Background: an optimization exercise with open tools, aiming at small area and a short achievable clock period. Do not read the settings as production practice.
Function was checked by simulation only, so behaviour that the tests miss may differ from the original.
Not every run is shown, and edits may drop behaviour that the tests do not exercise.

`config.mk`:
```
export PLATFORM = sky130hd
export DESIGN_NAME = cpu
export DESIGN_NICKNAME = cpu
export VERILOG_FILES = /design/flow/design.v
export SDC_FILE = /design/flow/constraint.sdc
export NUM_CORES = 4
export LEC_CHECK = 0
export CAP_MARGIN = 20
export CORE_MARGIN = 2
export CORE_UTILIZATION = 40
export SLEW_MARGIN = 20
```
`constraint.sdc`:
```
create_clock -name core_clock -period 20.0 [get_ports {clk}]
set_input_delay 4.0000 -clock core_clock [delete_from_list [all_inputs] [get_ports {clk}]]
set_output_delay 4.0000 -clock core_clock [all_outputs]
set_load 0.01 [all_outputs]
```
`design.v`:
```
`timescale 1ns / 1ps
package common;
    localparam REGISTER_FILE_SIZE = 32;  
    localparam logic [9:0] BEQ_INSTRUCTION = {3'b000, 7'b1100011};
    localparam logic [9:0] BNE_INSTRUCTION = {3'b001, 7'b1100011};
    localparam logic [9:0] BLT_INSTRUCTION = {3'b100, 7'b1100011};
    localparam logic [9:0] BGE_INSTRUCTION = {3'b101, 7'b1100011};
    localparam logic [9:0] BLTU_INSTRUCTION = {3'b110, 7'b1100011};
    localparam logic [9:0] BGEU_INSTRUCTION = {3'b111, 7'b1100011}; 
    typedef enum logic [3:0]
    {
        ALU_AND  = 4'b0000,       
        ALU_OR   = 4'b0001,
        ALU_XOR  = 4'b0010,
        ALU_ADD  = 4'b0011,               
        ALU_SUB = 4'b0100,
        ALU_SLT = 4'b0101,   
        ALU_SLTU = 4'b0110,  
        ALU_SLL = 4'b0111,   
        ALU_SRL = 4'b1000,   
        ALU_SRA = 4'b1001,   
        ALU_LUI = 4'b1010,
        B_BNE   = 4'b1011,  
        B_BLT   = 4'b1100,  
        B_BGE   = 4'b1101,  
        B_LTU   = 4'b1110,  
        B_GEU   = 4'b1111   
    } alu_op_type;
    typedef enum logic [1:0]
    {
        FORWARD_NONE,
        FORWARD_FROM_MEM,
        FORWARD_FROM_EX
    } forward_type;
    typedef enum logic [2:0]
    {
        NONE_TYPE,
        R_TYPE,
        I_TYPE,
        S_TYPE,
        B_TYPE,
        U_TYPE,
        J_TYPE
    } encoding_type;
    typedef struct packed
    {
        alu_op_type alu_op;
        encoding_type encoding;
        logic alu_src;
        logic mem_read;
        logic mem_write;
        logic reg_write;
        logic mem_to_reg;
        logic [1:0] mem_size;  
        logic mem_sign;
        logic is_branch;
    } control_type;
    typedef struct packed
    {
        logic [6:0] funct7;
        logic [4:0] rs2;
        logic [4:0] rs1;
        logic [2:0] funct3;
        logic [4:0] rd;
        logic [6:0] opcode;
    } instruction_type;
    typedef struct  packed
    {
        logic [31:0] pc;
        instruction_type instruction;
        logic decpompress_failed;
    } if_id_type;
    typedef struct packed
    {
        logic [4:0] reg_rs1_id;
        logic [4:0] reg_rs2_id;
        logic [4:0] reg_rd_id;
        logic [31:0] data1;
        logic [31:0] data2;
        logic [31:0] immediate_data;
        logic [31:0] pc;  
        control_type control;
        logic decpompress_failed;
        logic instruction_illegal;
    } id_ex_type;
    typedef struct packed
    {
        logic [4:0] reg_rd_id;
        control_type control;
        logic [31:0] alu_data;
        logic [31:0] pc;
        logic [31:0] memory_data;
    } ex_mem_type;
    typedef struct packed
    {
        logic [4:0] reg_rd_id;
        logic [31:0] memory_data;
        logic [31:0] alu_data;
        logic [31:0] pc;
        control_type control;
    } mem_wb_type;
    function [31:0] immediate_extension(instruction_type instruction, encoding_type inst_encoding);
        case (inst_encoding)
            I_TYPE: immediate_extension = { {20{instruction.funct7[6]}}, {instruction.funct7, instruction.rs2} };
            S_TYPE: immediate_extension = { {20{instruction.funct7[6]}}, {instruction.funct7, instruction.rd} };
            B_TYPE: immediate_extension = 
                { {20{instruction.funct7[6]}}, {instruction.funct7[6], instruction.rd[0], instruction.funct7[5:0], instruction.rd[4:1]}, 1'b0 };
            U_TYPE : immediate_extension = {instruction[31:12], 12'b0};
            J_TYPE : immediate_extension = { {12{instruction[31]}}, instruction[19:12], instruction[20], instruction[30:21], 1'b0 };
            default: immediate_extension = { {20{instruction.funct7[6]}}, {instruction.funct7, instruction.rs2} };
        endcase 
    endfunction
endpackage
`timescale 1ns / 1ps
import common::*;
module alu(
    input wire [3:0] control,
    input wire [31:0] left_operand, 
    input wire [31:0] right_operand,
    output logic zero_flag,
    output logic [31:0] result,
    output logic overflow
);
    logic [31:0] temp_result;
    always_comb begin
        case (control)
            ALU_AND:  temp_result = left_operand & right_operand;
            ALU_OR:   temp_result = left_operand | right_operand;
            ALU_XOR:  temp_result = left_operand ^ right_operand;
            ALU_ADD:  temp_result = left_operand + right_operand;
            ALU_SUB:  temp_result = left_operand - right_operand;
            ALU_SLT:  temp_result = ($signed(left_operand) < $signed(right_operand)) ? 32'b1 : 32'b0;
            ALU_SLTU: temp_result = (left_operand < right_operand) ? 32'b1 : 32'b0;
            ALU_SLL:  temp_result = left_operand << right_operand[4:0];
            ALU_SRL:  temp_result = left_operand >> right_operand[4:0];
            ALU_SRA:  temp_result = $signed(left_operand) >>> right_operand[4:0];
            ALU_LUI:  temp_result = right_operand; 
            B_BNE :   temp_result = !(left_operand != right_operand);
            B_BLT :   temp_result = !($signed (left_operand) < $signed (right_operand));
            B_BGE :   temp_result = !($signed (left_operand) >= $signed (right_operand));
            B_LTU :   temp_result = !(left_operand < right_operand);
            B_GEU :   temp_result = !(left_operand >= right_operand);
            default:  temp_result = 32'b0;
        endcase
    end
    always_comb begin
        if (control == ALU_ADD) begin
            overflow = (~(left_operand[31] ^ right_operand[31])) & (left_operand[31] ^ temp_result[31]);
        end
        else if (control == ALU_SUB) begin
            overflow = ((left_operand[31] ^ right_operand[31]) & (left_operand[31] ^ temp_result[31]));
        end
        else begin
            overflow = 1'b0;
        end
    end
    assign zero_flag = temp_result == 0 ? 1'b1 : 1'b0;
    assign result = temp_result;
endmodule
`timescale 1ns / 1ps
import common::*;
module control(
    input common::instruction_type instruction,
    output common::control_type control,
    output logic decode_failed
);  
    always_comb begin
        control = '0;
        decode_failed = 1'b0;
        case (instruction.opcode)
            7'b0110011: begin
                control.encoding = R_TYPE;
                control.reg_write = 1'b1;
                unique casez ({instruction.funct7[5], instruction.funct3})
                    4'b0_000: control.alu_op = ALU_ADD;
                    4'b1_000: control.alu_op = ALU_SUB;
                    4'b?_001: control.alu_op = ALU_SLL;
                    4'b?_010: control.alu_op = ALU_SLT;
                    4'b?_011: control.alu_op = ALU_SLTU;
                    4'b?_100: control.alu_op = ALU_XOR;
                    4'b0_101: control.alu_op = ALU_SRL;
                    4'b1_101: control.alu_op = ALU_SRA;
                    4'b?_110: control.alu_op = ALU_OR;
                    4'b?_111: control.alu_op = ALU_AND;
                    default:  decode_failed = 1'b1;
                endcase
            end
            7'b0010011: begin
                control.encoding = I_TYPE;
                control.reg_write = 1'b1;
                control.alu_src = 1'b1;
                unique casez ({instruction.funct7[5], instruction.funct3})
                    4'b?_000: control.alu_op = ALU_ADD;     
                    4'b?_001: control.alu_op = ALU_SLL;     
                    4'b?_010: control.alu_op = ALU_SLT;     
                    4'b?_011: control.alu_op = ALU_SLTU;    
                    4'b?_100: control.alu_op = ALU_XOR;     
                    4'b0_101: control.alu_op = ALU_SRL;     
                    4'b1_101: control.alu_op = ALU_SRA;     
                    4'b?_110: control.alu_op = ALU_OR;      
                    4'b?_111: control.alu_op = ALU_AND;     
                    default:  decode_failed = 1'b1;
                endcase
            end
            7'b0000011: begin
                control.encoding = I_TYPE;
                control.reg_write = 1'b1;
                control.alu_src = 1'b1;
                control.mem_read = 1'b1;
                control.mem_to_reg = 1'b1;
                control.alu_op = ALU_ADD;    
                unique casez (instruction.funct3)
                    3'b000: control.mem_size = 2'b00;  
                    3'b001: control.mem_size = 2'b01;  
                    3'b010: control.mem_size = 2'b10;  
                    3'b100: control.mem_size = 2'b00;  
                    3'b101: control.mem_size = 2'b01;  
                    default:  decode_failed = 1'b1;
                endcase
                unique casez (instruction.funct3)
                    3'b0??: control.mem_sign = 1'b1;  
                    3'b1??: control.mem_sign = 1'b0;  
                    default:  decode_failed = 1'b1;
                endcase
            end
            7'b1100111: begin
                control.encoding = I_TYPE;
                control.is_branch = 1'b1;
                control.reg_write = 1'b1;
                control.alu_op = ALU_ADD;  
            end
            7'b1101111: begin
                control.encoding = J_TYPE;
                control.is_branch = 1'b0;
                control.reg_write = 1'b1;
                control.alu_op = ALU_ADD;
            end
            7'b0100011: begin
                control.encoding = S_TYPE;
                control.alu_src = 1'b1;
                control.mem_write = 1'b1;
                control.alu_op = ALU_ADD;
                unique casez (instruction.funct3)
                    3'b000: control.mem_size = 2'b00;  
                    3'b001: control.mem_size = 2'b01;  
                    3'b010: control.mem_size = 2'b10;  
                    default:  decode_failed = 1'b1;
                endcase
            end
            7'b1100011: begin
                control.encoding = B_TYPE;
                control.is_branch = 1'b1;  
                control.reg_write = 1'b0;
                control.mem_write = 1'b0;
                unique casez ({instruction.funct3, instruction.opcode})
                    BEQ_INSTRUCTION: control.alu_op = ALU_SUB;  
                    BNE_INSTRUCTION: control.alu_op = B_BNE;  
                    BLT_INSTRUCTION: control.alu_op = B_BLT;  
                    BGE_INSTRUCTION: control.alu_op = B_BGE;
                    BLTU_INSTRUCTION: control.alu_op = B_LTU;
                    BGEU_INSTRUCTION: control.alu_op = B_GEU;
                    default:  decode_failed = 1'b1;
                endcase
            end
            7'b0110111: begin
                control.encoding = U_TYPE;
                control.reg_write = 1'b1;
                control.alu_src = 1'b1;
                control.alu_op = ALU_LUI;    
            end
            7'b0010111: begin
                control.encoding = U_TYPE;
                control.reg_write = 1'b1;
                control.alu_op = ALU_ADD;    
            end
            default: begin
                if (instruction == 32'h00001111 || instruction == 32'h00000000) begin
                    control = '0;
                end
                else begin
                    decode_failed = 1'b1;
                end
            end
        endcase
    end
endmodule
`timescale 1ns / 1ps
import common::*;
module register_file(
    input clk,
    input reset_n,
    input write_en,
    input [4:0] read1_id,
    input [4:0] read2_id,
    input [4:0] write_id,
    input [31:0] write_data,
    output logic [31:0] read1_data,
    output logic [31:0] read2_data
);
    logic [31:0] registers [0:REGISTER_FILE_SIZE-1] ;
    always_ff @(posedge clk) begin
        if (!reset_n) begin
            for (int i = 0; i < REGISTER_FILE_SIZE; i++)
                registers[i] <= '0;
        end 
        else if (write_en && write_id != 0) begin
            registers[write_id] <= write_data;     
        end
    end
    assign read1_data = (read1_id == 0) ? 32'b0 : 
                        (write_en && write_id == read1_id)? write_data:
                                                            registers[read1_id];
    assign read2_data = (read2_id == 0) ? 32'b0 : 
                        (write_en && write_id == read2_id)? write_data :
                                                            registers[read2_id];
endmodule
`timescale 1ns / 1ps
import common::*;
module decode_stage(
    input clk,
    input reset_n,
    input common::instruction_type instruction,
    input logic [31:0] pc_in,
    input logic write_en,
    input logic [4:0] write_id,
    input logic [31:0] write_data,
    output logic [4:0] reg_rd_id,
    output logic [31:0] read_data1,
    output logic [31:0] read_data2,
    output logic [31:0] immediate_data,
    output logic [31:0] pc_out,
    output logic instruction_illegal,
    output common::control_type control_signals
);
    logic decode_failed;
    logic reg_illegal;
    logic [31:0] rf_read_data1;
    logic [31:0] rf_read_data2;
    common::control_type controls;
    register_file rf_inst(
        .clk(clk),
        .reset_n(reset_n),
        .write_en(write_en),
        .read1_id(instruction.rs1),
        .read2_id(instruction.rs2),
        .write_id(write_id),
        .write_data(write_data),
        .read1_data(rf_read_data1),
        .read2_data(rf_read_data2)        
    );
    control inst_control(
        .instruction(instruction),
        .control(controls),
        .decode_failed(decode_failed)
    );
    always_comb begin: check_illegal_regs
        reg_illegal = 1'b0;
        if (((controls.encoding == R_TYPE||controls.encoding == I_TYPE||controls.encoding == U_TYPE||controls.encoding == J_TYPE) 
            && reg_rd_id == 0) || reg_rd_id >= REGISTER_FILE_SIZE) begin
            if(instruction.opcode != 7'b1100111 &&instruction != 32'b00000000_00000_00000_000_00000_0010011)
                reg_illegal = 1'b1;
        end
        if ((controls.encoding == R_TYPE||controls.encoding == I_TYPE||controls.encoding == S_TYPE
        ||controls.encoding == B_TYPE)&&instruction.rs1 >= REGISTER_FILE_SIZE) begin
            reg_illegal = 1'b1;
        end
        if ((controls.encoding == R_TYPE||controls.encoding == S_TYPE||controls.encoding == B_TYPE)
        && instruction.rs2 >= REGISTER_FILE_SIZE) begin
            reg_illegal = 1'b1;
        end
    end
    assign reg_rd_id = instruction.rd;
    assign read_data1 = rf_read_data1;
    assign read_data2 = rf_read_data2;
    assign immediate_data = common::immediate_extension(instruction, controls.encoding);
    assign control_signals = controls;
    assign pc_out = pc_in;
    assign instruction_illegal = decode_failed | reg_illegal;
endmodule
`timescale 1ns / 1ps
import common::*;
module execute_stage(
    input [31:0] data1,
    input [31:0] data2,
    input [31:0] immediate_data,
    input logic [31:0] pc_in,
    input common::control_type control_in,
    input logic [31:0] wb_forward_data,
    input logic [31:0] mem_forward_data,
    input common::forward_type forward_rs1,
    input common::forward_type forward_rs2,
    output common::control_type control_out,
    output logic [31:0] alu_data,
    output logic [31:0] memory_data,
    output logic pc_src,
    output logic [31:0] jalr_target_offset,
    output logic jalr_flag,
    output logic [31:0] pc_out,
    output logic overflow
);
    logic zero_flag;
    logic [31:0] alu_result;
    logic [31:0] left_operand;
    logic [31:0] right_operand;
    logic [31:0] data2_or_imm;
    logic [31:0] store_data;
    always_comb begin: operand_selector
        if (control_in.alu_src)
            data2_or_imm = immediate_data;
        else
            data2_or_imm = data2;
        case (forward_rs1)
            FORWARD_FROM_EX: left_operand = mem_forward_data;
            FORWARD_FROM_MEM: left_operand = wb_forward_data;
            default: left_operand = data1;
        endcase
        case (control_in.encoding)
            R_TYPE, S_TYPE, B_TYPE:
                case (forward_rs2)
                    FORWARD_FROM_EX: right_operand = mem_forward_data;
                    FORWARD_FROM_MEM: right_operand = wb_forward_data;
                    default: right_operand = data2_or_imm;
                endcase
            default: right_operand = data2_or_imm;  
        endcase
        if (control_in.encoding == S_TYPE)
            right_operand = data2_or_imm;  
        case (forward_rs2)
            FORWARD_FROM_EX: store_data = mem_forward_data;
            FORWARD_FROM_MEM: store_data = wb_forward_data;
            default: store_data = data2;
        endcase
    end
    always_comb begin: J_target_address
        alu_data = alu_result;
        jalr_flag = 1'b0;
        jalr_target_offset = '0;
        if (control_in.encoding == I_TYPE && control_in.is_branch) 
        begin
            alu_data = pc_in + 4;
            jalr_flag = 1'b1;
            jalr_target_offset = left_operand + immediate_data;
        end else if (control_in.encoding == J_TYPE)
            alu_data = pc_in + 4;
    end
    alu inst_alu(
        .control(control_in.alu_op),
        .left_operand(left_operand),
        .right_operand(right_operand),
        .zero_flag(zero_flag),
        .result(alu_result),
        .overflow(overflow)
    );
    assign control_out = control_in;
    assign memory_data = (control_in.encoding == S_TYPE) ? store_data : data2;  
    assign pc_src = (control_in.encoding == B_TYPE) ? (zero_flag) : 1'b0;   
    assign pc_out = pc_in;
endmodule
`timescale 1ns / 1ps
import common::*;
module instr_decompressor(
    input logic [15:0] c_instr,
    input is_compressed,
    output common::instruction_type decompressed_instr,
    output logic decompress_failed
);
    logic [6:0] funct7;
    logic [4:0] rs2;
    logic [4:0] rs1;
    logic [2:0] funct3;
    logic [4:0] rd;
    logic [6:0] opcode;
    always_comb begin
        funct7 = 7'b0;
        rs2 = 5'b0;
        rs1 = 5'b0;
        funct3 = 3'b0;
        rd = 5'b0;
        opcode = 7'b0;
        decompress_failed = 1'b0;
        if (is_compressed) begin
            case (c_instr[1:0])
                2'b00: begin
                    case (c_instr[15:13])
                        3'b010: begin
                            {funct7, rs2} = {5'b00000, c_instr[5], c_instr[12:10], c_instr[6], 2'b00};
                            rs1 = {2'b01, c_instr[9:7]};  
                            rd = {2'b01, c_instr[4:2]};  
                            funct3 = 3'b010;  
                            opcode = 7'b0000011;  
                        end
                        3'b110: begin
                            {funct7, rd} = {5'b00000, c_instr[5], c_instr[12:10], c_instr[6], 2'b00}; 
                            rs1 = {2'b01, c_instr[9:7]};  
                            rs2 = {2'b01, c_instr[4:2]};  
                            funct3 = 3'b010;  
                            opcode = 7'b0100011;  
                        end
                        default: begin
                            decompress_failed = 1'b1;
                        end
                    endcase
                end
                2'b01: begin
                    if (c_instr == 16'h1111) begin
                        funct7 = 7'b0000000;
                        rs2 = 5'b00000;
                        rs1 = 5'b00000;
                        funct3 = 3'b001;
                        rd = 5'b00010;
                        opcode = 7'b0010001;
                    end
                    else begin
                        case (c_instr[15:13])
                            3'b000: begin
                                funct7 = {{6{c_instr[12]}}, c_instr[12]};
                                rs2 = c_instr[6:2];
                                rs1 = c_instr[11:7];
                                funct3 = 3'b000;  
                                rd = c_instr[11:7];
                                opcode = 7'b0010011;  
                            end
                            3'b001: begin
                                funct7[6] = c_instr[12];  
                                {funct7[5:0], rs2[4:1]} = {c_instr[8], c_instr[10:9], c_instr[6], 
                                                            c_instr[7], c_instr[2], c_instr[11], c_instr[5:3]};  
                                rs2[0] = c_instr[12];  
                                {rs1, funct3} = {8{c_instr[12]}};
                                rd = 5'd1;  
                                opcode = 7'b1101111;  
                            end
                            3'b010: begin
                                funct7 = {{6{c_instr[12]}}, c_instr[12]};
                                rs2 = c_instr[6:2];
                                rs1 = 5'b0;  
                                funct3 = 3'b000;  
                                rd = c_instr[11:7];
                                opcode = 7'b0010011;  
                            end
                            3'b011: begin
                                if (c_instr[11:7] != 5'd2 && c_instr[11:7] != 5'd0)
                                begin
                                    {funct7, rs2, rs1, funct3} = {{14{c_instr[12]}}, c_instr[12], c_instr[6:2]};  
                                    rd = c_instr[11:7];
                                    opcode = 7'b0110111;  
                                end
                            end
                            3'b100: begin
                                unique casez (c_instr[12:10])
                                    3'b?00: begin
                                        funct7 = {6'b0, c_instr[12]};
                                        rs2 = c_instr[6:2];
                                        rs1 = {2'b01, c_instr[9:7]};  
                                        rd = {2'b01, c_instr[9:7]};  
                                        funct3 = 3'b101;  
                                        opcode = 7'b0010011;  
                                    end
                                    3'b?01: begin
                                        funct7 = {6'b01_0000, c_instr[12]};
                                        rs2 = c_instr[6:2];
                                        rs1 = {2'b01, c_instr[9:7]};  
                                        rd = {2'b01, c_instr[9:7]};  
                                        funct3 = 3'b101;  
                                        opcode = 7'b0010011;  
                                    end
                                    3'b?10: begin
                                        funct7 = {{6{c_instr[12]}}, c_instr[12]};
                                        rs2 = c_instr[6:2];
                                        rs1 = {2'b01, c_instr[9:7]};  
                                        rd = {2'b01, c_instr[9:7]};  
                                        funct3 = 3'b111;  
                                        opcode = 7'b0010011;  
                                    end
                                    3'b011: begin
                                        rs2 = {2'b01, c_instr[4:2]};  
                                        rs1 = {2'b01, c_instr[9:7]};  
                                        rd = {2'b01, c_instr[9:7]};  
                                        opcode = 7'b0110011;  
                                        unique casez (c_instr[6:5])
                                            2'b00: begin
                                                funct7 = 7'b0100000;
                                                funct3 = 3'b000;  
                                            end
                                            2'b01: begin
                                                funct7 = 7'b0000000;
                                                funct3 = 3'b100;  
                                            end
                                            2'b10: begin
                                                funct7 = 7'b0000000;
                                                funct3 = 3'b110;  
                                            end
                                            2'b11: begin
                                                funct7 = 7'b0000000;
                                                funct3 = 3'b111;  
                                            end
                                        endcase
                                    end
                                endcase
                            end
                            3'b101: begin
                                funct7[6] = c_instr[12];  
                                {funct7[5:0], rs2[4:1]} = {c_instr[8], c_instr[10:9], c_instr[6], 
                                                            c_instr[7], c_instr[2], c_instr[11], c_instr[5:3]};  
                                rs2[0] = c_instr[12];  
                                {rs1, funct3} = {8{c_instr[12]}};
                                rd = 5'd0;  
                                opcode = 7'b1101111;  
                            end
                            3'b110: begin
                                funct7[6] = c_instr[12];  
                                funct7[5:0] = {{2{c_instr[12]}}, c_instr[12], c_instr[6:5], c_instr[2]};  
                                rs2 = 5'b00000;  
                                rs1 = {2'b01, c_instr[9:7]};  
                                rd[4:1] = {c_instr[11:10], c_instr[4:3]};  
                                rd[0] = c_instr[12];  
                                funct3 = 3'b000;  
                                opcode = 7'b1100011;  
                            end
                            3'b111: begin
                                funct7[6] = c_instr[12];  
                                funct7[5:0] = {{2{c_instr[12]}}, c_instr[12], c_instr[6:5], c_instr[2]};  
                                rs2 = 5'b00000;  
                                rs1 = {2'b01, c_instr[9:7]};  
                                rd[4:1] = {c_instr[11:10], c_instr[4:3]};  
                                rd[0] = c_instr[12];  
                                funct3 = 3'b001;  
                                opcode = 7'b1100011;  
                            end
                            default: decompress_failed = 1'b1;
                        endcase
                    end
                end
                2'b10: begin
                    case (c_instr[15:13])
                        3'b000: begin
                            funct7 = {6'b0, c_instr[12]};
                            rs2 = c_instr[6:2];
                            rs1 = c_instr[11:7];
                            rd = c_instr[11:7];
                            funct3 = 3'b001;  
                            opcode = 7'b0010011;  
                        end
                        3'b100: begin
                            case (c_instr[12])
                                1'b0: begin
                                    if (c_instr[6:2] == 5'b00000)
                                    begin
                                        if (c_instr[11:7] != 5'b00000)
                                        begin
                                            funct7 = 7'b0000000;
                                            rs2 = 5'b00000;
                                            rs1 = c_instr[11:7];
                                            rd = 5'b00000;  
                                            funct3 = 3'b000;  
                                            opcode = 7'b1100111;  
                                        end
                                    end
                                    else begin
                                        funct7 = 7'b0000000;
                                        rs2 = c_instr[6:2];
                                        rs1 = 5'd0;  
                                        rd = c_instr[11:7];
                                        funct3 = 3'b000;  
                                        opcode = 7'b0110011;  
                                    end
                                end
                                1'b1: begin
                                    if (c_instr[6:2] == 5'b00000)
                                    begin
                                        if (c_instr[11:7] != 5'b00000)
                                        begin
                                            funct7 = 7'b0000000;
                                            rs2 = 5'b00000;
                                            rs1 = c_instr[11:7];
                                            rd = 5'd1;  
                                            funct3 = 3'b000;  
                                            opcode = 7'b1100111;  
                                        end
                                    end
                                    else begin
                                        if (c_instr[11:7] != 5'b00000 && c_instr[6:2] != 5'b00000)
                                        begin
                                            funct7 = 7'b0000000;
                                            rs2 = c_instr[6:2];
                                            rs1 = c_instr[11:7];
                                            rd = c_instr[11:7];
                                            funct3 = 3'b000;  
                                            opcode = 7'b0110011;  
                                        end
                                    end
                                end
                                default: begin
                                    decompress_failed = 1'b1;
                                end
                            endcase
                        end
                        default: begin
                            decompress_failed = 1'b1;
                        end
                    endcase
                end
            endcase
        end
    end
    assign decompressed_instr = {funct7, rs2, rs1, funct3, rd, opcode};
endmodule
`timescale 1ns / 1ps
import common::*;
module fetch_stage(
    input clk,
    input reset_n,
    input common::instruction_type data,
    input pc_src,
    input pc_write,
    input prediction,
    input [31:0] jalr_target_offset,
    input jalr_flag,
    input run_flag,
    output logic [31:0] address,
    output logic [31:0] pc_out,
    output common::instruction_type instruction_out, 
    output logic if_id_flush,
    output logic id_ex_flush,
    output logic decompress_failed,
    output logic run_finished_next,
    output logic is_conditional_branch
);
    logic [31:0] pc_next, pc_reg;
    logic [31:0] branch_offset0, branch_offset0_next;
    logic [31:0] branch_offset1;
    logic [31:0] pc_buff0, pc_buff0_next;
    logic [31:0] pc_buff1;
    logic [31:0] pc_recovery, pc_recovery_next;
    logic prediction_valid, prediction_valid_next;
    logic prediction_buff;
    logic mispredict_taken;  
    logic mispredict_not_taken;  
    logic [15:0] instr_buffer, instr_buffer_next;
    logic buffer_valid, buffer_valid_next;
    logic is_compressed;
    logic [31:0] current_instr;
    logic [31:0] instr_offset, instr_offset_next;
    logic [1:0] offset_cnt, offset_cnt_next;
    common::instruction_type decompressed_instr;
    common::instruction_type instr;
    common::encoding_type instr_type;
    logic if_id_flush_reg, id_ex_flush_reg;
    logic run_finished;
    logic [31:0] pc_normal, pc_branch, pc_mispred1, pc_mispred2;
    typedef enum {IDLE, DIRECT, USE_BUFFER} state_type;
    state_type state, state_next;
    always_ff @(posedge clk or negedge reset_n)
    begin
        if (!reset_n)
        begin
            pc_reg <= '0;
            pc_buff0 <= '0;
            pc_buff1 <= '0;
            pc_recovery <= '0;
            prediction_valid <= 1'b0;
            prediction_buff <= 1'b0;
            branch_offset0 <= '0;
            branch_offset1 <= '0;
            state <= IDLE;
            instr_buffer <= '0;
            buffer_valid <= 1'b0;
            instr_offset <= '0;
            offset_cnt <= 2'd0;
            run_finished <= 1'b0;
        end
        else begin
            pc_reg <= pc_next;
            pc_buff0 <= pc_buff0_next;
            pc_buff1 <= pc_buff0;
            pc_recovery <= pc_recovery_next;
            prediction_valid <= prediction_valid_next;
            prediction_buff <= prediction_valid;
            branch_offset0 <= branch_offset0_next;
            branch_offset1 <= branch_offset0;
            state <= state_next;
            instr_buffer <= instr_buffer_next;
            buffer_valid <= buffer_valid_next;
            instr_offset <= instr_offset_next;
            offset_cnt <= offset_cnt_next;
            run_finished <= run_finished_next;
        end
    end
    always_comb begin: flush_logic
        if_id_flush_reg = pc_src ^ prediction_buff || jalr_flag;
        id_ex_flush_reg = if_id_flush_reg;
    end
    always_comb begin: FSM_logic
        state_next = state;
        case (state)
            IDLE: begin
                if (run_flag)
                begin
                    if (data[1:0] != 2'b11 && data[17:16] == 2'b11)
                            state_next = USE_BUFFER;
                    else
                        state_next = DIRECT;
                end
                else
                    state_next = IDLE;  
            end
            DIRECT: begin
                case (pc_reg[1])
                    1'b0: begin
                        if (data[1:0] != 2'b11 && data[17:16] == 2'b11)
                            state_next = USE_BUFFER;
                        else
                            state_next = DIRECT;
                    end
                    1'b1: state_next = DIRECT;  
                endcase
                if (run_finished)
                    state_next = IDLE;  
            end
            USE_BUFFER: begin
                if (data[17:16] == 2'b11)  
                    state_next = USE_BUFFER;
                else
                    state_next = DIRECT;  
                if (run_finished)
                    state_next = IDLE;  
            end
        endcase
    end
    always_comb begin: buffer_logic
        current_instr = '0;
        instr_buffer_next = '0;
        buffer_valid_next = 1'b0;
        is_compressed = 1'b0;
        case (state)
            IDLE: begin
                current_instr = '0;
                instr_buffer_next = '0;
                buffer_valid_next = 1'b0;
                is_compressed = 1'b0;
            end
            DIRECT: begin
                case (pc_reg[1])
                    1'b0: begin
                        if (data[1:0] != 2'b11)  
                        begin
                            current_instr = {16'b0, data[15:0]};
                            is_compressed = 1'b1;
                            if (data[17:16] == 2'b11)  
                            begin
                                buffer_valid_next = 1'b1;
                                instr_buffer_next = data[31:16];
                            end
                        end
                        else
                            current_instr = data;  
                    end
                    1'b1: begin  
                        current_instr = {16'b0, data[31:16]};
                        is_compressed = 1'b1;
                    end
                endcase
            end
            USE_BUFFER: begin  
                current_instr = {data[15:0], instr_buffer};
                if (data[17:16] == 2'b11)  
                begin
                    buffer_valid_next = 1'b1;
                    instr_buffer_next = data[31:16];
                end
            end
        endcase
        if (if_id_flush_reg)
        begin
            current_instr = '0;
        end
        if (!pc_write)
            current_instr = '0;
    end
    instr_decompressor decompressor(
        .c_instr(current_instr[15:0]),
        .is_compressed(is_compressed && !if_id_flush_reg),  
        .decompressed_instr(decompressed_instr),
        .decompress_failed(decompress_failed)
    );
    always_comb begin: branch_offset_calc
        instr = is_compressed ? decompressed_instr : current_instr;
        case (instr.opcode)
            7'b1100011: instr_type = B_TYPE;
            7'b1101111: instr_type = J_TYPE;
            default: instr_type = R_TYPE;
        endcase
        branch_offset0_next = instr_type != R_TYPE ? common::immediate_extension(instr, instr_type) : 0;
        if (instr_type == B_TYPE) 
        begin
            offset_cnt_next = 2'd2;
            instr_offset_next = 0;
        end
        else if (offset_cnt > 0) begin
            offset_cnt_next = offset_cnt - 2'd1;
            instr_offset_next = is_compressed ? instr_offset + 32'd2 : instr_offset + 32'd4;
        end
        else begin
            offset_cnt_next = 2'd0;
            instr_offset_next = 0;
        end
    end
    always_comb begin: branch_predict_logic
        if (instr_type == B_TYPE || instr_type == J_TYPE)
            pc_buff0_next = pc_reg;
        else
            pc_buff0_next = 0;
        if (instr_type == B_TYPE)
            pc_recovery_next = pc_reg + (is_compressed ? 32'd2 : 32'd4);
        else
            pc_recovery_next = pc_recovery;
        if (instr_type == B_TYPE)
            prediction_valid_next = prediction;
        else
            prediction_valid_next = 1'b0;
        mispredict_taken = pc_src && !prediction_buff;
        mispredict_not_taken = !pc_src && prediction_buff;
    end
    always_comb begin: optimized_pc_update
        run_finished_next = run_finished;
        if (!pc_write) 
            pc_next = pc_reg;  
        else begin
            unique casez ({
                (state == IDLE),
                jalr_flag,
                (current_instr == 32'h00001111),
                mispredict_not_taken,
                (pc_src && prediction_buff && !prediction_valid),
                mispredict_taken,
                (instr_type == J_TYPE),
                (instr_type == B_TYPE)})
                8'b1???????: pc_next = 32'd0;
                8'b01??????: pc_next = jalr_target_offset;
                8'b001?????: begin
                    pc_next = 32'd0;  
                    run_finished_next = 1'b1;  
                end
                8'b0001????: pc_next = pc_recovery_next;
                8'b00001???: pc_next = pc_mispred1;
                8'b000001??: pc_next = pc_mispred2;  
                8'b0000001?: pc_next = pc_branch;
                8'b00000001: pc_next = prediction ? pc_branch : pc_normal;
                default: pc_next = pc_normal;
            endcase
        end
    end
    assign if_id_flush = if_id_flush_reg;
    assign id_ex_flush = id_ex_flush_reg;
    assign pc_out = pc_reg;
    assign address = (buffer_valid) ? pc_reg + 32'd2 : pc_reg;
    assign pc_normal = pc_reg + (is_compressed ? 32'd2 : 32'd4);
    assign pc_branch = pc_reg + branch_offset0_next;
    assign pc_mispred1 = pc_buff1 + branch_offset1 + instr_offset_next;
    assign pc_mispred2 = pc_buff1 + branch_offset1;
    assign instruction_out = is_compressed ? decompressed_instr : current_instr;
    assign is_conditional_branch = instr_type == B_TYPE;
endmodule
`timescale 1ns / 1ps
import common::*;
module forwarding_unit(
    input logic [4:0] rs1_id,
    input logic [4:0] rs2_id,
    input logic [4:0] rd_id_ex,
    input logic [4:0] rd_id_mem,
    input logic reg_write_ex,
    input logic reg_write_mem,
    output common::forward_type forward_rs1,
    output common::forward_type forward_rs2
);
    always_comb begin
        if (rd_id_ex != 0 && rd_id_ex == rs1_id && reg_write_ex) 
            forward_rs1 = FORWARD_FROM_EX;  
        else if (rd_id_mem != 0 && rd_id_mem == rs1_id && reg_write_mem)
            forward_rs1 = FORWARD_FROM_MEM;  
        else
            forward_rs1 = FORWARD_NONE;  
    end
    always_comb begin
        if (rd_id_ex != 0 && rd_id_ex == rs2_id && reg_write_ex) begin
            forward_rs2 = FORWARD_FROM_EX;  
        end 
        else if (rd_id_mem != 0 && rd_id_mem == rs2_id && reg_write_mem) begin
            forward_rs2 = FORWARD_FROM_MEM;  
        end 
        else begin
            forward_rs2 = FORWARD_NONE;  
        end
    end
endmodule
`timescale 1ns / 1ps
module gshare_predictor #(
    parameter GHR_BITS = 8,
    parameter BHT_SIZE = 256
    )(
    input logic clk,
    input logic reset_n,
    input logic [31:0] pc,
    input logic update,             
    input logic actual_taken,       
    output logic prediction         
    );
    logic [GHR_BITS - 1:0] ghr, ghr_d;   
    logic [1:0] bht [0:BHT_SIZE - 1];   
    logic [$clog2(BHT_SIZE) - 1:0] index; 
    logic [1:0] counter;   
    logic [7:0] pc_part;
    logic [31:0] pc_generating_branch;
    assign pc_part = pc[GHR_BITS + 1 : 2];  
    assign index = pc_part ^ ghr_d; 
    assign counter = bht[index];
    assign prediction = counter[1];
    always_ff @(posedge clk or negedge reset_n) begin
        if (!reset_n)
        begin
            ghr <= '0;
            ghr_d <= '0;
            for (int i = 0; i < BHT_SIZE; i ++) begin
                bht[i] <= 2'b01;  
            end
        end
        else begin
            ghr_d <= ghr;  
            if (update) begin
                ghr <= {ghr[GHR_BITS - 2 : 0], actual_taken};
                case (bht[index])
                    2'b00: bht[index] <= actual_taken ? 2'b01 : 2'b00;  
                    2'b01: bht[index] <= actual_taken ? 2'b10 : 2'b00;  
                    2'b10: bht[index] <= actual_taken ? 2'b11 : 2'b01;  
                    2'b11: bht[index] <= actual_taken ? 2'b11 : 2'b10;  
                endcase
            end
        end
    end
endmodule
`timescale 1ns / 1ps
import common::*;
module mem_stage(
    input clk,
    input reset_n,
    input [31:0] alu_data_in,
    input [31:0] memory_data_in,
    input common::control_type control_in,
    input logic [31:0] pc_in,
    output common::control_type control_out,
    output logic [31:0] memory_data_out,
    output logic [31:0] pc_out,
    output logic [31:0] alu_data_out,
    output logic [9:0] dmem_addr,
    output logic dmem_we,
    output logic dmem_re,
    output logic [31:0] dmem_wdata,
    output logic [1:0] dmem_size,
    output logic dmem_sign,
    input [31:0] dmem_rdata
);
    assign dmem_addr = alu_data_in[9:0];
    assign dmem_we = control_in.mem_write;
    assign dmem_re = control_in.mem_read;
    assign dmem_wdata = memory_data_in;
    assign dmem_size = control_in.mem_size;
    assign dmem_sign = control_in.mem_sign;
    assign memory_data_out = dmem_rdata;
    assign alu_data_out = alu_data_in;    
    assign control_out = control_in;
    assign pc_out = pc_in;
endmodule
`timescale 1ns / 1ps
module stall_unit(
    input logic [4:0] rs1_id,
    input logic [4:0] rs2_id,
    input logic [4:0] rd_id,
    input logic mem_read,
    input logic indication,
    output logic pc_write,
    output logic if_id_write,
    output logic id_ex_write,
    output logic id_ex_flush,
    output logic ex_mem_flush
    );
    always_comb begin
        if(mem_read && (rd_id != 0) && ((rd_id == rs1_id) || (rd_id == rs2_id))) begin
            pc_write = 0;
            if_id_write = 0;
            id_ex_write = 1;
            id_ex_flush = 1;
            ex_mem_flush = 0;
        end
        else if (indication) begin  
            pc_write = 0;
            if_id_write = 0;
            id_ex_write = 0;
            id_ex_flush = 0;
            ex_mem_flush = 1;
        end
        else begin
            pc_write = 1;
            if_id_write = 1;
            id_ex_write = 1;
            id_ex_flush = 0;
            ex_mem_flush = 0;
        end
    end
endmodule
`timescale 1ns / 1ps
import common::*;
module cpu(
    input clk,
    input reset_n,
    input start,
    output logic [7:0] imem_addr,
    input [31:0] imem_rdata,
    output logic [9:0] dmem_addr,
    output logic dmem_we,
    output logic dmem_re,
    output logic [31:0] dmem_wdata,
    output logic [1:0] dmem_size,
    output logic dmem_sign,
    input [31:0] dmem_rdata,
    output running,
    output indication
);
    logic run_flag;
    logic run_flag_next;
    logic run_finished;
    logic stall_pc_write;
    logic indication_trigger;
    logic indication_extended;
    logic indication_extended_next;
    logic pc_src;
    logic pc_write;  
    logic if_id_write;  
    logic id_ex_write;  
    logic if_id_flush;  
    logic id_ex_flush;  
    logic ex_mem_flush;  
    logic branch_id_ex_flush;  
    logic stall_id_ex_flush;  
    logic fetch_prediction;
    logic fetch_decpompress_failed;
    logic [31:0] fetch_read_address;
    logic [31:0] fetch_pc;
    logic [31:0] program_mem_read_data;
    logic [31:0] uncompressed_instr;
    logic [4:0] decode_reg_rd_id;
    logic [31:0] decode_data1;
    logic [31:0] decode_data2;
    logic [31:0] decode_pc_out;
    logic [31:0] decode_immediate_data;
    common::control_type decode_control;
    logic decode_instruction_illegal;
    logic [31:0] execute_alu_data;
    common::control_type execute_control;
    logic [31:0] execute_memory_data;
    logic [1:0] execute_forwardA;
    logic [1:0] execute_forwardB;
    logic [31:0] execute_pc_out;
    logic [31:0] execute_jalr_target_offset;
    logic execute_jalr_flag;
    logic execute_overflow;
    logic [31:0] memory_memory_data;
    logic [31:0] memory_alu_data;
    logic [31:0] memory_pc_out;
    common::control_type memory_control;
    logic [4:0] wb_reg_rd_id;
    logic [31:0] wb_result;
    logic wb_write_back_en;
    common::if_id_type if_id_reg;
    common::if_id_type if_id_reg_next;
    common::id_ex_type id_ex_reg;
    common::id_ex_type id_ex_reg_next;
    common::ex_mem_type ex_mem_reg;
    common::ex_mem_type ex_mem_reg_next;
    common::mem_wb_type mem_wb_reg;
    always_ff @(posedge clk or negedge reset_n) begin
        if (!reset_n) begin
            if_id_reg <= '0;
            id_ex_reg <= '0;
            ex_mem_reg <= '0;
            mem_wb_reg <= '0;
        end
        else begin
            if_id_reg <= if_id_reg_next;
            id_ex_reg <= id_ex_reg_next;
            ex_mem_reg <= ex_mem_reg_next;
            mem_wb_reg.reg_rd_id <= ex_mem_reg.reg_rd_id;
            mem_wb_reg.memory_data <= memory_memory_data;
            mem_wb_reg.alu_data <= memory_alu_data;
            mem_wb_reg.control <= memory_control;
            mem_wb_reg.pc <= memory_pc_out;
        end
    end
    always_comb begin
        if(if_id_write) begin
            if_id_reg_next.pc = fetch_pc;
            if_id_reg_next.instruction = uncompressed_instr;
            if_id_reg_next.decpompress_failed = fetch_decpompress_failed;
        end
        else if(if_id_flush) begin
            if_id_reg_next = '0;
        end
        else begin
            if_id_reg_next = if_id_reg;
        end
    end
    always_comb begin
        if(id_ex_write) begin
            id_ex_reg_next.reg_rs1_id = if_id_reg.instruction.rs1;
            id_ex_reg_next.reg_rs2_id = if_id_reg.instruction.rs2;
            id_ex_reg_next.reg_rd_id = decode_reg_rd_id;
            id_ex_reg_next.data1 = decode_data1;
            id_ex_reg_next.data2 = decode_data2;
            id_ex_reg_next.pc = decode_pc_out;
            id_ex_reg_next.immediate_data = decode_immediate_data;
            id_ex_reg_next.control = decode_control;
            id_ex_reg_next.decpompress_failed = if_id_reg.decpompress_failed;
            id_ex_reg_next.instruction_illegal = decode_instruction_illegal;
            if (id_ex_flush)
                id_ex_reg_next = '0;
        end
        else begin
            id_ex_reg_next = id_ex_reg;
        end
    end
    always_comb begin
        if(ex_mem_flush) begin
            ex_mem_reg_next = '0;
        end
        else begin
            ex_mem_reg_next.reg_rd_id = id_ex_reg.reg_rd_id;
            ex_mem_reg_next.control = execute_control;
            ex_mem_reg_next.alu_data = execute_alu_data;
            ex_mem_reg_next.memory_data = execute_memory_data;
            ex_mem_reg_next.pc = execute_pc_out;
        end
    end
    always_ff @(posedge clk or negedge reset_n) begin
        if (!reset_n) begin
            indication_extended <= 0;
        end
        else begin
            indication_extended <= indication_extended_next;
        end
    end
    always_comb begin
        if (indication_trigger) begin
            indication_extended_next = 1;
        end
        else begin
            indication_extended_next = indication_extended;
        end
    end
    always_ff @(posedge clk or negedge reset_n) begin
        if (!reset_n) begin
            run_flag <= 0;
        end
        else begin
            run_flag <= run_flag_next;
        end
    end
    always_comb begin
        if(start && run_finished == 0) begin
            run_flag_next = 1;
        end
        else if(run_finished == 1) begin
            run_flag_next = 0;
        end
        else begin
            run_flag_next = run_flag;
        end
    end
    fetch_stage inst_fetch_stage(
        .clk(clk), 
        .reset_n(reset_n),
        .data(program_mem_read_data),
        .pc_src(pc_src),
        .pc_write(pc_write),
        .prediction(fetch_prediction),
        .jalr_target_offset(execute_jalr_target_offset),
        .jalr_flag(execute_jalr_flag),
        .run_flag(run_flag),
        .address(fetch_read_address),
        .pc_out(fetch_pc),
        .instruction_out(uncompressed_instr),
        .if_id_flush(if_id_flush),
        .id_ex_flush(branch_id_ex_flush),
        .run_finished_next(run_finished),
        .decompress_failed(fetch_decpompress_failed)
    );
    decode_stage inst_decode_stage(
        .clk(clk), 
        .reset_n(reset_n),    
        .instruction(if_id_reg.instruction),
        .pc_in(if_id_reg.pc),
        .write_en(wb_write_back_en),
        .write_id(wb_reg_rd_id),        
        .write_data(wb_result),
        .reg_rd_id(decode_reg_rd_id),
        .read_data1(decode_data1),
        .read_data2(decode_data2),
        .immediate_data(decode_immediate_data),
        .pc_out(decode_pc_out),
        .instruction_illegal(decode_instruction_illegal),
        .control_signals(decode_control)
    );
    execute_stage inst_execute_stage(
        .data1(id_ex_reg.data1),
        .data2(id_ex_reg.data2),
        .immediate_data(id_ex_reg.immediate_data),
        .pc_in(id_ex_reg.pc),
        .control_in(id_ex_reg.control),
        .wb_forward_data(wb_result),
        .mem_forward_data(ex_mem_reg.alu_data),
        .forward_rs1(execute_forwardA),
        .forward_rs2(execute_forwardB),
        .control_out(execute_control),
        .alu_data(execute_alu_data),
        .memory_data(execute_memory_data),
        .jalr_target_offset(execute_jalr_target_offset),
        .jalr_flag(execute_jalr_flag),
        .pc_src(pc_src),
        .pc_out(execute_pc_out),
        .overflow(execute_overflow)
    );
    mem_stage inst_mem_stage(
        .clk(clk), 
        .reset_n(reset_n),
        .pc_in(ex_mem_reg.pc),
        .alu_data_in(ex_mem_reg.alu_data),
        .memory_data_in(ex_mem_reg.memory_data),
        .control_in(ex_mem_reg.control),
        .control_out(memory_control),
        .memory_data_out(memory_memory_data),
        .dmem_addr(dmem_addr),
        .dmem_we(dmem_we),
        .dmem_re(dmem_re),
        .dmem_wdata(dmem_wdata),
        .dmem_size(dmem_size),
        .dmem_sign(dmem_sign),
        .dmem_rdata(dmem_rdata),
        .alu_data_out(memory_alu_data),
        .pc_out(memory_pc_out)
    );
    forwarding_unit inst_forwarding_unit(
        .rs1_id(id_ex_reg.reg_rs1_id),
        .rs2_id(id_ex_reg.reg_rs2_id),
        .rd_id_ex(ex_mem_reg.reg_rd_id),
        .rd_id_mem(mem_wb_reg.reg_rd_id),
        .reg_write_ex(ex_mem_reg.control.reg_write),
        .reg_write_mem(mem_wb_reg.control.reg_write),
        .forward_rs1(execute_forwardA),
        .forward_rs2(execute_forwardB)
    );
    stall_unit inst_stall_unit(
        .rs1_id(if_id_reg.instruction.rs1),
        .rs2_id(if_id_reg.instruction.rs2),
        .rd_id(id_ex_reg.reg_rd_id),
        .mem_read(id_ex_reg.control.mem_read),
        .indication(indication),
        .pc_write(stall_pc_write),
        .if_id_write(if_id_write),
        .id_ex_write(id_ex_write),
        .id_ex_flush(stall_id_ex_flush),
        .ex_mem_flush(ex_mem_flush)
    );
    gshare_predictor inst_gshare_predictor(
        .clk(clk),
        .reset_n(reset_n),
        .pc(execute_pc_out),
        .update(execute_control.is_branch),
        .actual_taken(pc_src),
        .prediction(fetch_prediction)
    );
    assign program_mem_read_data = imem_rdata;
    assign imem_addr = fetch_read_address[9:2];
    assign running = run_flag;
    assign wb_reg_rd_id = mem_wb_reg.reg_rd_id;
    assign wb_write_back_en = mem_wb_reg.control.reg_write;
    assign wb_result = mem_wb_reg.control.mem_read ? mem_wb_reg.memory_data : mem_wb_reg.alu_data;
    assign id_ex_flush = branch_id_ex_flush | stall_id_ex_flush;
    assign indication_trigger = id_ex_reg.decpompress_failed | id_ex_reg.instruction_illegal | execute_overflow;
    assign indication = indication_trigger | indication_extended;
    assign pc_write = stall_pc_write & run_flag;
endmodule
```
`run.sh`:
```
#!/bin/bash
# synth_recipe.tcl (not shown) runs the flow's synth.tcl, then flattens the netlist and writes it again
# the make line also repeats each setting of config.mk as NAME=value (left out here)
make -C /OpenROAD-flow-scripts/flow DESIGN_CONFIG=/design/flow/config.mk WORK_HOME=/design/flow/orfs CLKGATE_MAP_FILE= SYNTH_SCRIPT=/design/flow/synth_recipe.tcl finish
```
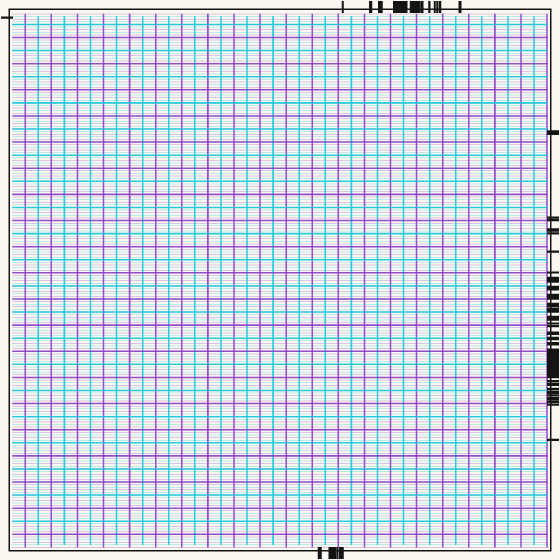
**Above:** run 1 (PDN straps and rails).
Pins as bars on the die edge.
Purple stands for VSS. Cyan stands for VDD.
41 straps on met4. 205 met1 rails follow the rows. The core has 204 rows. 40 straps on met5.
Core ar.: 309,000 um^2
die width: 562 um
chip height: 562 um

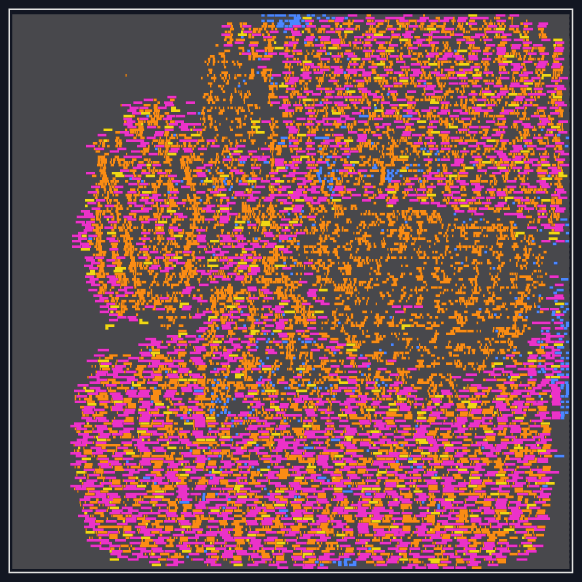
**Above:** run 1 (placement by cell class).
Scale: 1 px per um. Fill, decap, tap and diode cells in grey.
Magenta stands for sequential cells, cells 2,154, share of their area 45%. Orange stands for combinational and other logic, cells 8,751, share of their area 46%. Yellow stands for clock drivers and dummy loads, cells 442, share of their area 6.0%. Blue stands for remaining buffers and delay cells, cells 455, share of their area 3.0%.
Final Core Density: 44.8%
Seq area share: 42.9%
post-route cell area: 139,000 um^2

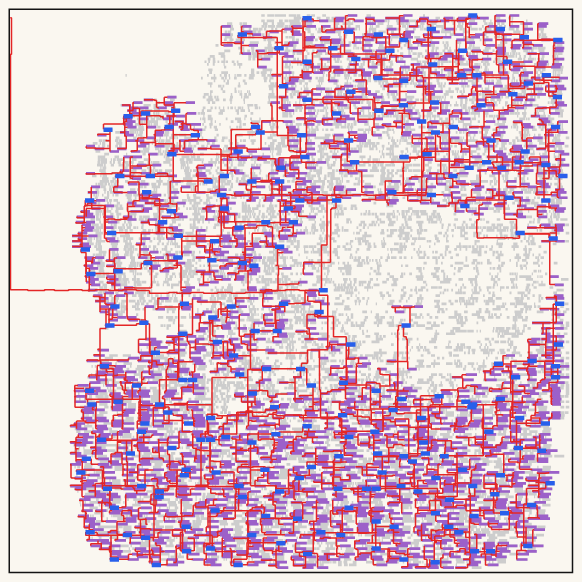
**Above:** run 1 (routed clock nets over the placement).
Scale: 1 px per um.
Red stands for clock wires, length 29.4 mm. Blue stands for clock drivers, count 239. Purple stands for flip-flops, count 2,154.
Position of the flops: widely spread. There are 240 routed clock nets.
skew final: 0.116 ns

==> impl_metrics.ini, run 1 <==
[outcome]
run_status = finished clean

[yosys]
synth-edff-count = 1024
yosysMostFrequentCell = nor2_1
synthCells = 11945
yosysSeqAreaShare_pct = 47.7
syn_avg_cell_area_um2 = 10.4
yosys_warnings = 12
ys_types = 102
synth_top_family_by_area = compound AO/OA/AOI/OAI gates
syn_area_um2 = 124000
synthSimpleGateAreaFrac_pct = 13.1
synth_ff_type = edfxtp_1
synth-adder-area-share_pct = 2.55
synth_area_leaders = edfxtp_1 25%, dfrtp_1 18%, mux4_2 10%
yosysTopAreaCell = edfxtp_1
muxShareOfSynthArea_pct = 12.9
synth-xor-area-share_pct = 1.93
synth_commonest_cells = 2,006 x nor2_1, 1,024 x edfxtp_1, 948 x a21oi_1
synth_compound_area_share_pct = 17.6
ys_async_sr_fraction_pct = 52.5
yosys.area.top_type_share_pct = 24.7
ys_seq_elements = 2154

[detailed_routing]
drt_iter0_drc = 19231
vias = 108596
dr.max_layer_used = met5
route.detailed.wl_per_inst_um = 34.9
drt-pass1-iter-count = 9
post_drt_via_cell_ratio = 6.81
wl_met1_um = 217000
ant_nets = 0
wl_met3_um = 84200
wl_met2_um = 228000
drc_errors = 0
wirelength_um = 557000

[min_path]
holdPathStages = 0
holdPathEnd = inst_fetch_stage.pc_buff1[25]
hp-start = inst_fetch_stage.pc_buff0[25]
min_path_type = flip-flop to flip-flop

[worst_setup_path]
timing.rr.end = inst_fetch_stage.pc_reg[30]
r2r_setup_slack_ns = 2.69
crit_cells = 56
slowest_delay_ns = 0.91
critPathKind = flip-flop to flip-flop
worstPathArrival_ns = 18.12
crit_buf_inv = 6
cp_top_family = compound AO/OA/AOI/OAI gates
end_kind = flip-flop
critPathRequiredTime_ns = 20.82
startpoint = ex_mem_reg[101]
startpoint_type = flip-flop
cpMostUsedCell = a21oi_1
crit_end = inst_fetch_stage.pc_reg[30]
critPathMaxFanout = 80
r2r_cells = 56
critPathSlowestCell = dfrtp_1
rr_startpoint = ex_mem_reg[101]

[clock_network]
clk_path_buf_depth = 4
htreeDepth = 4
root_buffer = clkbuf_16
tritoncts = yes
clk_pin_slew_ns = 0.07
worstSkewPairLatency_ns = 0.96
postCtsSetupBuffers = 0
ctsResizeCount = 0
cts_made_buffers = 239
cts_hold_buffers = 0
clock_sinks = 2154

[run]
maxCapViolations = 0

[sta]
max_freq_ghz = 0.0578
finalSetupViolCount = 0
max_slew.worst_pin.slew_ns = 1.28
slew_headroom_pct = 14.6
rsz0062_at_grt = no
fin_hold_ws_ns = 0.293
fin_tns_setup_ns = 0
hold_violations = 0
setup_slack_ns = 2.69
post-route-min-period_ns = 17.31
min_period_over_period_pct = 86.5

[placement]
post_dp_cell_area_um2 = 130000
gp_congestion = 1.06
portBuffers = 123
post-place-cells = 15470

[grt]
grt_max_degree = 254
grt_pass1_wl_um = 780000
track_usage_pct = 34.3
grt_overflow = 0
grt_pass1_vias = 102342
antenna_found_initial = 72

[finish]
largest_reg_flops = 1024
stdcell_count = 15958
synthToLayoutAreaGrowth_pct = 11.4
drive_gt1_share_pct = 16.1
final_nets = 11917

[floorplanning]
row_count = 204
die-area_um2 = 316000
start_util_pct = 40.3
## run 1: cell type report
cell class | instances | area, um^2
clock inverters | 121 | 1330
well taps | 4120 | 5150
diodes | 36 | 90.1
flip-flops and latches | 2154 | 59400
clock buffers | 321 | 6680
repair buffers | 455 | 4020
inverters | 191 | 718
fillers | 28476 | 171000
multi-input cells | 8560 | 61200
## run 1: worst reg2reg max path, delay by kind of cell, from the launching register on
kind / cells / cell delay, ns
DFF: 1 / 0.91
adders and majority gates: 5 / 1.36
AOI/OAI and AO/OA: 29 / 8.26
muxes: 1 / 0.15
and+or+nand+nor: 15 / 4.38
buffers and inverters: 6 / 2.11
## run 1: layout by cell type, fill, tap and decap left out, types with 243 or more instances in the layout
cell type and count:
a21oi_1 947, a22oi_1 243, buf_4 312, clkbuf_16 250, dfrtp_1 860, dfstp_2 256
edfxtp_1 1024, mux4_2 569, nand2_1 815, nor2_1 1998, o21ai_0 378, o31ai_1 632
## run 1: per-layer routing
| metal | vias to the layer above | track usage (%) |
|---|---|---|
| li1 | 44129 | - |
| met1 | 54561 | 47.8 |
| met2 | 8341 | 47.4 |
| met3 | 1527 | 12.5 |
| met4 | 38 | 14.8 |
| met5 | - | 0 |
**Run 1: wiring by layer**

Scale: 1 px per um.
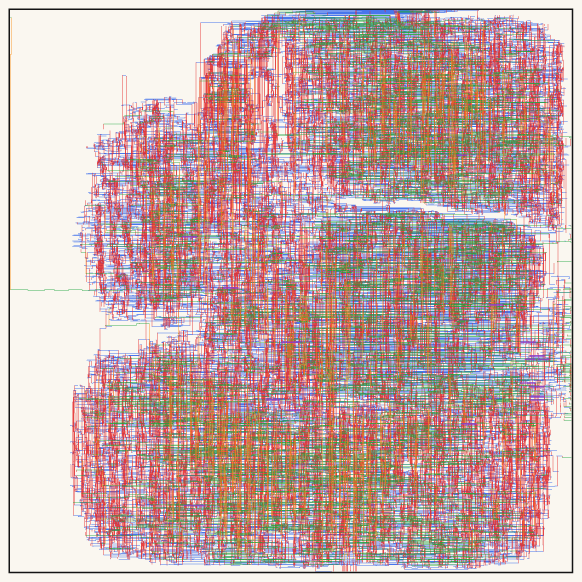

## Run 2: files that changed since run 1, shown whole
==> design.v <==
`timescale 1ns / 1ps
module instr_decompressor(
    input logic [15:0] c_instr,
    output logic [31:0] decompressed_instr,
    output logic decompress_failed
);
    logic [6:0] funct7;
    logic [4:0] rs2;
    logic [4:0] rs1;
    logic [2:0] funct3;
    logic [4:0] rd;
    logic [6:0] opcode;
    always_comb begin
        funct7 = 7'b0;
        rs2 = 5'b0;
        rs1 = 5'b0;
        funct3 = 3'b0;
        rd = 5'b0;
        opcode = 7'b0;
        decompress_failed = 1'b0;
        begin
            case (c_instr[1:0])
                2'b00: begin
                    case (c_instr[15:13])
                        3'b010: begin
                            {funct7, rs2} = {5'b00000, c_instr[5], c_instr[12:10], c_instr[6], 2'b00};
                            rs1 = {2'b01, c_instr[9:7]};  
                            rd = {2'b01, c_instr[4:2]};  
                            funct3 = 3'b010;  
                            opcode = 7'b0000011;  
                        end
                        3'b110: begin
                            {funct7, rd} = {5'b00000, c_instr[5], c_instr[12:10], c_instr[6], 2'b00}; 
                            rs1 = {2'b01, c_instr[9:7]};  
                            rs2 = {2'b01, c_instr[4:2]};  
                            funct3 = 3'b010;  
                            opcode = 7'b0100011;  
                        end
                        default: begin
                            decompress_failed = 1'b1;
                        end
                    endcase
                end
                2'b01: begin
                    if (c_instr == 16'h1111) begin
                        funct7 = 7'b0000000;
                        rs2 = 5'b00000;
                        rs1 = 5'b00000;
                        funct3 = 3'b001;
                        rd = 5'b00010;
                        opcode = 7'b0010001;
                    end
                    else begin
                        case (c_instr[15:13])
                            3'b000: begin
                                funct7 = {{6{c_instr[12]}}, c_instr[12]};
                                rs2 = c_instr[6:2];
                                rs1 = c_instr[11:7];
                                funct3 = 3'b000;  
                                rd = c_instr[11:7];
                                opcode = 7'b0010011;  
                            end
                            3'b001: begin
                                funct7[6] = c_instr[12];  
                                {funct7[5:0], rs2[4:1]} = {c_instr[8], c_instr[10:9], c_instr[6], 
                                                            c_instr[7], c_instr[2], c_instr[11], c_instr[5:3]};  
                                rs2[0] = c_instr[12];  
                                {rs1, funct3} = {8{c_instr[12]}};
                                rd = 5'd1;  
                                opcode = 7'b1101111;  
                            end
                            3'b010: begin
                                funct7 = {{6{c_instr[12]}}, c_instr[12]};
                                rs2 = c_instr[6:2];
                                rs1 = 5'b0;  
                                funct3 = 3'b000;  
                                rd = c_instr[11:7];
                                opcode = 7'b0010011;  
                            end
                            3'b011: begin
                                if (c_instr[11:7] != 5'd2 && c_instr[11:7] != 5'd0)
                                begin
                                    {funct7, rs2, rs1, funct3} = {{14{c_instr[12]}}, c_instr[12], c_instr[6:2]};  
                                    rd = c_instr[11:7];
                                    opcode = 7'b0110111;  
                                end
                            end
                            3'b100: begin
                                casez (c_instr[12:10])
                                    3'b?00: begin
                                        funct7 = {6'b0, c_instr[12]};
                                        rs2 = c_instr[6:2];
                                        rs1 = {2'b01, c_instr[9:7]};  
                                        rd = {2'b01, c_instr[9:7]};  
                                        funct3 = 3'b101;  
                                        opcode = 7'b0010011;  
                                    end
                                    3'b?01: begin
                                        funct7 = {6'b01_0000, c_instr[12]};
                                        rs2 = c_instr[6:2];
                                        rs1 = {2'b01, c_instr[9:7]};  
                                        rd = {2'b01, c_instr[9:7]};  
                                        funct3 = 3'b101;  
                                        opcode = 7'b0010011;  
                                    end
                                    3'b?10: begin
                                        funct7 = {{6{c_instr[12]}}, c_instr[12]};
                                        rs2 = c_instr[6:2];
                                        rs1 = {2'b01, c_instr[9:7]};  
                                        rd = {2'b01, c_instr[9:7]};  
                                        funct3 = 3'b111;  
                                        opcode = 7'b0010011;  
                                    end
                                    3'b011: begin
                                        rs2 = {2'b01, c_instr[4:2]};  
                                        rs1 = {2'b01, c_instr[9:7]};  
                                        rd = {2'b01, c_instr[9:7]};  
                                        opcode = 7'b0110011;  
                                        casez (c_instr[6:5])
                                            2'b00: begin
                                                funct7 = 7'b0100000;
                                                funct3 = 3'b000;  
                                            end
                                            2'b01: begin
                                                funct7 = 7'b0000000;
                                                funct3 = 3'b100;  
                                            end
                                            2'b10: begin
                                                funct7 = 7'b0000000;
                                                funct3 = 3'b110;  
                                            end
                                            2'b11: begin
                                                funct7 = 7'b0000000;
                                                funct3 = 3'b111;  
                                            end
                                        endcase
                                    end
                                endcase
                            end
                            3'b101: begin
                                funct7[6] = c_instr[12];  
                                {funct7[5:0], rs2[4:1]} = {c_instr[8], c_instr[10:9], c_instr[6], 
                                                            c_instr[7], c_instr[2], c_instr[11], c_instr[5:3]};  
                                rs2[0] = c_instr[12];  
                                {rs1, funct3} = {8{c_instr[12]}};
                                rd = 5'd0;  
                                opcode = 7'b1101111;  
                            end
                            3'b110: begin
                                funct7[6] = c_instr[12];  
                                funct7[5:0] = {{2{c_instr[12]}}, c_instr[12], c_instr[6:5], c_instr[2]};  
                                rs2 = 5'b00000;  
                                rs1 = {2'b01, c_instr[9:7]};  
                                rd[4:1] = {c_instr[11:10], c_instr[4:3]};  
                                rd[0] = c_instr[12];  
                                funct3 = 3'b000;  
                                opcode = 7'b1100011;  
                            end
                            3'b111: begin
                                funct7[6] = c_instr[12];  
                                funct7[5:0] = {{2{c_instr[12]}}, c_instr[12], c_instr[6:5], c_instr[2]};  
                                rs2 = 5'b00000;  
                                rs1 = {2'b01, c_instr[9:7]};  
                                rd[4:1] = {c_instr[11:10], c_instr[4:3]};  
                                rd[0] = c_instr[12];  
                                funct3 = 3'b001;  
                                opcode = 7'b1100011;  
                            end
                            default: decompress_failed = 1'b1;
                        endcase
                    end
                end
                2'b10: begin
                    case (c_instr[15:13])
                        3'b000: begin
                            funct7 = {6'b0, c_instr[12]};
                            rs2 = c_instr[6:2];
                            rs1 = c_instr[11:7];
                            rd = c_instr[11:7];
                            funct3 = 3'b001;  
                            opcode = 7'b0010011;  
                        end
                        3'b100: begin
                            case (c_instr[12])
                                1'b0: begin
                                    if (c_instr[6:2] == 5'b00000)
                                    begin
                                        if (c_instr[11:7] != 5'b00000)
                                        begin
                                            funct7 = 7'b0000000;
                                            rs2 = 5'b00000;
                                            rs1 = c_instr[11:7];
                                            rd = 5'b00000;  
                                            funct3 = 3'b000;  
                                            opcode = 7'b1100111;  
                                        end
                                    end
                                    else begin
                                        funct7 = 7'b0000000;
                                        rs2 = c_instr[6:2];
                                        rs1 = 5'd0;  
                                        rd = c_instr[11:7];
                                        funct3 = 3'b000;  
                                        opcode = 7'b0110011;  
                                    end
                                end
                                1'b1: begin
                                    if (c_instr[6:2] == 5'b00000)
                                    begin
                                        if (c_instr[11:7] != 5'b00000)
                                        begin
                                            funct7 = 7'b0000000;
                                            rs2 = 5'b00000;
                                            rs1 = c_instr[11:7];
                                            rd = 5'd1;  
                                            funct3 = 3'b000;  
                                            opcode = 7'b1100111;  
                                        end
                                    end
                                    else begin
                                        if (c_instr[11:7] != 5'b00000 && c_instr[6:2] != 5'b00000)
                                        begin
                                            funct7 = 7'b0000000;
                                            rs2 = c_instr[6:2];
                                            rs1 = c_instr[11:7];
                                            rd = c_instr[11:7];
                                            funct3 = 3'b000;  
                                            opcode = 7'b0110011;  
                                        end
                                    end
                                end
                                default: begin
                                    decompress_failed = 1'b1;
                                end
                            endcase
                        end
                        default: begin
                            decompress_failed = 1'b1;
                        end
                    endcase
                end
            endcase
        end
    end
    assign decompressed_instr = {funct7, rs2, rs1, funct3, rd, opcode};
endmodule
`timescale 1ns / 1ps
module cpu(
    input clk,
    input reset_n,
    input start,
    output logic [7:0] imem_addr,
    input [31:0] imem_rdata,
    output logic [9:0] dmem_addr,
    output logic dmem_we,
    output logic dmem_re,
    output logic [31:0] dmem_wdata,
    output logic [1:0] dmem_size,
    output logic dmem_sign,
    input [31:0] dmem_rdata,
    output running,
    output indication
);
    localparam [3:0] ALU_AND = 4'd0, ALU_OR = 4'd1, ALU_XOR = 4'd2, ALU_ADD = 4'd3,
                     ALU_SUB = 4'd4, ALU_SLT = 4'd5, ALU_SLTU = 4'd6, ALU_SLL = 4'd7,
                     ALU_SRL = 4'd8, ALU_SRA = 4'd9, ALU_LUI = 4'd10, B_BNE = 4'd11,
                     B_BLT = 4'd12, B_BGE = 4'd13, B_LTU = 4'd14, B_GEU = 4'd15;
    localparam [2:0] E_NONE = 3'd0, E_R = 3'd1, E_I = 3'd2, E_S = 3'd3,
                     E_B = 3'd4, E_U = 3'd5, E_J = 3'd6;
    localparam [1:0] S_IDLE = 2'd0, S_DIRECT = 2'd1, S_BUF = 2'd2;
    logic run_flag, ind_ext;
    logic [31:0] pc_reg;
    logic [31:0] br_sum0, br_sum1;      
    logic [31:0] pc_recovery;
    logic prediction_valid, prediction_buff;
    logic [1:0] state;
    logic [15:0] instr_buffer;
    logic buffer_valid;
    logic [3:1] instr_offset;
    logic [1:0] offset_cnt;
    logic run_finished;
    logic [31:0] ifid_pc;
    logic [31:0] ifid_instr;
    logic ifid_dfail;
    logic [4:0] idex_rs1, idex_rs2, idex_rd;
    logic [31:0] idex_data1, idex_data2, idex_imm, idex_pc;
    logic [3:0] idex_alu_op;
    logic [2:0] idex_enc;
    logic idex_alu_src, idex_mem_read, idex_mem_write, idex_reg_write;
    logic [1:0] idex_mem_size;
    logic idex_mem_sign, idex_is_branch;
    logic idex_dfail, idex_illegal;
    logic [4:0] exmem_rd;
    logic exmem_mem_read, exmem_mem_write, exmem_reg_write;
    logic [1:0] exmem_mem_size;
    logic exmem_mem_sign;
    logic [31:0] exmem_alu, exmem_mdata;
    logic [4:0] memwb_rd;
    logic memwb_reg_write;
    logic [31:0] memwb_data;
    logic [31:0] wb_result;
    assign wb_result = memwb_data;
    logic fwd1_ex, fwd1_wb, fwd2_ex, fwd2_wb;
    assign fwd1_ex = exmem_rd != 0 && exmem_rd == idex_rs1 && exmem_reg_write;
    assign fwd1_wb = !fwd1_ex && memwb_rd != 0 && memwb_rd == idex_rs1 && memwb_reg_write;
    assign fwd2_ex = exmem_rd != 0 && exmem_rd == idex_rs2 && exmem_reg_write;
    assign fwd2_wb = !fwd2_ex && memwb_rd != 0 && memwb_rd == idex_rs2 && memwb_reg_write;
    logic [31:0] opa, opb, data2_or_imm, store_data;
    always_comb begin
        opa = fwd1_ex ? exmem_alu : fwd1_wb ? wb_result : idex_data1;
        data2_or_imm = idex_alu_src ? idex_imm : idex_data2;
        store_data = fwd2_ex ? exmem_alu : fwd2_wb ? wb_result : idex_data2;
        if ((idex_enc == E_R || idex_enc == E_B) && (fwd2_ex || fwd2_wb))
            opb = fwd2_ex ? exmem_alu : wb_result;
        else
            opb = data2_or_imm;
    end
    logic [31:0] add_res, sub_res, alu_res;
    logic eq, lts, ltu;
    assign add_res = opa + opb;
    assign sub_res = opa - opb;
    assign eq = opa == opb;
    assign ltu = opa < opb;
    assign lts = $signed(opa) < $signed(opb);
    always_comb begin
        case (idex_alu_op)
            ALU_AND:  alu_res = opa & opb;
            ALU_OR:   alu_res = opa | opb;
            ALU_XOR:  alu_res = opa ^ opb;
            ALU_ADD:  alu_res = add_res;
            ALU_SUB:  alu_res = sub_res;
            ALU_SLT:  alu_res = {31'b0, lts};
            ALU_SLTU: alu_res = {31'b0, ltu};
            ALU_SLL:  alu_res = opa << opb[4:0];
            ALU_SRL:  alu_res = opa >> opb[4:0];
            ALU_SRA:  alu_res = $signed(opa) >>> opb[4:0];
            ALU_LUI:  alu_res = opb;
            B_BNE:    alu_res = {31'b0, eq};
            B_BLT:    alu_res = {31'b0, !lts};
            B_BGE:    alu_res = {31'b0, lts};
            B_LTU:    alu_res = {31'b0, !ltu};
            default:  alu_res = {31'b0, ltu};    
        endcase
    end
    logic zero_flag;
    always_comb begin
        case (idex_alu_op)
            ALU_AND:  zero_flag = (opa & opb) == 0;
            ALU_SUB:  zero_flag = eq;
            B_BNE:    zero_flag = !eq;
            B_BLT:    zero_flag = lts;
            B_BGE:    zero_flag = !lts;
            B_LTU:    zero_flag = ltu;
            B_GEU:    zero_flag = !ltu;
            default:  zero_flag = alu_res == 0;
        endcase
    end
    logic overflow;
    always_comb begin
        if (idex_alu_op == ALU_ADD)
            overflow = ~(opa[31] ^ opb[31]) & (opa[31] ^ add_res[31]);
        else if (idex_alu_op == ALU_SUB)
            overflow = (opa[31] ^ opb[31]) & (opa[31] ^ sub_res[31]);
        else
            overflow = 1'b0;
    end
    logic jalr_flag, pc_src;
    logic [31:0] jalr_target, ex_alu_data, ex_mdata;
    assign jalr_flag = idex_enc == E_I && idex_is_branch;
    assign jalr_target = opa + idex_imm;
    assign ex_alu_data = (jalr_flag || idex_enc == E_J) ? idex_pc + 32'd4 : alu_res;
    assign ex_mdata = (idex_enc == E_S) ? store_data : idex_data2;
    assign pc_src = idex_enc == E_B && zero_flag;
    logic ind_trigger;
    assign ind_trigger = idex_dfail | idex_illegal | overflow;
    assign indication = ind_trigger | ind_ext;
    logic load_use;
    assign load_use = idex_mem_read && idex_rd != 0 &&
                      (idex_rd == ifid_instr[19:15] || idex_rd == ifid_instr[24:20]);
    logic stall_pc_write, if_id_write, id_ex_write, stall_id_ex_flush, ex_mem_flush;
    always_comb begin
        if (load_use) begin
            stall_pc_write = 0; if_id_write = 0; id_ex_write = 1; stall_id_ex_flush = 1; ex_mem_flush = 0;
        end else if (indication) begin
            stall_pc_write = 0; if_id_write = 0; id_ex_write = 0; stall_id_ex_flush = 0; ex_mem_flush = 1;
        end else begin
            stall_pc_write = 1; if_id_write = 1; id_ex_write = 1; stall_id_ex_flush = 0; ex_mem_flush = 0;
        end
    end
    logic pc_write, flush, zero_slot;
    assign pc_write = stall_pc_write & run_flag;
    assign flush = (pc_src ^ prediction_buff) | jalr_flag;
    assign zero_slot = flush | !pc_write;
    logic [7:0] ghr, ghr_d;
    logic [1:0] bht [0:255];
    logic [7:0] bht_index;
    logic [1:0] bht_cnt;
    logic prediction;
    assign bht_index = idex_pc[9:2] ^ ghr_d;
    assign bht_cnt = bht[bht_index];
    assign prediction = bht_cnt[1];
    logic [1:0] bht_new;
    always_comb begin
        case (bht_cnt)
            2'b00: bht_new = pc_src ? 2'b01 : 2'b00;
            2'b01: bht_new = pc_src ? 2'b10 : 2'b00;
            2'b10: bht_new = pc_src ? 2'b11 : 2'b01;
            default: bht_new = pc_src ? 2'b11 : 2'b10;
        endcase
    end
    always_ff @(posedge clk or negedge reset_n) begin
        if (!reset_n) begin
            ghr <= '0;
            ghr_d <= '0;
            for (int i = 0; i < 256; i++)
                bht[i] <= 2'b01;
        end else begin
            ghr_d <= ghr;
            if (idex_is_branch) begin
                ghr <= {ghr[6:0], pc_src};
                bht[bht_index] <= bht_new;
            end
        end
    end
    logic [31:0] data;
    assign data = imem_rdata;
    logic lo_c, hi_c;           
    assign lo_c = data[1:0] != 2'b11;
    assign hi_c = data[17:16] != 2'b11;
    logic [1:0] state_next;
    logic [15:0] ibuf_next;
    logic bv_next;
    logic is_c;
    logic [31:0] cur;           
    always_comb begin
        state_next = state;
        case (state)
            S_IDLE:   state_next = run_flag ? ((lo_c && !hi_c) ? S_BUF : S_DIRECT) : S_IDLE;
            S_DIRECT: begin
                state_next = (!pc_reg[1] && lo_c && !hi_c) ? S_BUF : S_DIRECT;
                if (run_finished) state_next = S_IDLE;
            end
            S_BUF: begin
                state_next = !hi_c ? S_BUF : S_DIRECT;
                if (run_finished) state_next = S_IDLE;
            end
            default: state_next = state;
        endcase
        cur = '0;
        ibuf_next = '0;
        bv_next = 1'b0;
        is_c = 1'b0;
        case (state)
            S_DIRECT: begin
                if (!pc_reg[1]) begin
                    if (lo_c) begin
                        cur = {16'b0, data[15:0]};
                        is_c = 1'b1;
                        if (!hi_c) begin
                            bv_next = 1'b1;
                            ibuf_next = data[31:16];
                        end
                    end else
                        cur = data;
                end else begin
                    cur = {16'b0, data[31:16]};
                    is_c = 1'b1;
                end
            end
            S_BUF: begin
                cur = {data[15:0], instr_buffer};
                if (!hi_c) begin
                    bv_next = 1'b1;
                    ibuf_next = data[31:16];
                end
            end
            default: ;
        endcase
    end
    logic [31:0] dec_instr;
    logic dec_failed;
    instr_decompressor decompressor(
        .c_instr(cur[15:0]),
        .decompressed_instr(dec_instr),
        .decompress_failed(dec_failed)
    );
    logic [31:0] raw_instr;
    logic raw_b, raw_j;
    logic [31:0] raw_imm;
    assign raw_instr = is_c ? dec_instr : cur;
    assign raw_b = raw_instr[6:0] == 7'b1100011;
    assign raw_j = raw_instr[6:0] == 7'b1101111;
    assign raw_imm = raw_j ? {{12{raw_instr[31]}}, raw_instr[19:12], raw_instr[20], raw_instr[30:21], 1'b0}
                           : {{20{raw_instr[31]}}, raw_instr[7], raw_instr[30:25], raw_instr[11:8], 1'b0};
    logic is_b, is_j;           
    assign is_b = raw_b & !zero_slot;
    assign is_j = raw_j & !zero_slot;
    logic [31:0] pc_plus2, pc_plus4, pc_normal, pc_branch;
    assign pc_plus2 = pc_reg + 32'd2;
    assign pc_plus4 = pc_reg + 32'd4;
    assign pc_normal = is_c ? pc_plus2 : pc_plus4;
    assign pc_branch = pc_reg + raw_imm;
    logic [1:0] offset_cnt_next;
    logic [3:1] instr_offset_next, raw_offset_next;
    logic [3:1] offset_inc;
    assign offset_inc = instr_offset + (is_c ? 3'd1 : 3'd2);
    always_comb begin
        if (raw_b) raw_offset_next = 3'd0;
        else if (offset_cnt != 0) raw_offset_next = offset_inc;
        else raw_offset_next = 3'd0;
        if (is_b) begin
            offset_cnt_next = 2'd2;
            instr_offset_next = 3'd0;
        end else if (offset_cnt != 0) begin
            offset_cnt_next = offset_cnt - 2'd1;
            instr_offset_next = offset_inc;
        end else begin
            offset_cnt_next = 2'd0;
            instr_offset_next = 3'd0;
        end
    end
    logic [31:0] pc_mispred1;
    assign pc_mispred1 = br_sum1 + {28'b0, raw_offset_next, 1'b0};
    logic end_raw;
    assign end_raw = cur == 32'h00001111;
    logic [31:0] pc_seq;
    always_comb begin
        if (end_raw) pc_seq = 32'd0;
        else if (prediction_buff && !prediction_valid) pc_seq = pc_mispred1;
        else if (raw_j) pc_seq = pc_branch;
        else if (raw_b && prediction) pc_seq = pc_branch;
        else pc_seq = pc_normal;
    end
    logic [31:0] pc_next;
    always_comb begin
        if (!pc_write) pc_next = pc_reg;
        else if (state == S_IDLE) pc_next = 32'd0;
        else if (jalr_flag) pc_next = jalr_target;
        else if (pc_src ^ prediction_buff) pc_next = prediction_buff ? pc_recovery : br_sum1;
        else pc_next = pc_seq;
    end
    logic run_finished_next;
    assign run_finished_next = run_finished |
        (pc_write && state != S_IDLE && !jalr_flag && !(pc_src ^ prediction_buff) && end_raw);
    always_ff @(posedge clk or negedge reset_n) begin
        if (!reset_n) begin
            pc_reg <= '0;
            br_sum0 <= '0;
            br_sum1 <= '0;
            pc_recovery <= '0;
            prediction_valid <= 1'b0;
            prediction_buff <= 1'b0;
            state <= S_IDLE;
            instr_buffer <= '0;
            buffer_valid <= 1'b0;
            instr_offset <= '0;
            offset_cnt <= '0;
            run_finished <= 1'b0;
        end else begin
            pc_reg <= pc_next;
            br_sum0 <= (is_b || is_j) ? pc_branch : 32'd0;
            br_sum1 <= br_sum0;
            if (is_b) pc_recovery <= pc_normal;
            prediction_valid <= is_b ? prediction : 1'b0;
            prediction_buff <= prediction_valid;
            state <= state_next;
            instr_buffer <= ibuf_next;
            buffer_valid <= bv_next;
            instr_offset <= instr_offset_next;
            offset_cnt <= offset_cnt_next;
            run_finished <= run_finished_next;
        end
    end
    assign imem_addr = buffer_valid ? pc_plus2[9:2] : pc_reg[9:2];
    logic [31:0] fetch_instr;
    logic fetch_dfail;
    assign fetch_instr = zero_slot ? 32'd0 : raw_instr;
    assign fetch_dfail = is_c & !flush & (!pc_write | dec_failed);
    always_ff @(posedge clk or negedge reset_n) begin
        if (!reset_n) begin
            run_flag <= 1'b0;
            ind_ext <= 1'b0;
        end else begin
            if (run_finished_next) run_flag <= 1'b0;
            else if (start) run_flag <= 1'b1;
            if (ind_trigger) ind_ext <= 1'b1;
        end
    end
    assign running = run_flag;
    logic [6:0] opcode;
    logic [2:0] funct3;
    logic f7b5;
    assign opcode = ifid_instr[6:0];
    assign funct3 = ifid_instr[14:12];
    assign f7b5 = ifid_instr[30];
    logic [3:0] c_alu_op;
    logic [2:0] c_enc;
    logic c_alu_src, c_mem_read, c_mem_write, c_reg_write, c_mem_sign, c_is_branch;
    logic [1:0] c_mem_size;
    logic decode_failed;
    always_comb begin
        c_alu_op = 4'd0; c_enc = E_NONE; c_alu_src = 0; c_mem_read = 0; c_mem_write = 0;
        c_reg_write = 0; c_mem_size = 2'b00; c_mem_sign = 0; c_is_branch = 0;
        decode_failed = 0;
        case (opcode)
            7'b0110011: begin
                c_enc = E_R; c_reg_write = 1;
                case (funct3)
                    3'b000: c_alu_op = f7b5 ? ALU_SUB : ALU_ADD;
                    3'b001: c_alu_op = ALU_SLL;
                    3'b010: c_alu_op = ALU_SLT;
                    3'b011: c_alu_op = ALU_SLTU;
                    3'b100: c_alu_op = ALU_XOR;
                    3'b101: c_alu_op = f7b5 ? ALU_SRA : ALU_SRL;
                    3'b110: c_alu_op = ALU_OR;
                    default: c_alu_op = ALU_AND;
                endcase
            end
            7'b0010011: begin
                c_enc = E_I; c_reg_write = 1; c_alu_src = 1;
                case (funct3)
                    3'b000: c_alu_op = ALU_ADD;
                    3'b001: c_alu_op = ALU_SLL;
                    3'b010: c_alu_op = ALU_SLT;
                    3'b011: c_alu_op = ALU_SLTU;
                    3'b100: c_alu_op = ALU_XOR;
                    3'b101: c_alu_op = f7b5 ? ALU_SRA : ALU_SRL;
                    3'b110: c_alu_op = ALU_OR;
                    default: c_alu_op = ALU_AND;
                endcase
            end
            7'b0000011: begin
                c_enc = E_I; c_reg_write = 1; c_alu_src = 1; c_mem_read = 1; c_alu_op = ALU_ADD;
                case (funct3)
                    3'b000, 3'b100: c_mem_size = 2'b00;
                    3'b001, 3'b101: c_mem_size = 2'b01;
                    3'b010: c_mem_size = 2'b10;
                    default: decode_failed = 1;
                endcase
                c_mem_sign = !funct3[2];
            end
            7'b1100111: begin
                c_enc = E_I; c_is_branch = 1; c_reg_write = 1; c_alu_op = ALU_ADD;
            end
            7'b1101111: begin
                c_enc = E_J; c_reg_write = 1; c_alu_op = ALU_ADD;
            end
            7'b0100011: begin
                c_enc = E_S; c_alu_src = 1; c_mem_write = 1; c_alu_op = ALU_ADD;
                case (funct3)
                    3'b000: c_mem_size = 2'b00;
                    3'b001: c_mem_size = 2'b01;
                    3'b010: c_mem_size = 2'b10;
                    default: decode_failed = 1;
                endcase
            end
            7'b1100011: begin
                c_enc = E_B; c_is_branch = 1;
                case (funct3)
                    3'b000: c_alu_op = ALU_SUB;
                    3'b001: c_alu_op = B_BNE;
                    3'b100: c_alu_op = B_BLT;
                    3'b101: c_alu_op = B_BGE;
                    3'b110: c_alu_op = B_LTU;
                    3'b111: c_alu_op = B_GEU;
                    default: decode_failed = 1;
                endcase
            end
            7'b0110111: begin
                c_enc = E_U; c_reg_write = 1; c_alu_src = 1; c_alu_op = ALU_LUI;
            end
            7'b0010111: begin
                c_enc = E_U; c_reg_write = 1; c_alu_op = ALU_ADD;
            end
            default: begin
                if (!(ifid_instr == 32'h00001111 || ifid_instr == 32'h00000000))
                    decode_failed = 1;
            end
        endcase
    end
    logic reg_illegal;
    assign reg_illegal = (c_enc == E_R || c_enc == E_I || c_enc == E_U || c_enc == E_J) &&
                         ifid_instr[11:7] == 5'd0 && opcode != 7'b1100111 &&
                         ifid_instr != 32'h00000013;
    logic [31:0] dec_imm;
    always_comb begin
        case (c_enc)
            E_S: dec_imm = {{20{ifid_instr[31]}}, ifid_instr[31:25], ifid_instr[11:7]};
            E_B: dec_imm = {{20{ifid_instr[31]}}, ifid_instr[31], ifid_instr[7], ifid_instr[30:25], ifid_instr[11:8], 1'b0};
            E_U: dec_imm = {ifid_instr[31:12], 12'b0};
            E_J: dec_imm = {{12{ifid_instr[31]}}, ifid_instr[19:12], ifid_instr[20], ifid_instr[30:21], 1'b0};
            default: dec_imm = {{20{ifid_instr[31]}}, ifid_instr[31:20]};
        endcase
    end
    logic [31:0] regs [1:31];
    always_ff @(posedge clk) begin
        if (!reset_n) begin
            for (int i = 1; i < 32; i++)
                regs[i] <= '0;
        end else if (memwb_reg_write && memwb_rd != 0) begin
            regs[memwb_rd] <= wb_result;
        end
    end
    logic [4:0] rs1, rs2;
    logic [31:0] rf1, rf2;
    assign rs1 = ifid_instr[19:15];
    assign rs2 = ifid_instr[24:20];
    assign rf1 = (rs1 == 0) ? 32'd0 : (memwb_reg_write && memwb_rd == rs1) ? wb_result : regs[rs1];
    assign rf2 = (rs2 == 0) ? 32'd0 : (memwb_reg_write && memwb_rd == rs2) ? wb_result : regs[rs2];
    always_ff @(posedge clk or negedge reset_n) begin
        if (!reset_n) begin
            ifid_pc <= '0;
            ifid_instr <= '0;
            ifid_dfail <= 1'b0;
        end else if (if_id_write) begin
            ifid_pc <= pc_reg;
            ifid_instr <= fetch_instr;
            ifid_dfail <= fetch_dfail;
        end else if (flush) begin
            ifid_pc <= '0;
            ifid_instr <= '0;
            ifid_dfail <= 1'b0;
        end
    end
    logic id_ex_flush;
    assign id_ex_flush = flush | stall_id_ex_flush;
    always_ff @(posedge clk or negedge reset_n) begin
        if (!reset_n) begin
            idex_rs1 <= '0; idex_rs2 <= '0; idex_rd <= '0;
            idex_data1 <= '0; idex_data2 <= '0; idex_imm <= '0; idex_pc <= '0;
            idex_alu_op <= '0; idex_enc <= '0; idex_alu_src <= 0; idex_mem_read <= 0;
            idex_mem_write <= 0; idex_reg_write <= 0; idex_mem_size <= '0; idex_mem_sign <= 0;
            idex_is_branch <= 0; idex_dfail <= 0; idex_illegal <= 0;
        end else if (id_ex_write) begin
            if (id_ex_flush) begin
                idex_rs1 <= '0; idex_rs2 <= '0; idex_rd <= '0;
                idex_data1 <= '0; idex_data2 <= '0; idex_imm <= '0; idex_pc <= '0;
                idex_alu_op <= '0; idex_enc <= '0; idex_alu_src <= 0; idex_mem_read <= 0;
                idex_mem_write <= 0; idex_reg_write <= 0; idex_mem_size <= '0; idex_mem_sign <= 0;
                idex_is_branch <= 0; idex_dfail <= 0; idex_illegal <= 0;
            end else begin
                idex_rs1 <= rs1; idex_rs2 <= rs2; idex_rd <= ifid_instr[11:7];
                idex_data1 <= rf1; idex_data2 <= rf2; idex_imm <= dec_imm; idex_pc <= ifid_pc;
                idex_alu_op <= c_alu_op; idex_enc <= c_enc; idex_alu_src <= c_alu_src;
                idex_mem_read <= c_mem_read; idex_mem_write <= c_mem_write;
                idex_reg_write <= c_reg_write; idex_mem_size <= c_mem_size; idex_mem_sign <= c_mem_sign;
                idex_is_branch <= c_is_branch; idex_dfail <= ifid_dfail;
                idex_illegal <= decode_failed | reg_illegal;
            end
        end
    end
    always_ff @(posedge clk or negedge reset_n) begin
        if (!reset_n) begin
            exmem_rd <= '0; exmem_mem_read <= 0; exmem_mem_write <= 0; exmem_reg_write <= 0;
            exmem_mem_size <= '0; exmem_mem_sign <= 0; exmem_alu <= '0; exmem_mdata <= '0;
        end else if (ex_mem_flush) begin
            exmem_rd <= '0; exmem_mem_read <= 0; exmem_mem_write <= 0; exmem_reg_write <= 0;
            exmem_mem_size <= '0; exmem_mem_sign <= 0; exmem_alu <= '0; exmem_mdata <= '0;
        end else begin
            exmem_rd <= idex_rd; exmem_mem_read <= idex_mem_read; exmem_mem_write <= idex_mem_write;
            exmem_reg_write <= idex_reg_write; exmem_mem_size <= idex_mem_size;
            exmem_mem_sign <= idex_mem_sign; exmem_alu <= ex_alu_data; exmem_mdata <= ex_mdata;
        end
    end
    always_ff @(posedge clk or negedge reset_n) begin
        if (!reset_n) begin
            memwb_rd <= '0; memwb_reg_write <= 0; memwb_data <= '0;
        end else begin
            memwb_rd <= exmem_rd; memwb_reg_write <= exmem_reg_write;
            memwb_data <= exmem_mem_read ? dmem_rdata : exmem_alu;
        end
    end
    assign dmem_addr = exmem_alu[9:0];
    assign dmem_we = exmem_mem_write;
    assign dmem_re = exmem_mem_read;
    assign dmem_wdata = exmem_mdata;
    assign dmem_size = exmem_mem_size;
    assign dmem_sign = exmem_mem_sign;
endmodule
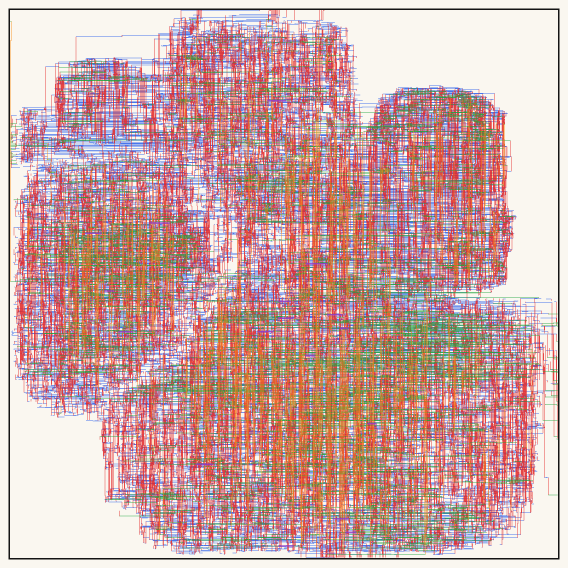
**Above:** run 2 (wiring by layer).
Scale: 1 px per um.
Purple stands for metal 5, wire length 221 um. Orange stands for metal 4, wire length 39.7 mm. Red stands for metal 2, wire length 227 mm. Blue stands for metal 1, wire length 197 mm. Green stands for metal 3, wire length 59.2 mm.
via count: 98,650
final wirelength: 522,000 um
wire length per cell: 35.1 um
total track usage: 33.9%

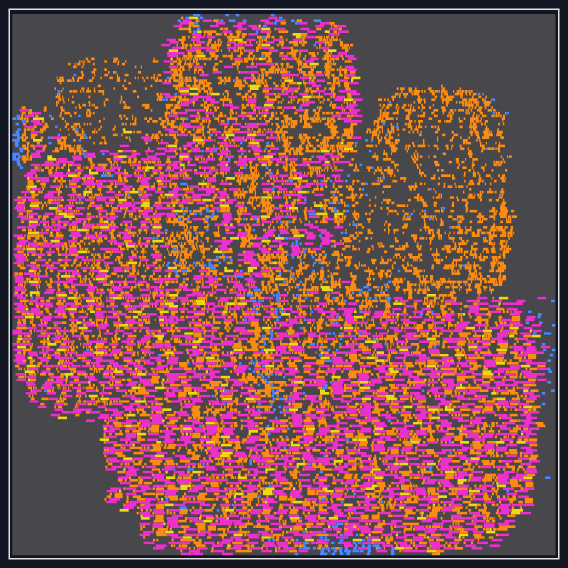
**Above:** run 2 (placement by cell class).
Scale: 1 px per um. Fill, decap, tap and diode cells in grey.
Magenta stands for sequential cells, cells 2,046, share of their area 44%. Yellow stands for clock drivers and dummy loads, cells 420, share of their area 5.9%. Blue stands for remaining buffers and delay cells, cells 486, share of their area 3.2%. Orange stands for combinational and other logic, cells 7,999, share of their area 46%.
Core ar.: 294,000 um^2
Row Count: 199
Final Core Density: 45.1%
post-route cell area: 133,000 um^2
Seq area share: 42.8%

==> run 2 against run 1 <==
  * Still clean on timing, DRC and antenna
  * Worst hold slack better by 0.053 ns
  * Clock skew grew 0.020 ns
  * Clock-buffer cell count is 6 lower
  * First-iteration DRC count decreased by 24%
  * Via count fell by 9.2%
  * Final area is 4.3% lower
  * Flip-flop and latch count decreased by 108
  * Die area fell by 4.9%
==> impl_metrics.ini, run 2 <==
[clock_network]
worstSkewPairLatency_ns = 0.97
cts_made_buffers = 224
postCtsSetupBuffers = 0
cts_hold_buffers = 0
clk_path_buf_depth = 4
clk_pin_slew_ns = 0.06
tritoncts = yes
ctsResizeCount = 0
root_buffer = clkbuf_16
clock_sinks = 2046

[yosys]
synthCells = 10972
yosysMostFrequentCell = nand2_1
synth_compound_area_share_pct = 13.8
yosysTopAreaCell = edfxtp_1
synth-edff-count = 1024
synth_commonest_cells = 1,160 x nand2_1, 1,041 x and2_1, 1,024 x edfxtp_1
synthSimpleGateAreaFrac_pct = 15.5
syn_avg_cell_area_um2 = 10.8
synth_area_leaders = edfxtp_1 26%, dfrtp_1 16%, mux4_2 9.4%
yosysSeqAreaShare_pct = 47.9
syn_area_um2 = 118000
yosys_warnings = 3
ys_seq_elements = 2046
ys_async_sr_fraction_pct = 50.0
synth_top_family_by_area = multiplexers
synth-xor-area-share_pct = 1.67
muxShareOfSynthArea_pct = 15.6
synth_ff_type = edfxtp_1
yosys.area.top_type_share_pct = 26.0
ys_types = 106

[finish]
num-clock-buffers = 315
seq_cells = 2046
inverters = 162
drive_gt1_share_pct = 19.1
synthToLayoutAreaGrowth_pct = 12.1
stdcell_count = 14885
register_area_um2 = 56700
nNonClkBuffers = 486
final_cell_mix = 1,158 x nand2_1, 1,037 x and2_1, 1,024 x edfxtp_1, 750 x dfrtp_1, 613 x o21ai_0
buffer_area_share_pct = 3.08
largestClassByArea = multi-input combinational cells
multi_input_gates = 7837
final_nets = 11002
final.fill_count = 27004
antenna_cells = 15
final_common_cell = nand2_1

[worst_setup_path]
critPathMaxFanout = 36
critPathKind = flip-flop to output port
crit_end = indication
worstPathArrival_ns = 9.17
rr_startpoint = exmem_rd[3]
timing.rr.end = bht[207][1]
end_kind = output port
startpoint = memwb_rd[2]
critPathRequiredTime_ns = 16.00
startpoint_type = flip-flop
r2r_setup_slack_ns = 8.95
r2r_cells = 26

[outcome]
run_status = finished clean

[sta]
fin_tns_setup_ns = 0
min_period_over_period_pct = 65.9
max_freq_ghz = 0.0759
hold_violations = 0
rsz0062_at_grt = no
slew_headroom_pct = 7.68
finalSetupViolCount = 0
setup_slack_ns = 6.83
fin_hold_ws_ns = 0.346
max_slew.worst_pin.slew_ns = 1.38
post-route-min-period_ns = 13.17
drv_slew = 0
finClkSkew_ns = 0.136

[floorplanning]
die_h_um = 548
n_tap_cell = 3919
die_w_um = 548
die-area_um2 = 300000

[detailed_routing]
drc_errors = 0
drt-pass1-iter-count = 10
ant_nets = 0
drt_iter0_drc = 14542
post_drt_via_cell_ratio = 6.63

[grt]
grt_pass1_wl_um = 732000
grt_max_degree = 186
antenna_found_initial = 48
use_met1_pct = 44.2
grt_util_met2_pct = 50.3
grt_pass1_vias = 95108
busiest_layer = met2

[min_path]
hp-start = br_sum0[2]
holdPathStages = 0
holdPathEnd = br_sum1[2]
min_path_type = flip-flop to flip-flop

[placement]
portBuffers = 123
post-place-cells = 14449
gp_congestion = 1.00
post_dp_cell_area_um2 = 125000

[run]
maxCapViolations = 0
run 2: changes by cell type in the layout (fill, tap and decap cells not counted), sizes merged, moves of 108 or more:
cell	before	now
a21oi	949	553
nor2	2006	644
o21ai	404	722
and2	75	1045
nand2	878	1160
o31ai	633	26
dfrtp	874	766
mux2	108	404
run 2: logic make-up after synthesis:
logic type      Yosys count
other cells               1
compound gates         2512
buf+inv                1120
xor+xnor                224
flops                  2046
simple gates           3722
mux                    1166
fa+ha+maj               181
run 2: worst max-delay path, cell delays in order (launching register included):
cell and delay [ns]:
dfrtp_1 0.53, or3_1 0.79, o311ai_4 0.58, or4_4 0.24, a21o_1 0.12, buf_4 0.40
nand2_1 0.40, inv_2 0.40, ha_1 0.37, o21ai_0 0.18, a21oi_1 0.41, o211ai_1 0.32
o31ai_1 0.50, a21oi_1 0.34, o211ai_1 0.43, a31o_2 0.22, a21oi_1 0.10, xnor2_1 0.71
a2111oi_1 0.18, buf_4 0.22, nand2_1 0.24, clkdlybuf4s50_1 0.61
run 2: metal layers:
layer / wire [um] / up-vias
li1: - / 40408
met1: 197000 / 49919
met2: 227000 / 6660
met3: 59200 / 1629
met4: 39700 / 34
met5: 220 / -
**Run 2: PDN straps and rails**

Pins as bars on the die edge.
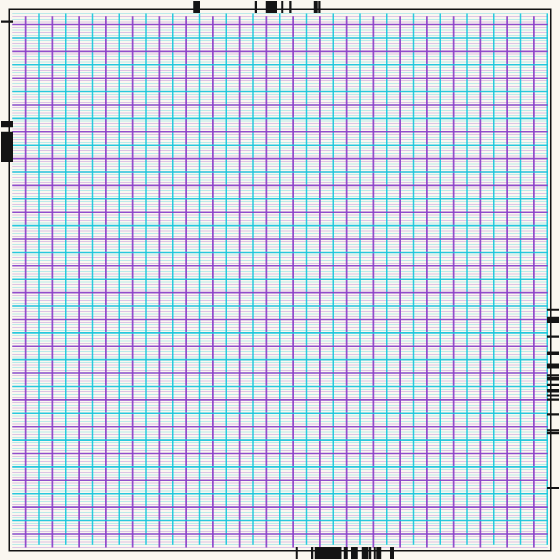

==> run 3, diff against run 2 <==
--- a/design.v
+++ b/design.v
@@ -1,3 +1,37 @@
 `timescale 1ns / 1ps
+module add_fast #(parameter W = 32) (
+    input  logic [W-1:0] a,
+    input  logic [W-1:0] b,
+    input  logic cin,
+    output logic [W-1:0] sum,
+    output logic cout
+);
+    localparam L = $clog2(W + 1);
+    logic [W:0] g [0:L];
+    logic [W:0] p [0:L];
+    always_comb begin
+        g[0][0] = cin;
+        p[0][0] = 1'b0;
+        for (int i = 0; i < W; i++) begin
+            g[0][i+1] = a[i] & b[i];
+            p[0][i+1] = a[i] ^ b[i];
+        end
+        for (int l = 0; l < L; l++) begin
+            for (int i = 0; i <= W; i++) begin
+                if (((i >> l) & 1) == 1) begin
+                    g[l+1][i] = g[l][i] | (p[l][i] & g[l][((i >> l) << l) - 1]);
+                    p[l+1][i] = p[l][i] & p[l][((i >> l) << l) - 1];
+                end else begin
+                    g[l+1][i] = g[l][i];
+                    p[l+1][i] = p[l][i];
+                end
+            end
+        end
+        for (int i = 0; i < W; i++)
+            sum[i] = p[0][i+1] ^ g[L][i];
+        cout = g[L][W];
+    end
+endmodule
+`timescale 1ns / 1ps
 module instr_decompressor(
     input logic [15:0] c_instr,
@@ -302,8 +336,4 @@
     assign wb_result = memwb_data;
     logic fwd1_ex, fwd1_wb, fwd2_ex, fwd2_wb;
-    assign fwd1_ex = exmem_rd != 0 && exmem_rd == idex_rs1 && exmem_reg_write;
-    assign fwd1_wb = !fwd1_ex && memwb_rd != 0 && memwb_rd == idex_rs1 && memwb_reg_write;
-    assign fwd2_ex = exmem_rd != 0 && exmem_rd == idex_rs2 && exmem_reg_write;
-    assign fwd2_wb = !fwd2_ex && memwb_rd != 0 && memwb_rd == idex_rs2 && memwb_reg_write;
     logic [31:0] opa, opb, data2_or_imm, store_data;
     always_comb begin
@@ -318,9 +348,10 @@
     logic [31:0] add_res, sub_res, alu_res;
     logic eq, lts, ltu;
-    assign add_res = opa + opb;
-    assign sub_res = opa - opb;
+    logic add_co, sub_co, jalr_co;
+    add_fast #(32) u_alu_add (.a(opa), .b(opb), .cin(1'b0), .sum(add_res), .cout(add_co));
+    add_fast #(32) u_alu_sub (.a(opa), .b(~opb), .cin(1'b1), .sum(sub_res), .cout(sub_co));
     assign eq = opa == opb;
-    assign ltu = opa < opb;
-    assign lts = $signed(opa) < $signed(opb);
+    assign ltu = !sub_co;
+    assign lts = (opa[31] ^ opb[31]) ? opa[31] : sub_res[31];
     always_comb begin
         case (idex_alu_op)
@@ -368,5 +399,5 @@
     logic [31:0] jalr_target, ex_alu_data, ex_mdata;
     assign jalr_flag = idex_enc == E_I && idex_is_branch;
-    assign jalr_target = opa + idex_imm;
+    add_fast #(32) u_jalr (.a(opa), .b(idex_imm), .cin(1'b0), .sum(jalr_target), .cout(jalr_co));
     assign ex_alu_data = (jalr_flag || idex_enc == E_J) ? idex_pc + 32'd4 : alu_res;
     assign ex_mdata = (idex_enc == E_S) ? store_data : idex_data2;
@@ -486,11 +517,16 @@
     );
     logic [31:0] raw_instr;
-    logic raw_b, raw_j;
-    logic [31:0] raw_imm;
     assign raw_instr = is_c ? dec_instr : cur;
-    assign raw_b = raw_instr[6:0] == 7'b1100011;
-    assign raw_j = raw_instr[6:0] == 7'b1101111;
-    assign raw_imm = raw_j ? {{12{raw_instr[31]}}, raw_instr[19:12], raw_instr[20], raw_instr[30:21], 1'b0}
-                           : {{20{raw_instr[31]}}, raw_instr[7], raw_instr[30:25], raw_instr[11:8], 1'b0};
+    logic [31:0] instr32;       
+    logic [15:0] c16;           
+    assign instr32 = (state == S_BUF) ? {data[15:0], instr_buffer} : data;
+    assign c16 = pc_reg[1] ? data[31:16] : data[15:0];
+    logic slot32;               
+    assign slot32 = (state == S_BUF) || (state == S_DIRECT && !pc_reg[1] && !lo_c);
+    logic raw_b, raw_j;
+    assign raw_b = is_c ? (c16[1:0] == 2'b01 && c16[15:14] == 2'b11)
+                        : (slot32 && instr32[6:0] == 7'b1100011);
+    assign raw_j = is_c ? (c16[1:0] == 2'b01 && c16[14:13] == 2'b01)
+                        : (slot32 && instr32[6:0] == 7'b1101111);
     logic is_b, is_j;           
     assign is_b = raw_b & !zero_slot;
@@ -500,13 +536,30 @@
     assign pc_plus4 = pc_reg + 32'd4;
     assign pc_normal = is_c ? pc_plus2 : pc_plus4;
-    assign pc_branch = pc_reg + raw_imm;
+    logic [20:0] imm32;
+    logic [11:0] immc;
+    assign imm32 = instr32[3] ? {instr32[31], instr32[19:12], instr32[20], instr32[30:21], 1'b0}
+                              : {{9{instr32[31]}}, instr32[7], instr32[30:25], instr32[11:8], 1'b0};
+    assign immc = c16[14] ? {{4{c16[12]}}, c16[6:5], c16[2], c16[11:10], c16[4:3], 1'b0}
+                          : {c16[12], c16[8], c16[10:9], c16[6], c16[7], c16[2], c16[11], c16[5:3], 1'b0};
+    logic [20:0] t32_lo;
+    logic [11:0] tc_lo;
+    logic t32_co, tc_co;
+    add_fast #(21) u_add32 (.a(pc_reg[20:0]), .b(imm32), .cin(1'b0), .sum(t32_lo), .cout(t32_co));
+    add_fast #(12) u_addc (.a(pc_reg[11:0]), .b(immc), .cin(1'b0), .sum(tc_lo), .cout(tc_co));
+    logic [10:0] hi21_inc, hi21_dec, t32_hi;
+    logic [19:0] hi12_inc, hi12_dec, tc_hi;
+    logic inc_co0, inc_co1, dec_co0, dec_co1;
+    add_fast #(11) u_inc21 (.a(pc_reg[31:21]), .b(11'd0), .cin(1'b1), .sum(hi21_inc), .cout(inc_co0));
+    add_fast #(11) u_dec21 (.a(pc_reg[31:21]), .b({11{1'b1}}), .cin(1'b0), .sum(hi21_dec), .cout(dec_co0));
+    add_fast #(20) u_inc12 (.a(pc_reg[31:12]), .b(20'd0), .cin(1'b1), .sum(hi12_inc), .cout(inc_co1));
+    add_fast #(20) u_dec12 (.a(pc_reg[31:12]), .b({20{1'b1}}), .cin(1'b0), .sum(hi12_dec), .cout(dec_co1));
+    assign t32_hi = (t32_co == imm32[20]) ? pc_reg[31:21] : t32_co ? hi21_inc : hi21_dec;
+    assign tc_hi = (tc_co == immc[11]) ? pc_reg[31:12] : tc_co ? hi12_inc : hi12_dec;
+    assign pc_branch = is_c ? {tc_hi, tc_lo} : {t32_hi, t32_lo};
     logic [1:0] offset_cnt_next;
-    logic [3:1] instr_offset_next, raw_offset_next;
+    logic [3:1] instr_offset_next;
     logic [3:1] offset_inc;
     assign offset_inc = instr_offset + (is_c ? 3'd1 : 3'd2);
     always_comb begin
-        if (raw_b) raw_offset_next = 3'd0;
-        else if (offset_cnt != 0) raw_offset_next = offset_inc;
-        else raw_offset_next = 3'd0;
         if (is_b) begin
             offset_cnt_next = 2'd2;
@@ -520,8 +573,13 @@
         end
     end
-    logic [31:0] pc_mispred1;
-    assign pc_mispred1 = br_sum1 + {28'b0, raw_offset_next, 1'b0};
+    logic [31:0] mis_base, mis_p2, mis_p4, pc_mispred1;
+    logic mis_co0, mis_co1, mis_co2;
+    add_fast #(32) u_mis0 (.a(br_sum1), .b({28'b0, instr_offset, 1'b0}), .cin(1'b0), .sum(mis_base), .cout(mis_co0));
+    add_fast #(32) u_mis2 (.a(mis_base), .b(32'd2), .cin(1'b0), .sum(mis_p2), .cout(mis_co1));
+    add_fast #(32) u_mis4 (.a(mis_base), .b(32'd4), .cin(1'b0), .sum(mis_p4), .cout(mis_co2));
+    assign pc_mispred1 = (raw_b || offset_cnt == 0) ? br_sum1 : is_c ? mis_p2 : mis_p4;
     logic end_raw;
-    assign end_raw = cur == 32'h00001111;
+    assign end_raw = (state == S_DIRECT && (pc_reg[1] ? data[31:16] == 16'h1111 : data[15:0] == 16'h1111)) ||
+                     (state == S_BUF && data[15:0] == 16'h0000 && instr_buffer == 16'h1111);
     logic [31:0] pc_seq;
     always_comb begin
@@ -763,4 +821,23 @@
         end
     end
+    logic [4:0] n_exmem_rd, n_idex_rs1, n_idex_rs2;
+    logic n_exmem_rw;
+    assign n_exmem_rd = ex_mem_flush ? 5'd0 : idex_rd;
+    assign n_exmem_rw = ex_mem_flush ? 1'b0 : idex_reg_write;
+    assign n_idex_rs1 = !id_ex_write ? idex_rs1 : id_ex_flush ? 5'd0 : rs1;
+    assign n_idex_rs2 = !id_ex_write ? idex_rs2 : id_ex_flush ? 5'd0 : rs2;
+    logic n_f1ex, n_f2ex;
+    assign n_f1ex = n_exmem_rd != 0 && n_exmem_rd == n_idex_rs1 && n_exmem_rw;
+    assign n_f2ex = n_exmem_rd != 0 && n_exmem_rd == n_idex_rs2 && n_exmem_rw;
+    always_ff @(posedge clk or negedge reset_n) begin
+        if (!reset_n) begin
+            fwd1_ex <= 0; fwd1_wb <= 0; fwd2_ex <= 0; fwd2_wb <= 0;
+        end else begin
+            fwd1_ex <= n_f1ex;
+            fwd2_ex <= n_f2ex;
+            fwd1_wb <= !n_f1ex && exmem_rd != 0 && exmem_rd == n_idex_rs1 && exmem_reg_write;
+            fwd2_wb <= !n_f2ex && exmem_rd != 0 && exmem_rd == n_idex_rs2 && exmem_reg_write;
+        end
+    end
     always_ff @(posedge clk or negedge reset_n) begin
         if (!reset_n) begin
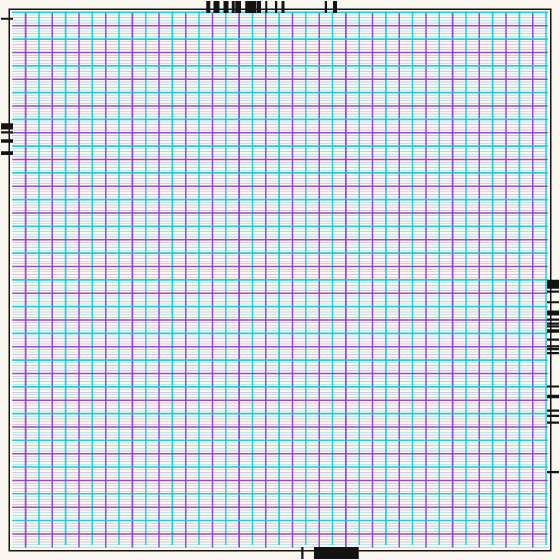
**Above:** run 3 (PDN straps and rails).
Pins as bars on the die edge.
Purple stands for VSS. Cyan stands for VDD.
The core has 200 rows. 201 met1 rails follow the rows. 40 straps on met4. 124 signal pins sit on the boundary.
Core ar.: 296,000 um^2

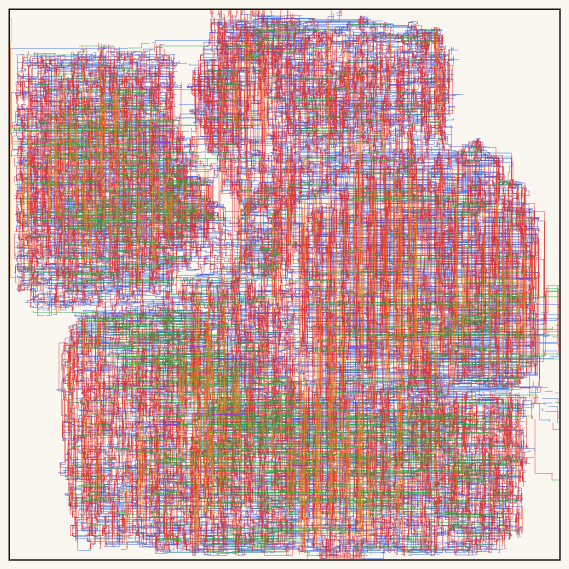
**Above:** run 3 (wiring by layer).
Scale: 1 px per um.
final wirelength: 531,000 um
via count: 98,571

==> run 3 against run 2 <==
  * Die area grew 0.46%
  * Flip-flop and latch count up 4
  * Clock-buffer cell count rose by 7
  * Global-route usage up 0.61 points
  * Clock skew shrank 0.021 ns
  * Register-to-register slack lost 0.68 ns
  * Via count about the same
  * Worst setup slack better by 0.045 ns
  * Sequential share of layout area decreased by 0.083 points
  * Fmax rose by 0.34%
==> impl_metrics.ini, run 3 <==
[sta]
min_period_over_period_pct = 65.6
fin_tns_setup_ns = 0
setup_slack_ns = 6.87
max_slew.worst_pin.slew_ns = 1.23
finClkSkew_ns = 0.116
hold_violations = 0
slew_headroom_pct = 17.8

[clock_network]
clk_path_buf_depth = 4
clock_sinks = 2050
root_buffer = clkbuf_16
cts_made_buffers = 229
postCtsSetupBuffers = 0

[floorplanning]
die-area_um2 = 302000
n_tap_cell = 3939
die_w_um = 549
die_h_um = 549

[finish]
drive_gt1_share_pct = 17.3
synthToLayoutAreaGrowth_pct = 12.0
buffer_area_share_pct = 3.03
stdcell_count = 15095
final_common_cell = nand2_1
inverters = 187
multi_input_gates = 7985
register_area_um2 = 56800
final_nets = 11208
final.fill_count = 27600
nNonClkBuffers = 488

[worst_setup_path]
r2r_cells = 36
critPathRequiredTime_ns = 16.00
rr_startpoint = fwd2_ex
critPathKind = flip-flop to output port
r2r_setup_slack_ns = 8.27
timing.rr.end = fwd1_wb
end_kind = output port
slowest_delay_ns = 0.77

[yosys]
synthCells = 11177
synthSimpleGateAreaFrac_pct = 15.9
yosysTopAreaCell = edfxtp_1
syn_area_um2 = 119000
synth-edff-count = 1024
yosysMostFrequentCell = nand2_1
ys_types = 101
synth_area_leaders = edfxtp_1 26%, dfrtp_1 16%, mux4_2 11%
muxShareOfSynthArea_pct = 14.7
synth-xor-area-share_pct = 1.60
yosys.area.top_type_share_pct = 25.9
ys_async_sr_fraction_pct = 50.0
synth_compound_area_share_pct = 14.0

[detailed_routing]
drt-pass1-iter-count = 8
drc_errors = 0
wl_met1_um = 200000

[placement]
gp_congestion = 1.00

[outcome]
run_status = finished clean

[run]
maxCapViolations = 0

[grt]
grt_pass1_vias = 95546
busiest_layer = met2
use_met1_pct = 44.6
grt_pass1_wl_um = 743000
antenna_found_initial = 42
-- run 3: changes by cell type in the layout (fill, tap and decap cells not counted), moves of 32 or more --
cell	previous run	this run
o21ai_1	72	30
nand2_1	1158	1420
a21oi_1	548	456
nand3_1	311	230
a211oi_1	83	115
nor2_1	611	522
o21ai_0	613	898
nor3_1	158	242
a221oi_1	137	64
mux4_2	494	577
mux2_2	374	115
-- run 3: worst max-delay path by stage --
stage / to / slack [ns] / cells after the start / startpoint
2_1_floorplan: indication / 10.21 / 26 / idex_alu_src
3_3_place_gp: fwd1_wb / 7.72 / 34 / fwd2_ex
3_5_place_dp: indication / 7.88 / 25 / fwd2_ex
4_1_cts: indication / 6.96 / 25 / fwd2_ex
5_1_grt: indication / 6.39 / 25 / fwd2_ex
6_report: indication / 6.87 / 25 / fwd2_ex
**Run 3: placement by cell class**

Scale: 1 px per um. Fill, decap, tap and diode cells in grey.
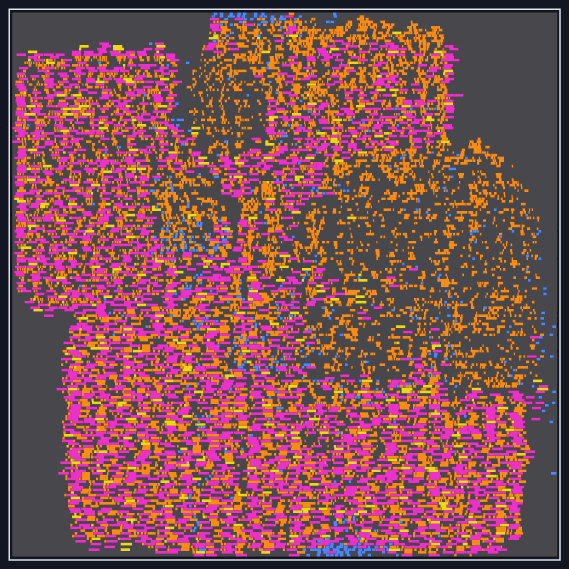

==> run 4, diff against run 3 <==
--- a/design.v
+++ b/design.v
@@ -33,4 +33,19 @@
     end
 endmodule
+module add_ripple #(parameter W = 8) (
+    input  logic [W-1:0] a,
+    input  logic [W-1:0] b,
+    input  logic cin,
+    output logic [W-1:0] sum
+);
+    logic [W:0] c;
+    always_comb begin
+        c[0] = cin;
+        for (int i = 0; i < W; i++) begin
+            sum[i] = a[i] ^ b[i] ^ c[i];
+            c[i+1] = (a[i] & b[i]) | (a[i] & c[i]) | (b[i] & c[i]);
+        end
+    end
+endmodule
 `timescale 1ns / 1ps
 module instr_decompressor(
@@ -317,6 +332,6 @@
     logic [31:0] ifid_instr;
     logic ifid_dfail;
-    logic [4:0] idex_rs1, idex_rs2, idex_rd;
-    logic [31:0] idex_data1, idex_data2, idex_imm, idex_pc;
+    logic [4:0] idex_rd;
+    logic [31:0] ex_a, ex_b, ex_x, idex_pc;    
     logic [3:0] idex_alu_op;
     logic [2:0] idex_enc;
@@ -335,15 +350,7 @@
     logic [31:0] wb_result;
     assign wb_result = memwb_data;
-    logic fwd1_ex, fwd1_wb, fwd2_ex, fwd2_wb;
-    logic [31:0] opa, opb, data2_or_imm, store_data;
-    always_comb begin
-        opa = fwd1_ex ? exmem_alu : fwd1_wb ? wb_result : idex_data1;
-        data2_or_imm = idex_alu_src ? idex_imm : idex_data2;
-        store_data = fwd2_ex ? exmem_alu : fwd2_wb ? wb_result : idex_data2;
-        if ((idex_enc == E_R || idex_enc == E_B) && (fwd2_ex || fwd2_wb))
-            opb = fwd2_ex ? exmem_alu : wb_result;
-        else
-            opb = data2_or_imm;
-    end
+    logic [31:0] opa, opb;
+    assign opa = ex_a;
+    assign opb = ex_b;
     logic [31:0] add_res, sub_res, alu_res;
     logic eq, lts, ltu;
@@ -363,7 +370,7 @@
             ALU_SLT:  alu_res = {31'b0, lts};
             ALU_SLTU: alu_res = {31'b0, ltu};
-            ALU_SLL:  alu_res = opa << opb[4:0];
-            ALU_SRL:  alu_res = opa >> opb[4:0];
-            ALU_SRA:  alu_res = $signed(opa) >>> opb[4:0];
+            ALU_SLL:  alu_res = shl_res;
+            ALU_SRL:  alu_res = shr_res;
+            ALU_SRA:  alu_res = shr_res;
             ALU_LUI:  alu_res = opb;
             B_BNE:    alu_res = {31'b0, eq};
@@ -374,4 +381,18 @@
         endcase
     end
+    logic [31:0] sh_in, sh_out, shl_res, shr_res;
+    logic sh_left, sh_fill;
+    assign sh_left = idex_alu_op == ALU_SLL;
+    assign sh_fill = idex_alu_op == ALU_SRA && opa[31];
+    always_comb begin
+        for (int i = 0; i < 32; i++)
+            sh_in[i] = sh_left ? opa[31-i] : opa[i];
+    end
+    assign sh_out = $signed({sh_fill, sh_in}) >>> opb[4:0];
+    always_comb begin
+        for (int i = 0; i < 32; i++)
+            shl_res[i] = sh_out[31-i];
+    end
+    assign shr_res = sh_out;
     logic zero_flag;
     always_comb begin
@@ -399,7 +420,7 @@
     logic [31:0] jalr_target, ex_alu_data, ex_mdata;
     assign jalr_flag = idex_enc == E_I && idex_is_branch;
-    add_fast #(32) u_jalr (.a(opa), .b(idex_imm), .cin(1'b0), .sum(jalr_target), .cout(jalr_co));
+    add_fast #(32) u_jalr (.a(opa), .b(ex_x), .cin(1'b0), .sum(jalr_target), .cout(jalr_co));
     assign ex_alu_data = (jalr_flag || idex_enc == E_J) ? idex_pc + 32'd4 : alu_res;
-    assign ex_mdata = (idex_enc == E_S) ? store_data : idex_data2;
+    assign ex_mdata = ex_x;
     assign pc_src = idex_enc == E_B && zero_flag;
     logic ind_trigger;
@@ -424,10 +445,10 @@
     assign zero_slot = flush | !pc_write;
     logic [7:0] ghr, ghr_d;
-    logic [1:0] bht [0:255];
+    logic [1:0] bht [0:255];      
     logic [7:0] bht_index;
     logic [1:0] bht_cnt;
     logic prediction;
     assign bht_index = idex_pc[9:2] ^ ghr_d;
-    assign bht_cnt = bht[bht_index];
+    assign bht_cnt = bht[bht_index] ^ 2'b01;
     assign prediction = bht_cnt[1];
     logic [1:0] bht_new;
@@ -445,10 +466,10 @@
             ghr_d <= '0;
             for (int i = 0; i < 256; i++)
-                bht[i] <= 2'b01;
+                bht[i] <= 2'b00;
         end else begin
             ghr_d <= ghr;
             if (idex_is_branch) begin
                 ghr <= {ghr[6:0], pc_src};
-                bht[bht_index] <= bht_new;
+                bht[bht_index] <= bht_new ^ 2'b01;
             end
         end
@@ -533,6 +554,8 @@
     assign is_j = raw_j & !zero_slot;
     logic [31:0] pc_plus2, pc_plus4, pc_normal, pc_branch;
-    assign pc_plus2 = pc_reg + 32'd2;
-    assign pc_plus4 = pc_reg + 32'd4;
+    logic [31:2] pc_inc;
+    assign pc_inc = pc_reg[31:2] + 30'd1;
+    assign pc_plus4 = {pc_inc, pc_reg[1:0]};
+    assign pc_plus2 = pc_reg[1] ? {pc_inc, 1'b0, pc_reg[0]} : {pc_reg[31:2], 1'b1, pc_reg[0]};
     assign pc_normal = is_c ? pc_plus2 : pc_plus4;
     logic [20:0] imm32;
@@ -550,8 +573,8 @@
     logic [19:0] hi12_inc, hi12_dec, tc_hi;
     logic inc_co0, inc_co1, dec_co0, dec_co1;
-    add_fast #(11) u_inc21 (.a(pc_reg[31:21]), .b(11'd0), .cin(1'b1), .sum(hi21_inc), .cout(inc_co0));
-    add_fast #(11) u_dec21 (.a(pc_reg[31:21]), .b({11{1'b1}}), .cin(1'b0), .sum(hi21_dec), .cout(dec_co0));
-    add_fast #(20) u_inc12 (.a(pc_reg[31:12]), .b(20'd0), .cin(1'b1), .sum(hi12_inc), .cout(inc_co1));
-    add_fast #(20) u_dec12 (.a(pc_reg[31:12]), .b({20{1'b1}}), .cin(1'b0), .sum(hi12_dec), .cout(dec_co1));
+    add_ripple #(11) u_inc21 (.a(pc_reg[31:21]), .b(11'd0), .cin(1'b1), .sum(hi21_inc));
+    add_ripple #(11) u_dec21 (.a(pc_reg[31:21]), .b({11{1'b1}}), .cin(1'b0), .sum(hi21_dec));
+    add_ripple #(20) u_inc12 (.a(pc_reg[31:12]), .b(20'd0), .cin(1'b1), .sum(hi12_inc));
+    add_ripple #(20) u_dec12 (.a(pc_reg[31:12]), .b({20{1'b1}}), .cin(1'b0), .sum(hi12_dec));
     assign t32_hi = (t32_co == imm32[20]) ? pc_reg[31:21] : t32_co ? hi21_inc : hi21_dec;
     assign tc_hi = (tc_co == immc[11]) ? pc_reg[31:12] : tc_co ? hi12_inc : hi12_dec;
@@ -559,6 +582,8 @@
     logic [1:0] offset_cnt_next;
     logic [3:1] instr_offset_next;
-    logic [3:1] offset_inc;
-    assign offset_inc = instr_offset + (is_c ? 3'd1 : 3'd2);
+    logic [3:1] offset_inc, offset_inc2, offset_inc4;
+    assign offset_inc2 = instr_offset + 3'd1;
+    assign offset_inc4 = instr_offset + 3'd2;
+    assign offset_inc = is_c ? offset_inc2 : offset_inc4;
     always_comb begin
         if (is_b) begin
@@ -573,10 +598,13 @@
         end
     end
-    logic [31:0] mis_base, mis_p2, mis_p4, pc_mispred1;
-    logic mis_co0, mis_co1, mis_co2;
-    add_fast #(32) u_mis0 (.a(br_sum1), .b({28'b0, instr_offset, 1'b0}), .cin(1'b0), .sum(mis_base), .cout(mis_co0));
-    add_fast #(32) u_mis2 (.a(mis_base), .b(32'd2), .cin(1'b0), .sum(mis_p2), .cout(mis_co1));
-    add_fast #(32) u_mis4 (.a(mis_base), .b(32'd4), .cin(1'b0), .sum(mis_p4), .cout(mis_co2));
-    assign pc_mispred1 = (raw_b || offset_cnt == 0) ? br_sum1 : is_c ? mis_p2 : mis_p4;
+    logic [4:0] mis_lo2, mis_lo4, mis_lo;
+    logic [31:4] mis_hi_inc;
+    logic [31:0] pc_mispred1;
+    assign mis_lo2 = {1'b0, br_sum1[3:0]} + {1'b0, offset_inc2, 1'b0};
+    assign mis_lo4 = {1'b0, br_sum1[3:0]} + {1'b0, offset_inc4, 1'b0};
+    assign mis_hi_inc = br_sum1[31:4] + 28'd1;
+    assign mis_lo = is_c ? mis_lo2 : mis_lo4;
+    assign pc_mispred1 = (raw_b || offset_cnt == 0) ? br_sum1 :
+                         {mis_lo[4] ? mis_hi_inc : br_sum1[31:4], mis_lo[3:0]};
     logic end_raw;
     assign end_raw = (state == S_DIRECT && (pc_reg[1] ? data[31:16] == 16'h1111 : data[15:0] == 16'h1111)) ||
@@ -604,11 +632,7 @@
         if (!reset_n) begin
             pc_reg <= '0;
-            br_sum0 <= '0;
-            br_sum1 <= '0;
-            pc_recovery <= '0;
             prediction_valid <= 1'b0;
             prediction_buff <= 1'b0;
             state <= S_IDLE;
-            instr_buffer <= '0;
             buffer_valid <= 1'b0;
             instr_offset <= '0;
@@ -617,11 +641,7 @@
         end else begin
             pc_reg <= pc_next;
-            br_sum0 <= (is_b || is_j) ? pc_branch : 32'd0;
-            br_sum1 <= br_sum0;
-            if (is_b) pc_recovery <= pc_normal;
             prediction_valid <= is_b ? prediction : 1'b0;
             prediction_buff <= prediction_valid;
             state <= state_next;
-            instr_buffer <= ibuf_next;
             buffer_valid <= bv_next;
             instr_offset <= instr_offset_next;
@@ -630,4 +650,10 @@
         end
     end
+    always_ff @(posedge clk) begin
+        br_sum0 <= (is_b || is_j) ? pc_branch : 32'd0;
+        br_sum1 <= br_sum0;
+        if (is_b) pc_recovery <= pc_normal;
+        instr_buffer <= ibuf_next;
+    end
     assign imem_addr = buffer_valid ? pc_plus2[9:2] : pc_reg[9:2];
     logic [31:0] fetch_instr;
@@ -751,11 +777,10 @@
         endcase
     end
-    logic [31:0] regs [1:31];
-    always_ff @(posedge clk) begin
-        if (!reset_n) begin
-            for (int i = 1; i < 32; i++)
-                regs[i] <= '0;
-        end else if (memwb_reg_write && memwb_rd != 0) begin
-            regs[memwb_rd] <= wb_result;
+    logic [31:0] regs [0:31];
+    assign regs[0] = 32'd0;
+    for (genvar r = 1; r < 32; r++) begin : g_rf
+        always_ff @(posedge clk) begin
+            if (!reset_n || (memwb_reg_write && memwb_rd == r))
+                regs[r] <= reset_n ? wb_result : 32'd0;
         end
     end
@@ -764,6 +789,6 @@
     assign rs1 = ifid_instr[19:15];
     assign rs2 = ifid_instr[24:20];
-    assign rf1 = (rs1 == 0) ? 32'd0 : (memwb_reg_write && memwb_rd == rs1) ? wb_result : regs[rs1];
-    assign rf2 = (rs2 == 0) ? 32'd0 : (memwb_reg_write && memwb_rd == rs2) ? wb_result : regs[rs2];
+    assign rf1 = (rs1 != 0 && memwb_reg_write && memwb_rd == rs1) ? wb_result : regs[rs1];
+    assign rf2 = (rs2 != 0 && memwb_reg_write && memwb_rd == rs2) ? wb_result : regs[rs2];
     always_ff @(posedge clk or negedge reset_n) begin
         if (!reset_n) begin
@@ -785,22 +810,19 @@
     always_ff @(posedge clk or negedge reset_n) begin
         if (!reset_n) begin
-            idex_rs1 <= '0; idex_rs2 <= '0; idex_rd <= '0;
-            idex_data1 <= '0; idex_data2 <= '0; idex_imm <= '0; idex_pc <= '0;
-            idex_alu_op <= '0; idex_enc <= '0; idex_alu_src <= 0; idex_mem_read <= 0;
-            idex_mem_write <= 0; idex_reg_write <= 0; idex_mem_size <= '0; idex_mem_sign <= 0;
+            idex_pc <= '0;
+            idex_alu_op <= '0; idex_enc <= '0; idex_mem_read <= 0;
+            idex_mem_write <= 0; idex_reg_write <= 0;
             idex_is_branch <= 0; idex_dfail <= 0; idex_illegal <= 0;
         end else if (id_ex_write) begin
             if (id_ex_flush) begin
-                idex_rs1 <= '0; idex_rs2 <= '0; idex_rd <= '0;
-                idex_data1 <= '0; idex_data2 <= '0; idex_imm <= '0; idex_pc <= '0;
-                idex_alu_op <= '0; idex_enc <= '0; idex_alu_src <= 0; idex_mem_read <= 0;
-                idex_mem_write <= 0; idex_reg_write <= 0; idex_mem_size <= '0; idex_mem_sign <= 0;
+                idex_pc <= '0;
+                idex_alu_op <= '0; idex_enc <= '0; idex_mem_read <= 0;
+                idex_mem_write <= 0; idex_reg_write <= 0;
                 idex_is_branch <= 0; idex_dfail <= 0; idex_illegal <= 0;
             end else begin
-                idex_rs1 <= rs1; idex_rs2 <= rs2; idex_rd <= ifid_instr[11:7];
-                idex_data1 <= rf1; idex_data2 <= rf2; idex_imm <= dec_imm; idex_pc <= ifid_pc;
-                idex_alu_op <= c_alu_op; idex_enc <= c_enc; idex_alu_src <= c_alu_src;
+                idex_pc <= ifid_pc;
+                idex_alu_op <= c_alu_op; idex_enc <= c_enc;
                 idex_mem_read <= c_mem_read; idex_mem_write <= c_mem_write;
-                idex_reg_write <= c_reg_write; idex_mem_size <= c_mem_size; idex_mem_sign <= c_mem_sign;
+                idex_reg_write <= c_reg_write;
                 idex_is_branch <= c_is_branch; idex_dfail <= ifid_dfail;
                 idex_illegal <= decode_failed | reg_illegal;
@@ -808,44 +830,49 @@
         end
     end
-    always_ff @(posedge clk or negedge reset_n) begin
-        if (!reset_n) begin
-            exmem_rd <= '0; exmem_mem_read <= 0; exmem_mem_write <= 0; exmem_reg_write <= 0;
-            exmem_mem_size <= '0; exmem_mem_sign <= 0; exmem_alu <= '0; exmem_mdata <= '0;
-        end else if (ex_mem_flush) begin
-            exmem_rd <= '0; exmem_mem_read <= 0; exmem_mem_write <= 0; exmem_reg_write <= 0;
-            exmem_mem_size <= '0; exmem_mem_sign <= 0; exmem_alu <= '0; exmem_mdata <= '0;
-        end else begin
-            exmem_rd <= idex_rd; exmem_mem_read <= idex_mem_read; exmem_mem_write <= idex_mem_write;
-            exmem_reg_write <= idex_reg_write; exmem_mem_size <= idex_mem_size;
-            exmem_mem_sign <= idex_mem_sign; exmem_alu <= ex_alu_data; exmem_mdata <= ex_mdata;
+    always_ff @(posedge clk) begin
+        if (id_ex_write) begin
+            idex_rd <= ifid_instr[11:7];
+            idex_alu_src <= c_alu_src; idex_mem_size <= c_mem_size; idex_mem_sign <= c_mem_sign;
         end
     end
-    logic [4:0] n_exmem_rd, n_idex_rs1, n_idex_rs2;
-    logic n_exmem_rw;
-    assign n_exmem_rd = ex_mem_flush ? 5'd0 : idex_rd;
-    assign n_exmem_rw = ex_mem_flush ? 1'b0 : idex_reg_write;
-    assign n_idex_rs1 = !id_ex_write ? idex_rs1 : id_ex_flush ? 5'd0 : rs1;
-    assign n_idex_rs2 = !id_ex_write ? idex_rs2 : id_ex_flush ? 5'd0 : rs2;
-    logic n_f1ex, n_f2ex;
-    assign n_f1ex = n_exmem_rd != 0 && n_exmem_rd == n_idex_rs1 && n_exmem_rw;
-    assign n_f2ex = n_exmem_rd != 0 && n_exmem_rd == n_idex_rs2 && n_exmem_rw;
     always_ff @(posedge clk or negedge reset_n) begin
         if (!reset_n) begin
-            fwd1_ex <= 0; fwd1_wb <= 0; fwd2_ex <= 0; fwd2_wb <= 0;
+            exmem_mem_read <= 0; exmem_mem_write <= 0; exmem_reg_write <= 0;
+        end else if (ex_mem_flush) begin
+            exmem_mem_read <= 0; exmem_mem_write <= 0; exmem_reg_write <= 0;
         end else begin
-            fwd1_ex <= n_f1ex;
-            fwd2_ex <= n_f2ex;
-            fwd1_wb <= !n_f1ex && exmem_rd != 0 && exmem_rd == n_idex_rs1 && exmem_reg_write;
-            fwd2_wb <= !n_f2ex && exmem_rd != 0 && exmem_rd == n_idex_rs2 && exmem_reg_write;
+            exmem_mem_read <= idex_mem_read; exmem_mem_write <= idex_mem_write;
+            exmem_reg_write <= idex_reg_write;
         end
     end
+    always_ff @(posedge clk) begin
+        exmem_rd <= idex_rd; exmem_mem_size <= idex_mem_size;
+        exmem_mem_sign <= idex_mem_sign; exmem_alu <= ex_alu_data; exmem_mdata <= ex_mdata;
+    end
+    logic f1ex, f1wb, f2ex, f2wb;
+    logic [31:0] wb_next, fwd_a, fwd_b;
+    assign f1ex = idex_rd != 0 && idex_rd == rs1 && idex_reg_write;
+    assign f2ex = idex_rd != 0 && idex_rd == rs2 && idex_reg_write;
+    assign f1wb = !f1ex && exmem_rd != 0 && exmem_rd == rs1 && exmem_reg_write;
+    assign f2wb = !f2ex && exmem_rd != 0 && exmem_rd == rs2 && exmem_reg_write;
+    assign wb_next = exmem_mem_read ? dmem_rdata : exmem_alu;
+    assign fwd_a = f1ex ? ex_alu_data : f1wb ? wb_next : rf1;
+    assign fwd_b = f2ex ? ex_alu_data : f2wb ? wb_next : rf2;
+    always_ff @(posedge clk) begin
+        ex_a <= fwd_a;
+        ex_b <= (c_enc == E_R || c_enc == E_B) ? fwd_b : c_alu_src ? dec_imm : rf2;
+        ex_x <= (c_enc == E_S) ? fwd_b : dec_imm;
+    end
     always_ff @(posedge clk or negedge reset_n) begin
         if (!reset_n) begin
-            memwb_rd <= '0; memwb_reg_write <= 0; memwb_data <= '0;
+            memwb_reg_write <= 0;
         end else begin
-            memwb_rd <= exmem_rd; memwb_reg_write <= exmem_reg_write;
-            memwb_data <= exmem_mem_read ? dmem_rdata : exmem_alu;
+            memwb_reg_write <= exmem_reg_write;
         end
     end
+    always_ff @(posedge clk) begin
+        memwb_rd <= exmem_rd;
+        memwb_data <= wb_next;
+    end
     assign dmem_addr = exmem_alu[9:0];
     assign dmem_we = exmem_mem_write;
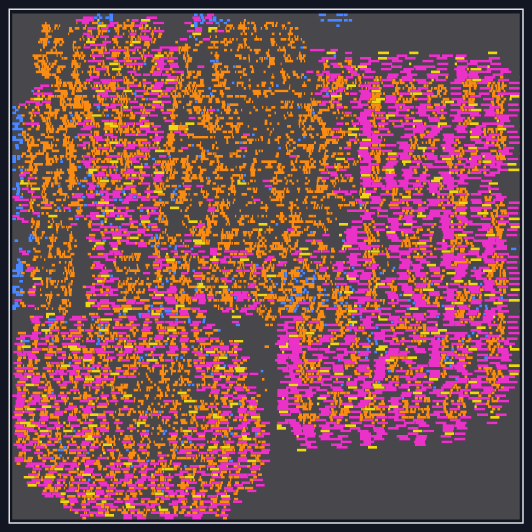
**Above:** run 4 (placement by cell class).
Scale: 1 px per um. Fill, decap, tap and diode cells in grey.
Yellow stands for clock drivers and dummy loads, cells 404, share of their area 6.7%. Magenta stands for sequential cells, cells 2,003, share of their area 48%. Orange stands for combinational and other logic, cells 6,649, share of their area 42%. Blue stands for remaining buffers and delay cells, cells 419, share of their area 3.1%.
Row Count: 186
Seq area share: 46.0%
Core ar.: 257,000 um^2
post-route cell area: 117,000 um^2

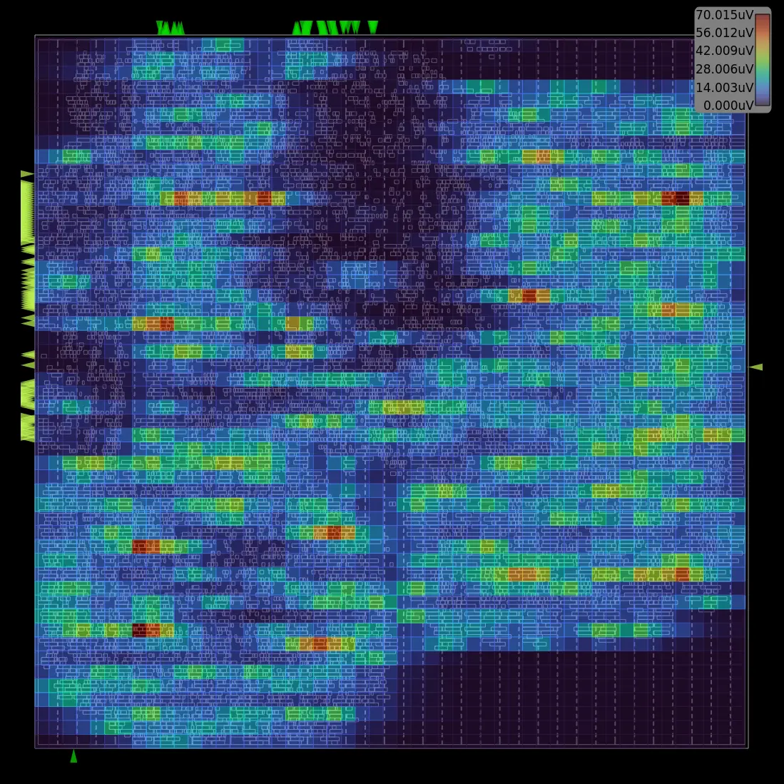
**Above:** run 4 (supply voltage drop heat map).

==> run 4 against run 3 <==
  * Flip-flop and latch count shrank 47
  * Die area shrank 13%
  * Largest cell class is now flip-flops and latches
  * Sequential share of layout area is 3.3 points higher
  * Clock-buffer cell count down 51
  * Synthesized area shrank 13%
  * Final area shrank 12%
  * Final cell count fell by 15%
  * Via count is 5.9% lower
  * Still clean on timing, DRC and antenna
  * Worst hold slack worse by 0.012 ns
==> impl_metrics.ini, run 4 <==
[yosys]
yosysMostFrequentCell = edfxtp_1
yosys.area.top_type_share_pct = 30.0
syn_area_um2 = 103000
synth_area_leaders = edfxtp_1 30%, dfrtp_1 17%, mux2_2 6.5%
ys_types = 90
yosysTopAreaCell = edfxtp_1
synthCells = 9377
ys_async_sr_fraction_pct = 34.3
synth-edff-count = 1032

[worst_setup_path]
end_kind = output port
crit_cells = 19
critPathRequiredTime_ns = 16.00
r2r_setup_slack_ns = 10.32
r2r_cells = 29
crit_end = indication
rr_startpoint = ex_b[4]
startpoint = ex_b[4]
critPathKind = flip-flop to output port
slowest_delay_ns = 0.68

[finish]
stdcell_count = 12884
final_nets = 9604
synthToLayoutAreaGrowth_pct = 13.3
final.fill_count = 23531
buffer_area_share_pct = 2.99
multi_input_gates = 6471
final_common_cell = edfxtp_1
inverters = 178
drive_gt1_share_pct = 15.7

[detailed_routing]
vias = 92781
drc_errors = 0
drt-pass1-iter-count = 13

[floorplanning]
die_h_um = 512
die-area_um2 = 262000
die_w_um = 512
n_tap_cell = 3384

[run]
maxCapViolations = 0

[sta]
min_period_over_period_pct = 55.1
setup_slack_ns = 8.99
finClkSkew_ns = 0.0935
hold_violations = 0
slew_headroom_pct = 14.4
fin_tns_setup_ns = 0

[grt]
grt_pass1_vias = 87525
grt_pass1_wl_um = 706000
antenna_found_initial = 48

[outcome]
run_status = finished clean

[clock_network]
root_buffer = clkbuf_16
postCtsSetupBuffers = 0
clock_sinks = 2003
clk_path_buf_depth = 4

[placement]
gp_congestion = 1.01
## run 4: changes by cell type in the layout (fill, tap and decap cells not counted), sizes merged, moves of 105 or more
cell / delta
and2: -907
dfstp: -256
mux4: -560
mux2: +474
a221oi: +244
dfxtp: +284
a22o: +272
a22oi: +316
o21ai: -653
mux2i: -105
nand2: -659
## run 4: cells by family (layout without fill, tap and decap cells)
| group | Yosys count | after routing | synth area share, % |
|---|---|---|---|
| AOI/OAI and AO/OA | 2679 | 2679 | 18.9 |
| DFF | 2003 | 2003 | 52.2 |
| adders and majority gates | 242 | 242 | 3.09 |
| and+or+nand+nor | 2527 | 2527 | 11.6 |
| buffers and inverters | 903 | 1001 | 3.59 |
| muxes | 814 | 814 | 8.81 |
| xor gates and xnor gates | 209 | 209 | 1.79 |
| other | 0 | 25 | 0 |
## run 4: per-layer routing
layer  vias to the layer above  share of wire (%)  routed length (um)  track usage [%]
met5                         -              0.034                 174                0
met4                        28                7.0               36100             20.7
met3                      2100                 15               77600             14.5
met2                      8313                 41              212000             54.1
met1                     46082                 37              191000             49.1
li1                      36258                  -                   -                -

## what the ideal ports hide
How much do the figures lean on ideal ports? The routed layouts below were timed once more, with nothing changed but the port constraints. Step 1 sets driving cells, clkbuf_16 on the clock port and buf_2 on the other inputs (assumed; they add their load-dependent delay and slew). Step 2 adds t to the input delays and takes it off the output delays; t is the mean of the earliest and latest rising clock arrival at the registers after step 1. Input paths then give back, and output paths get back, about the clock's delay inside the block. Three values: ideal ports, drivers, drivers and shift; two values: the first two.
| run | t (ns) | setup slack, ns | hold WS [ns] | worst setup path at the end | clock arrival spread, ns |
|---|---|---|---|---|---|
| run 1 | 1.016 | 2.693 / 2.693 / 2.693 | 0.293 / 0.293 / 0.293 | register to register | 0.153 / 0.153 |
| run 2 | 1.008 | 6.828 / 6.725 / 7.150 | 0.346 / 0.346 / 0.346 | input to register | 0.136 / 0.137 |
| run 3 | 1.001 | 6.873 / 6.777 / 7.778 | 0.331 / 0.331 / 0.331 | register to output | 0.116 / 0.116 |
| run 4 | 0.971 | 8.988 / 8.902 / 9.873 | 0.319 / 0.319 / 0.319 | register to output | 0.093 / 0.094 |
After both steps setup and hold are still met in every run listed.
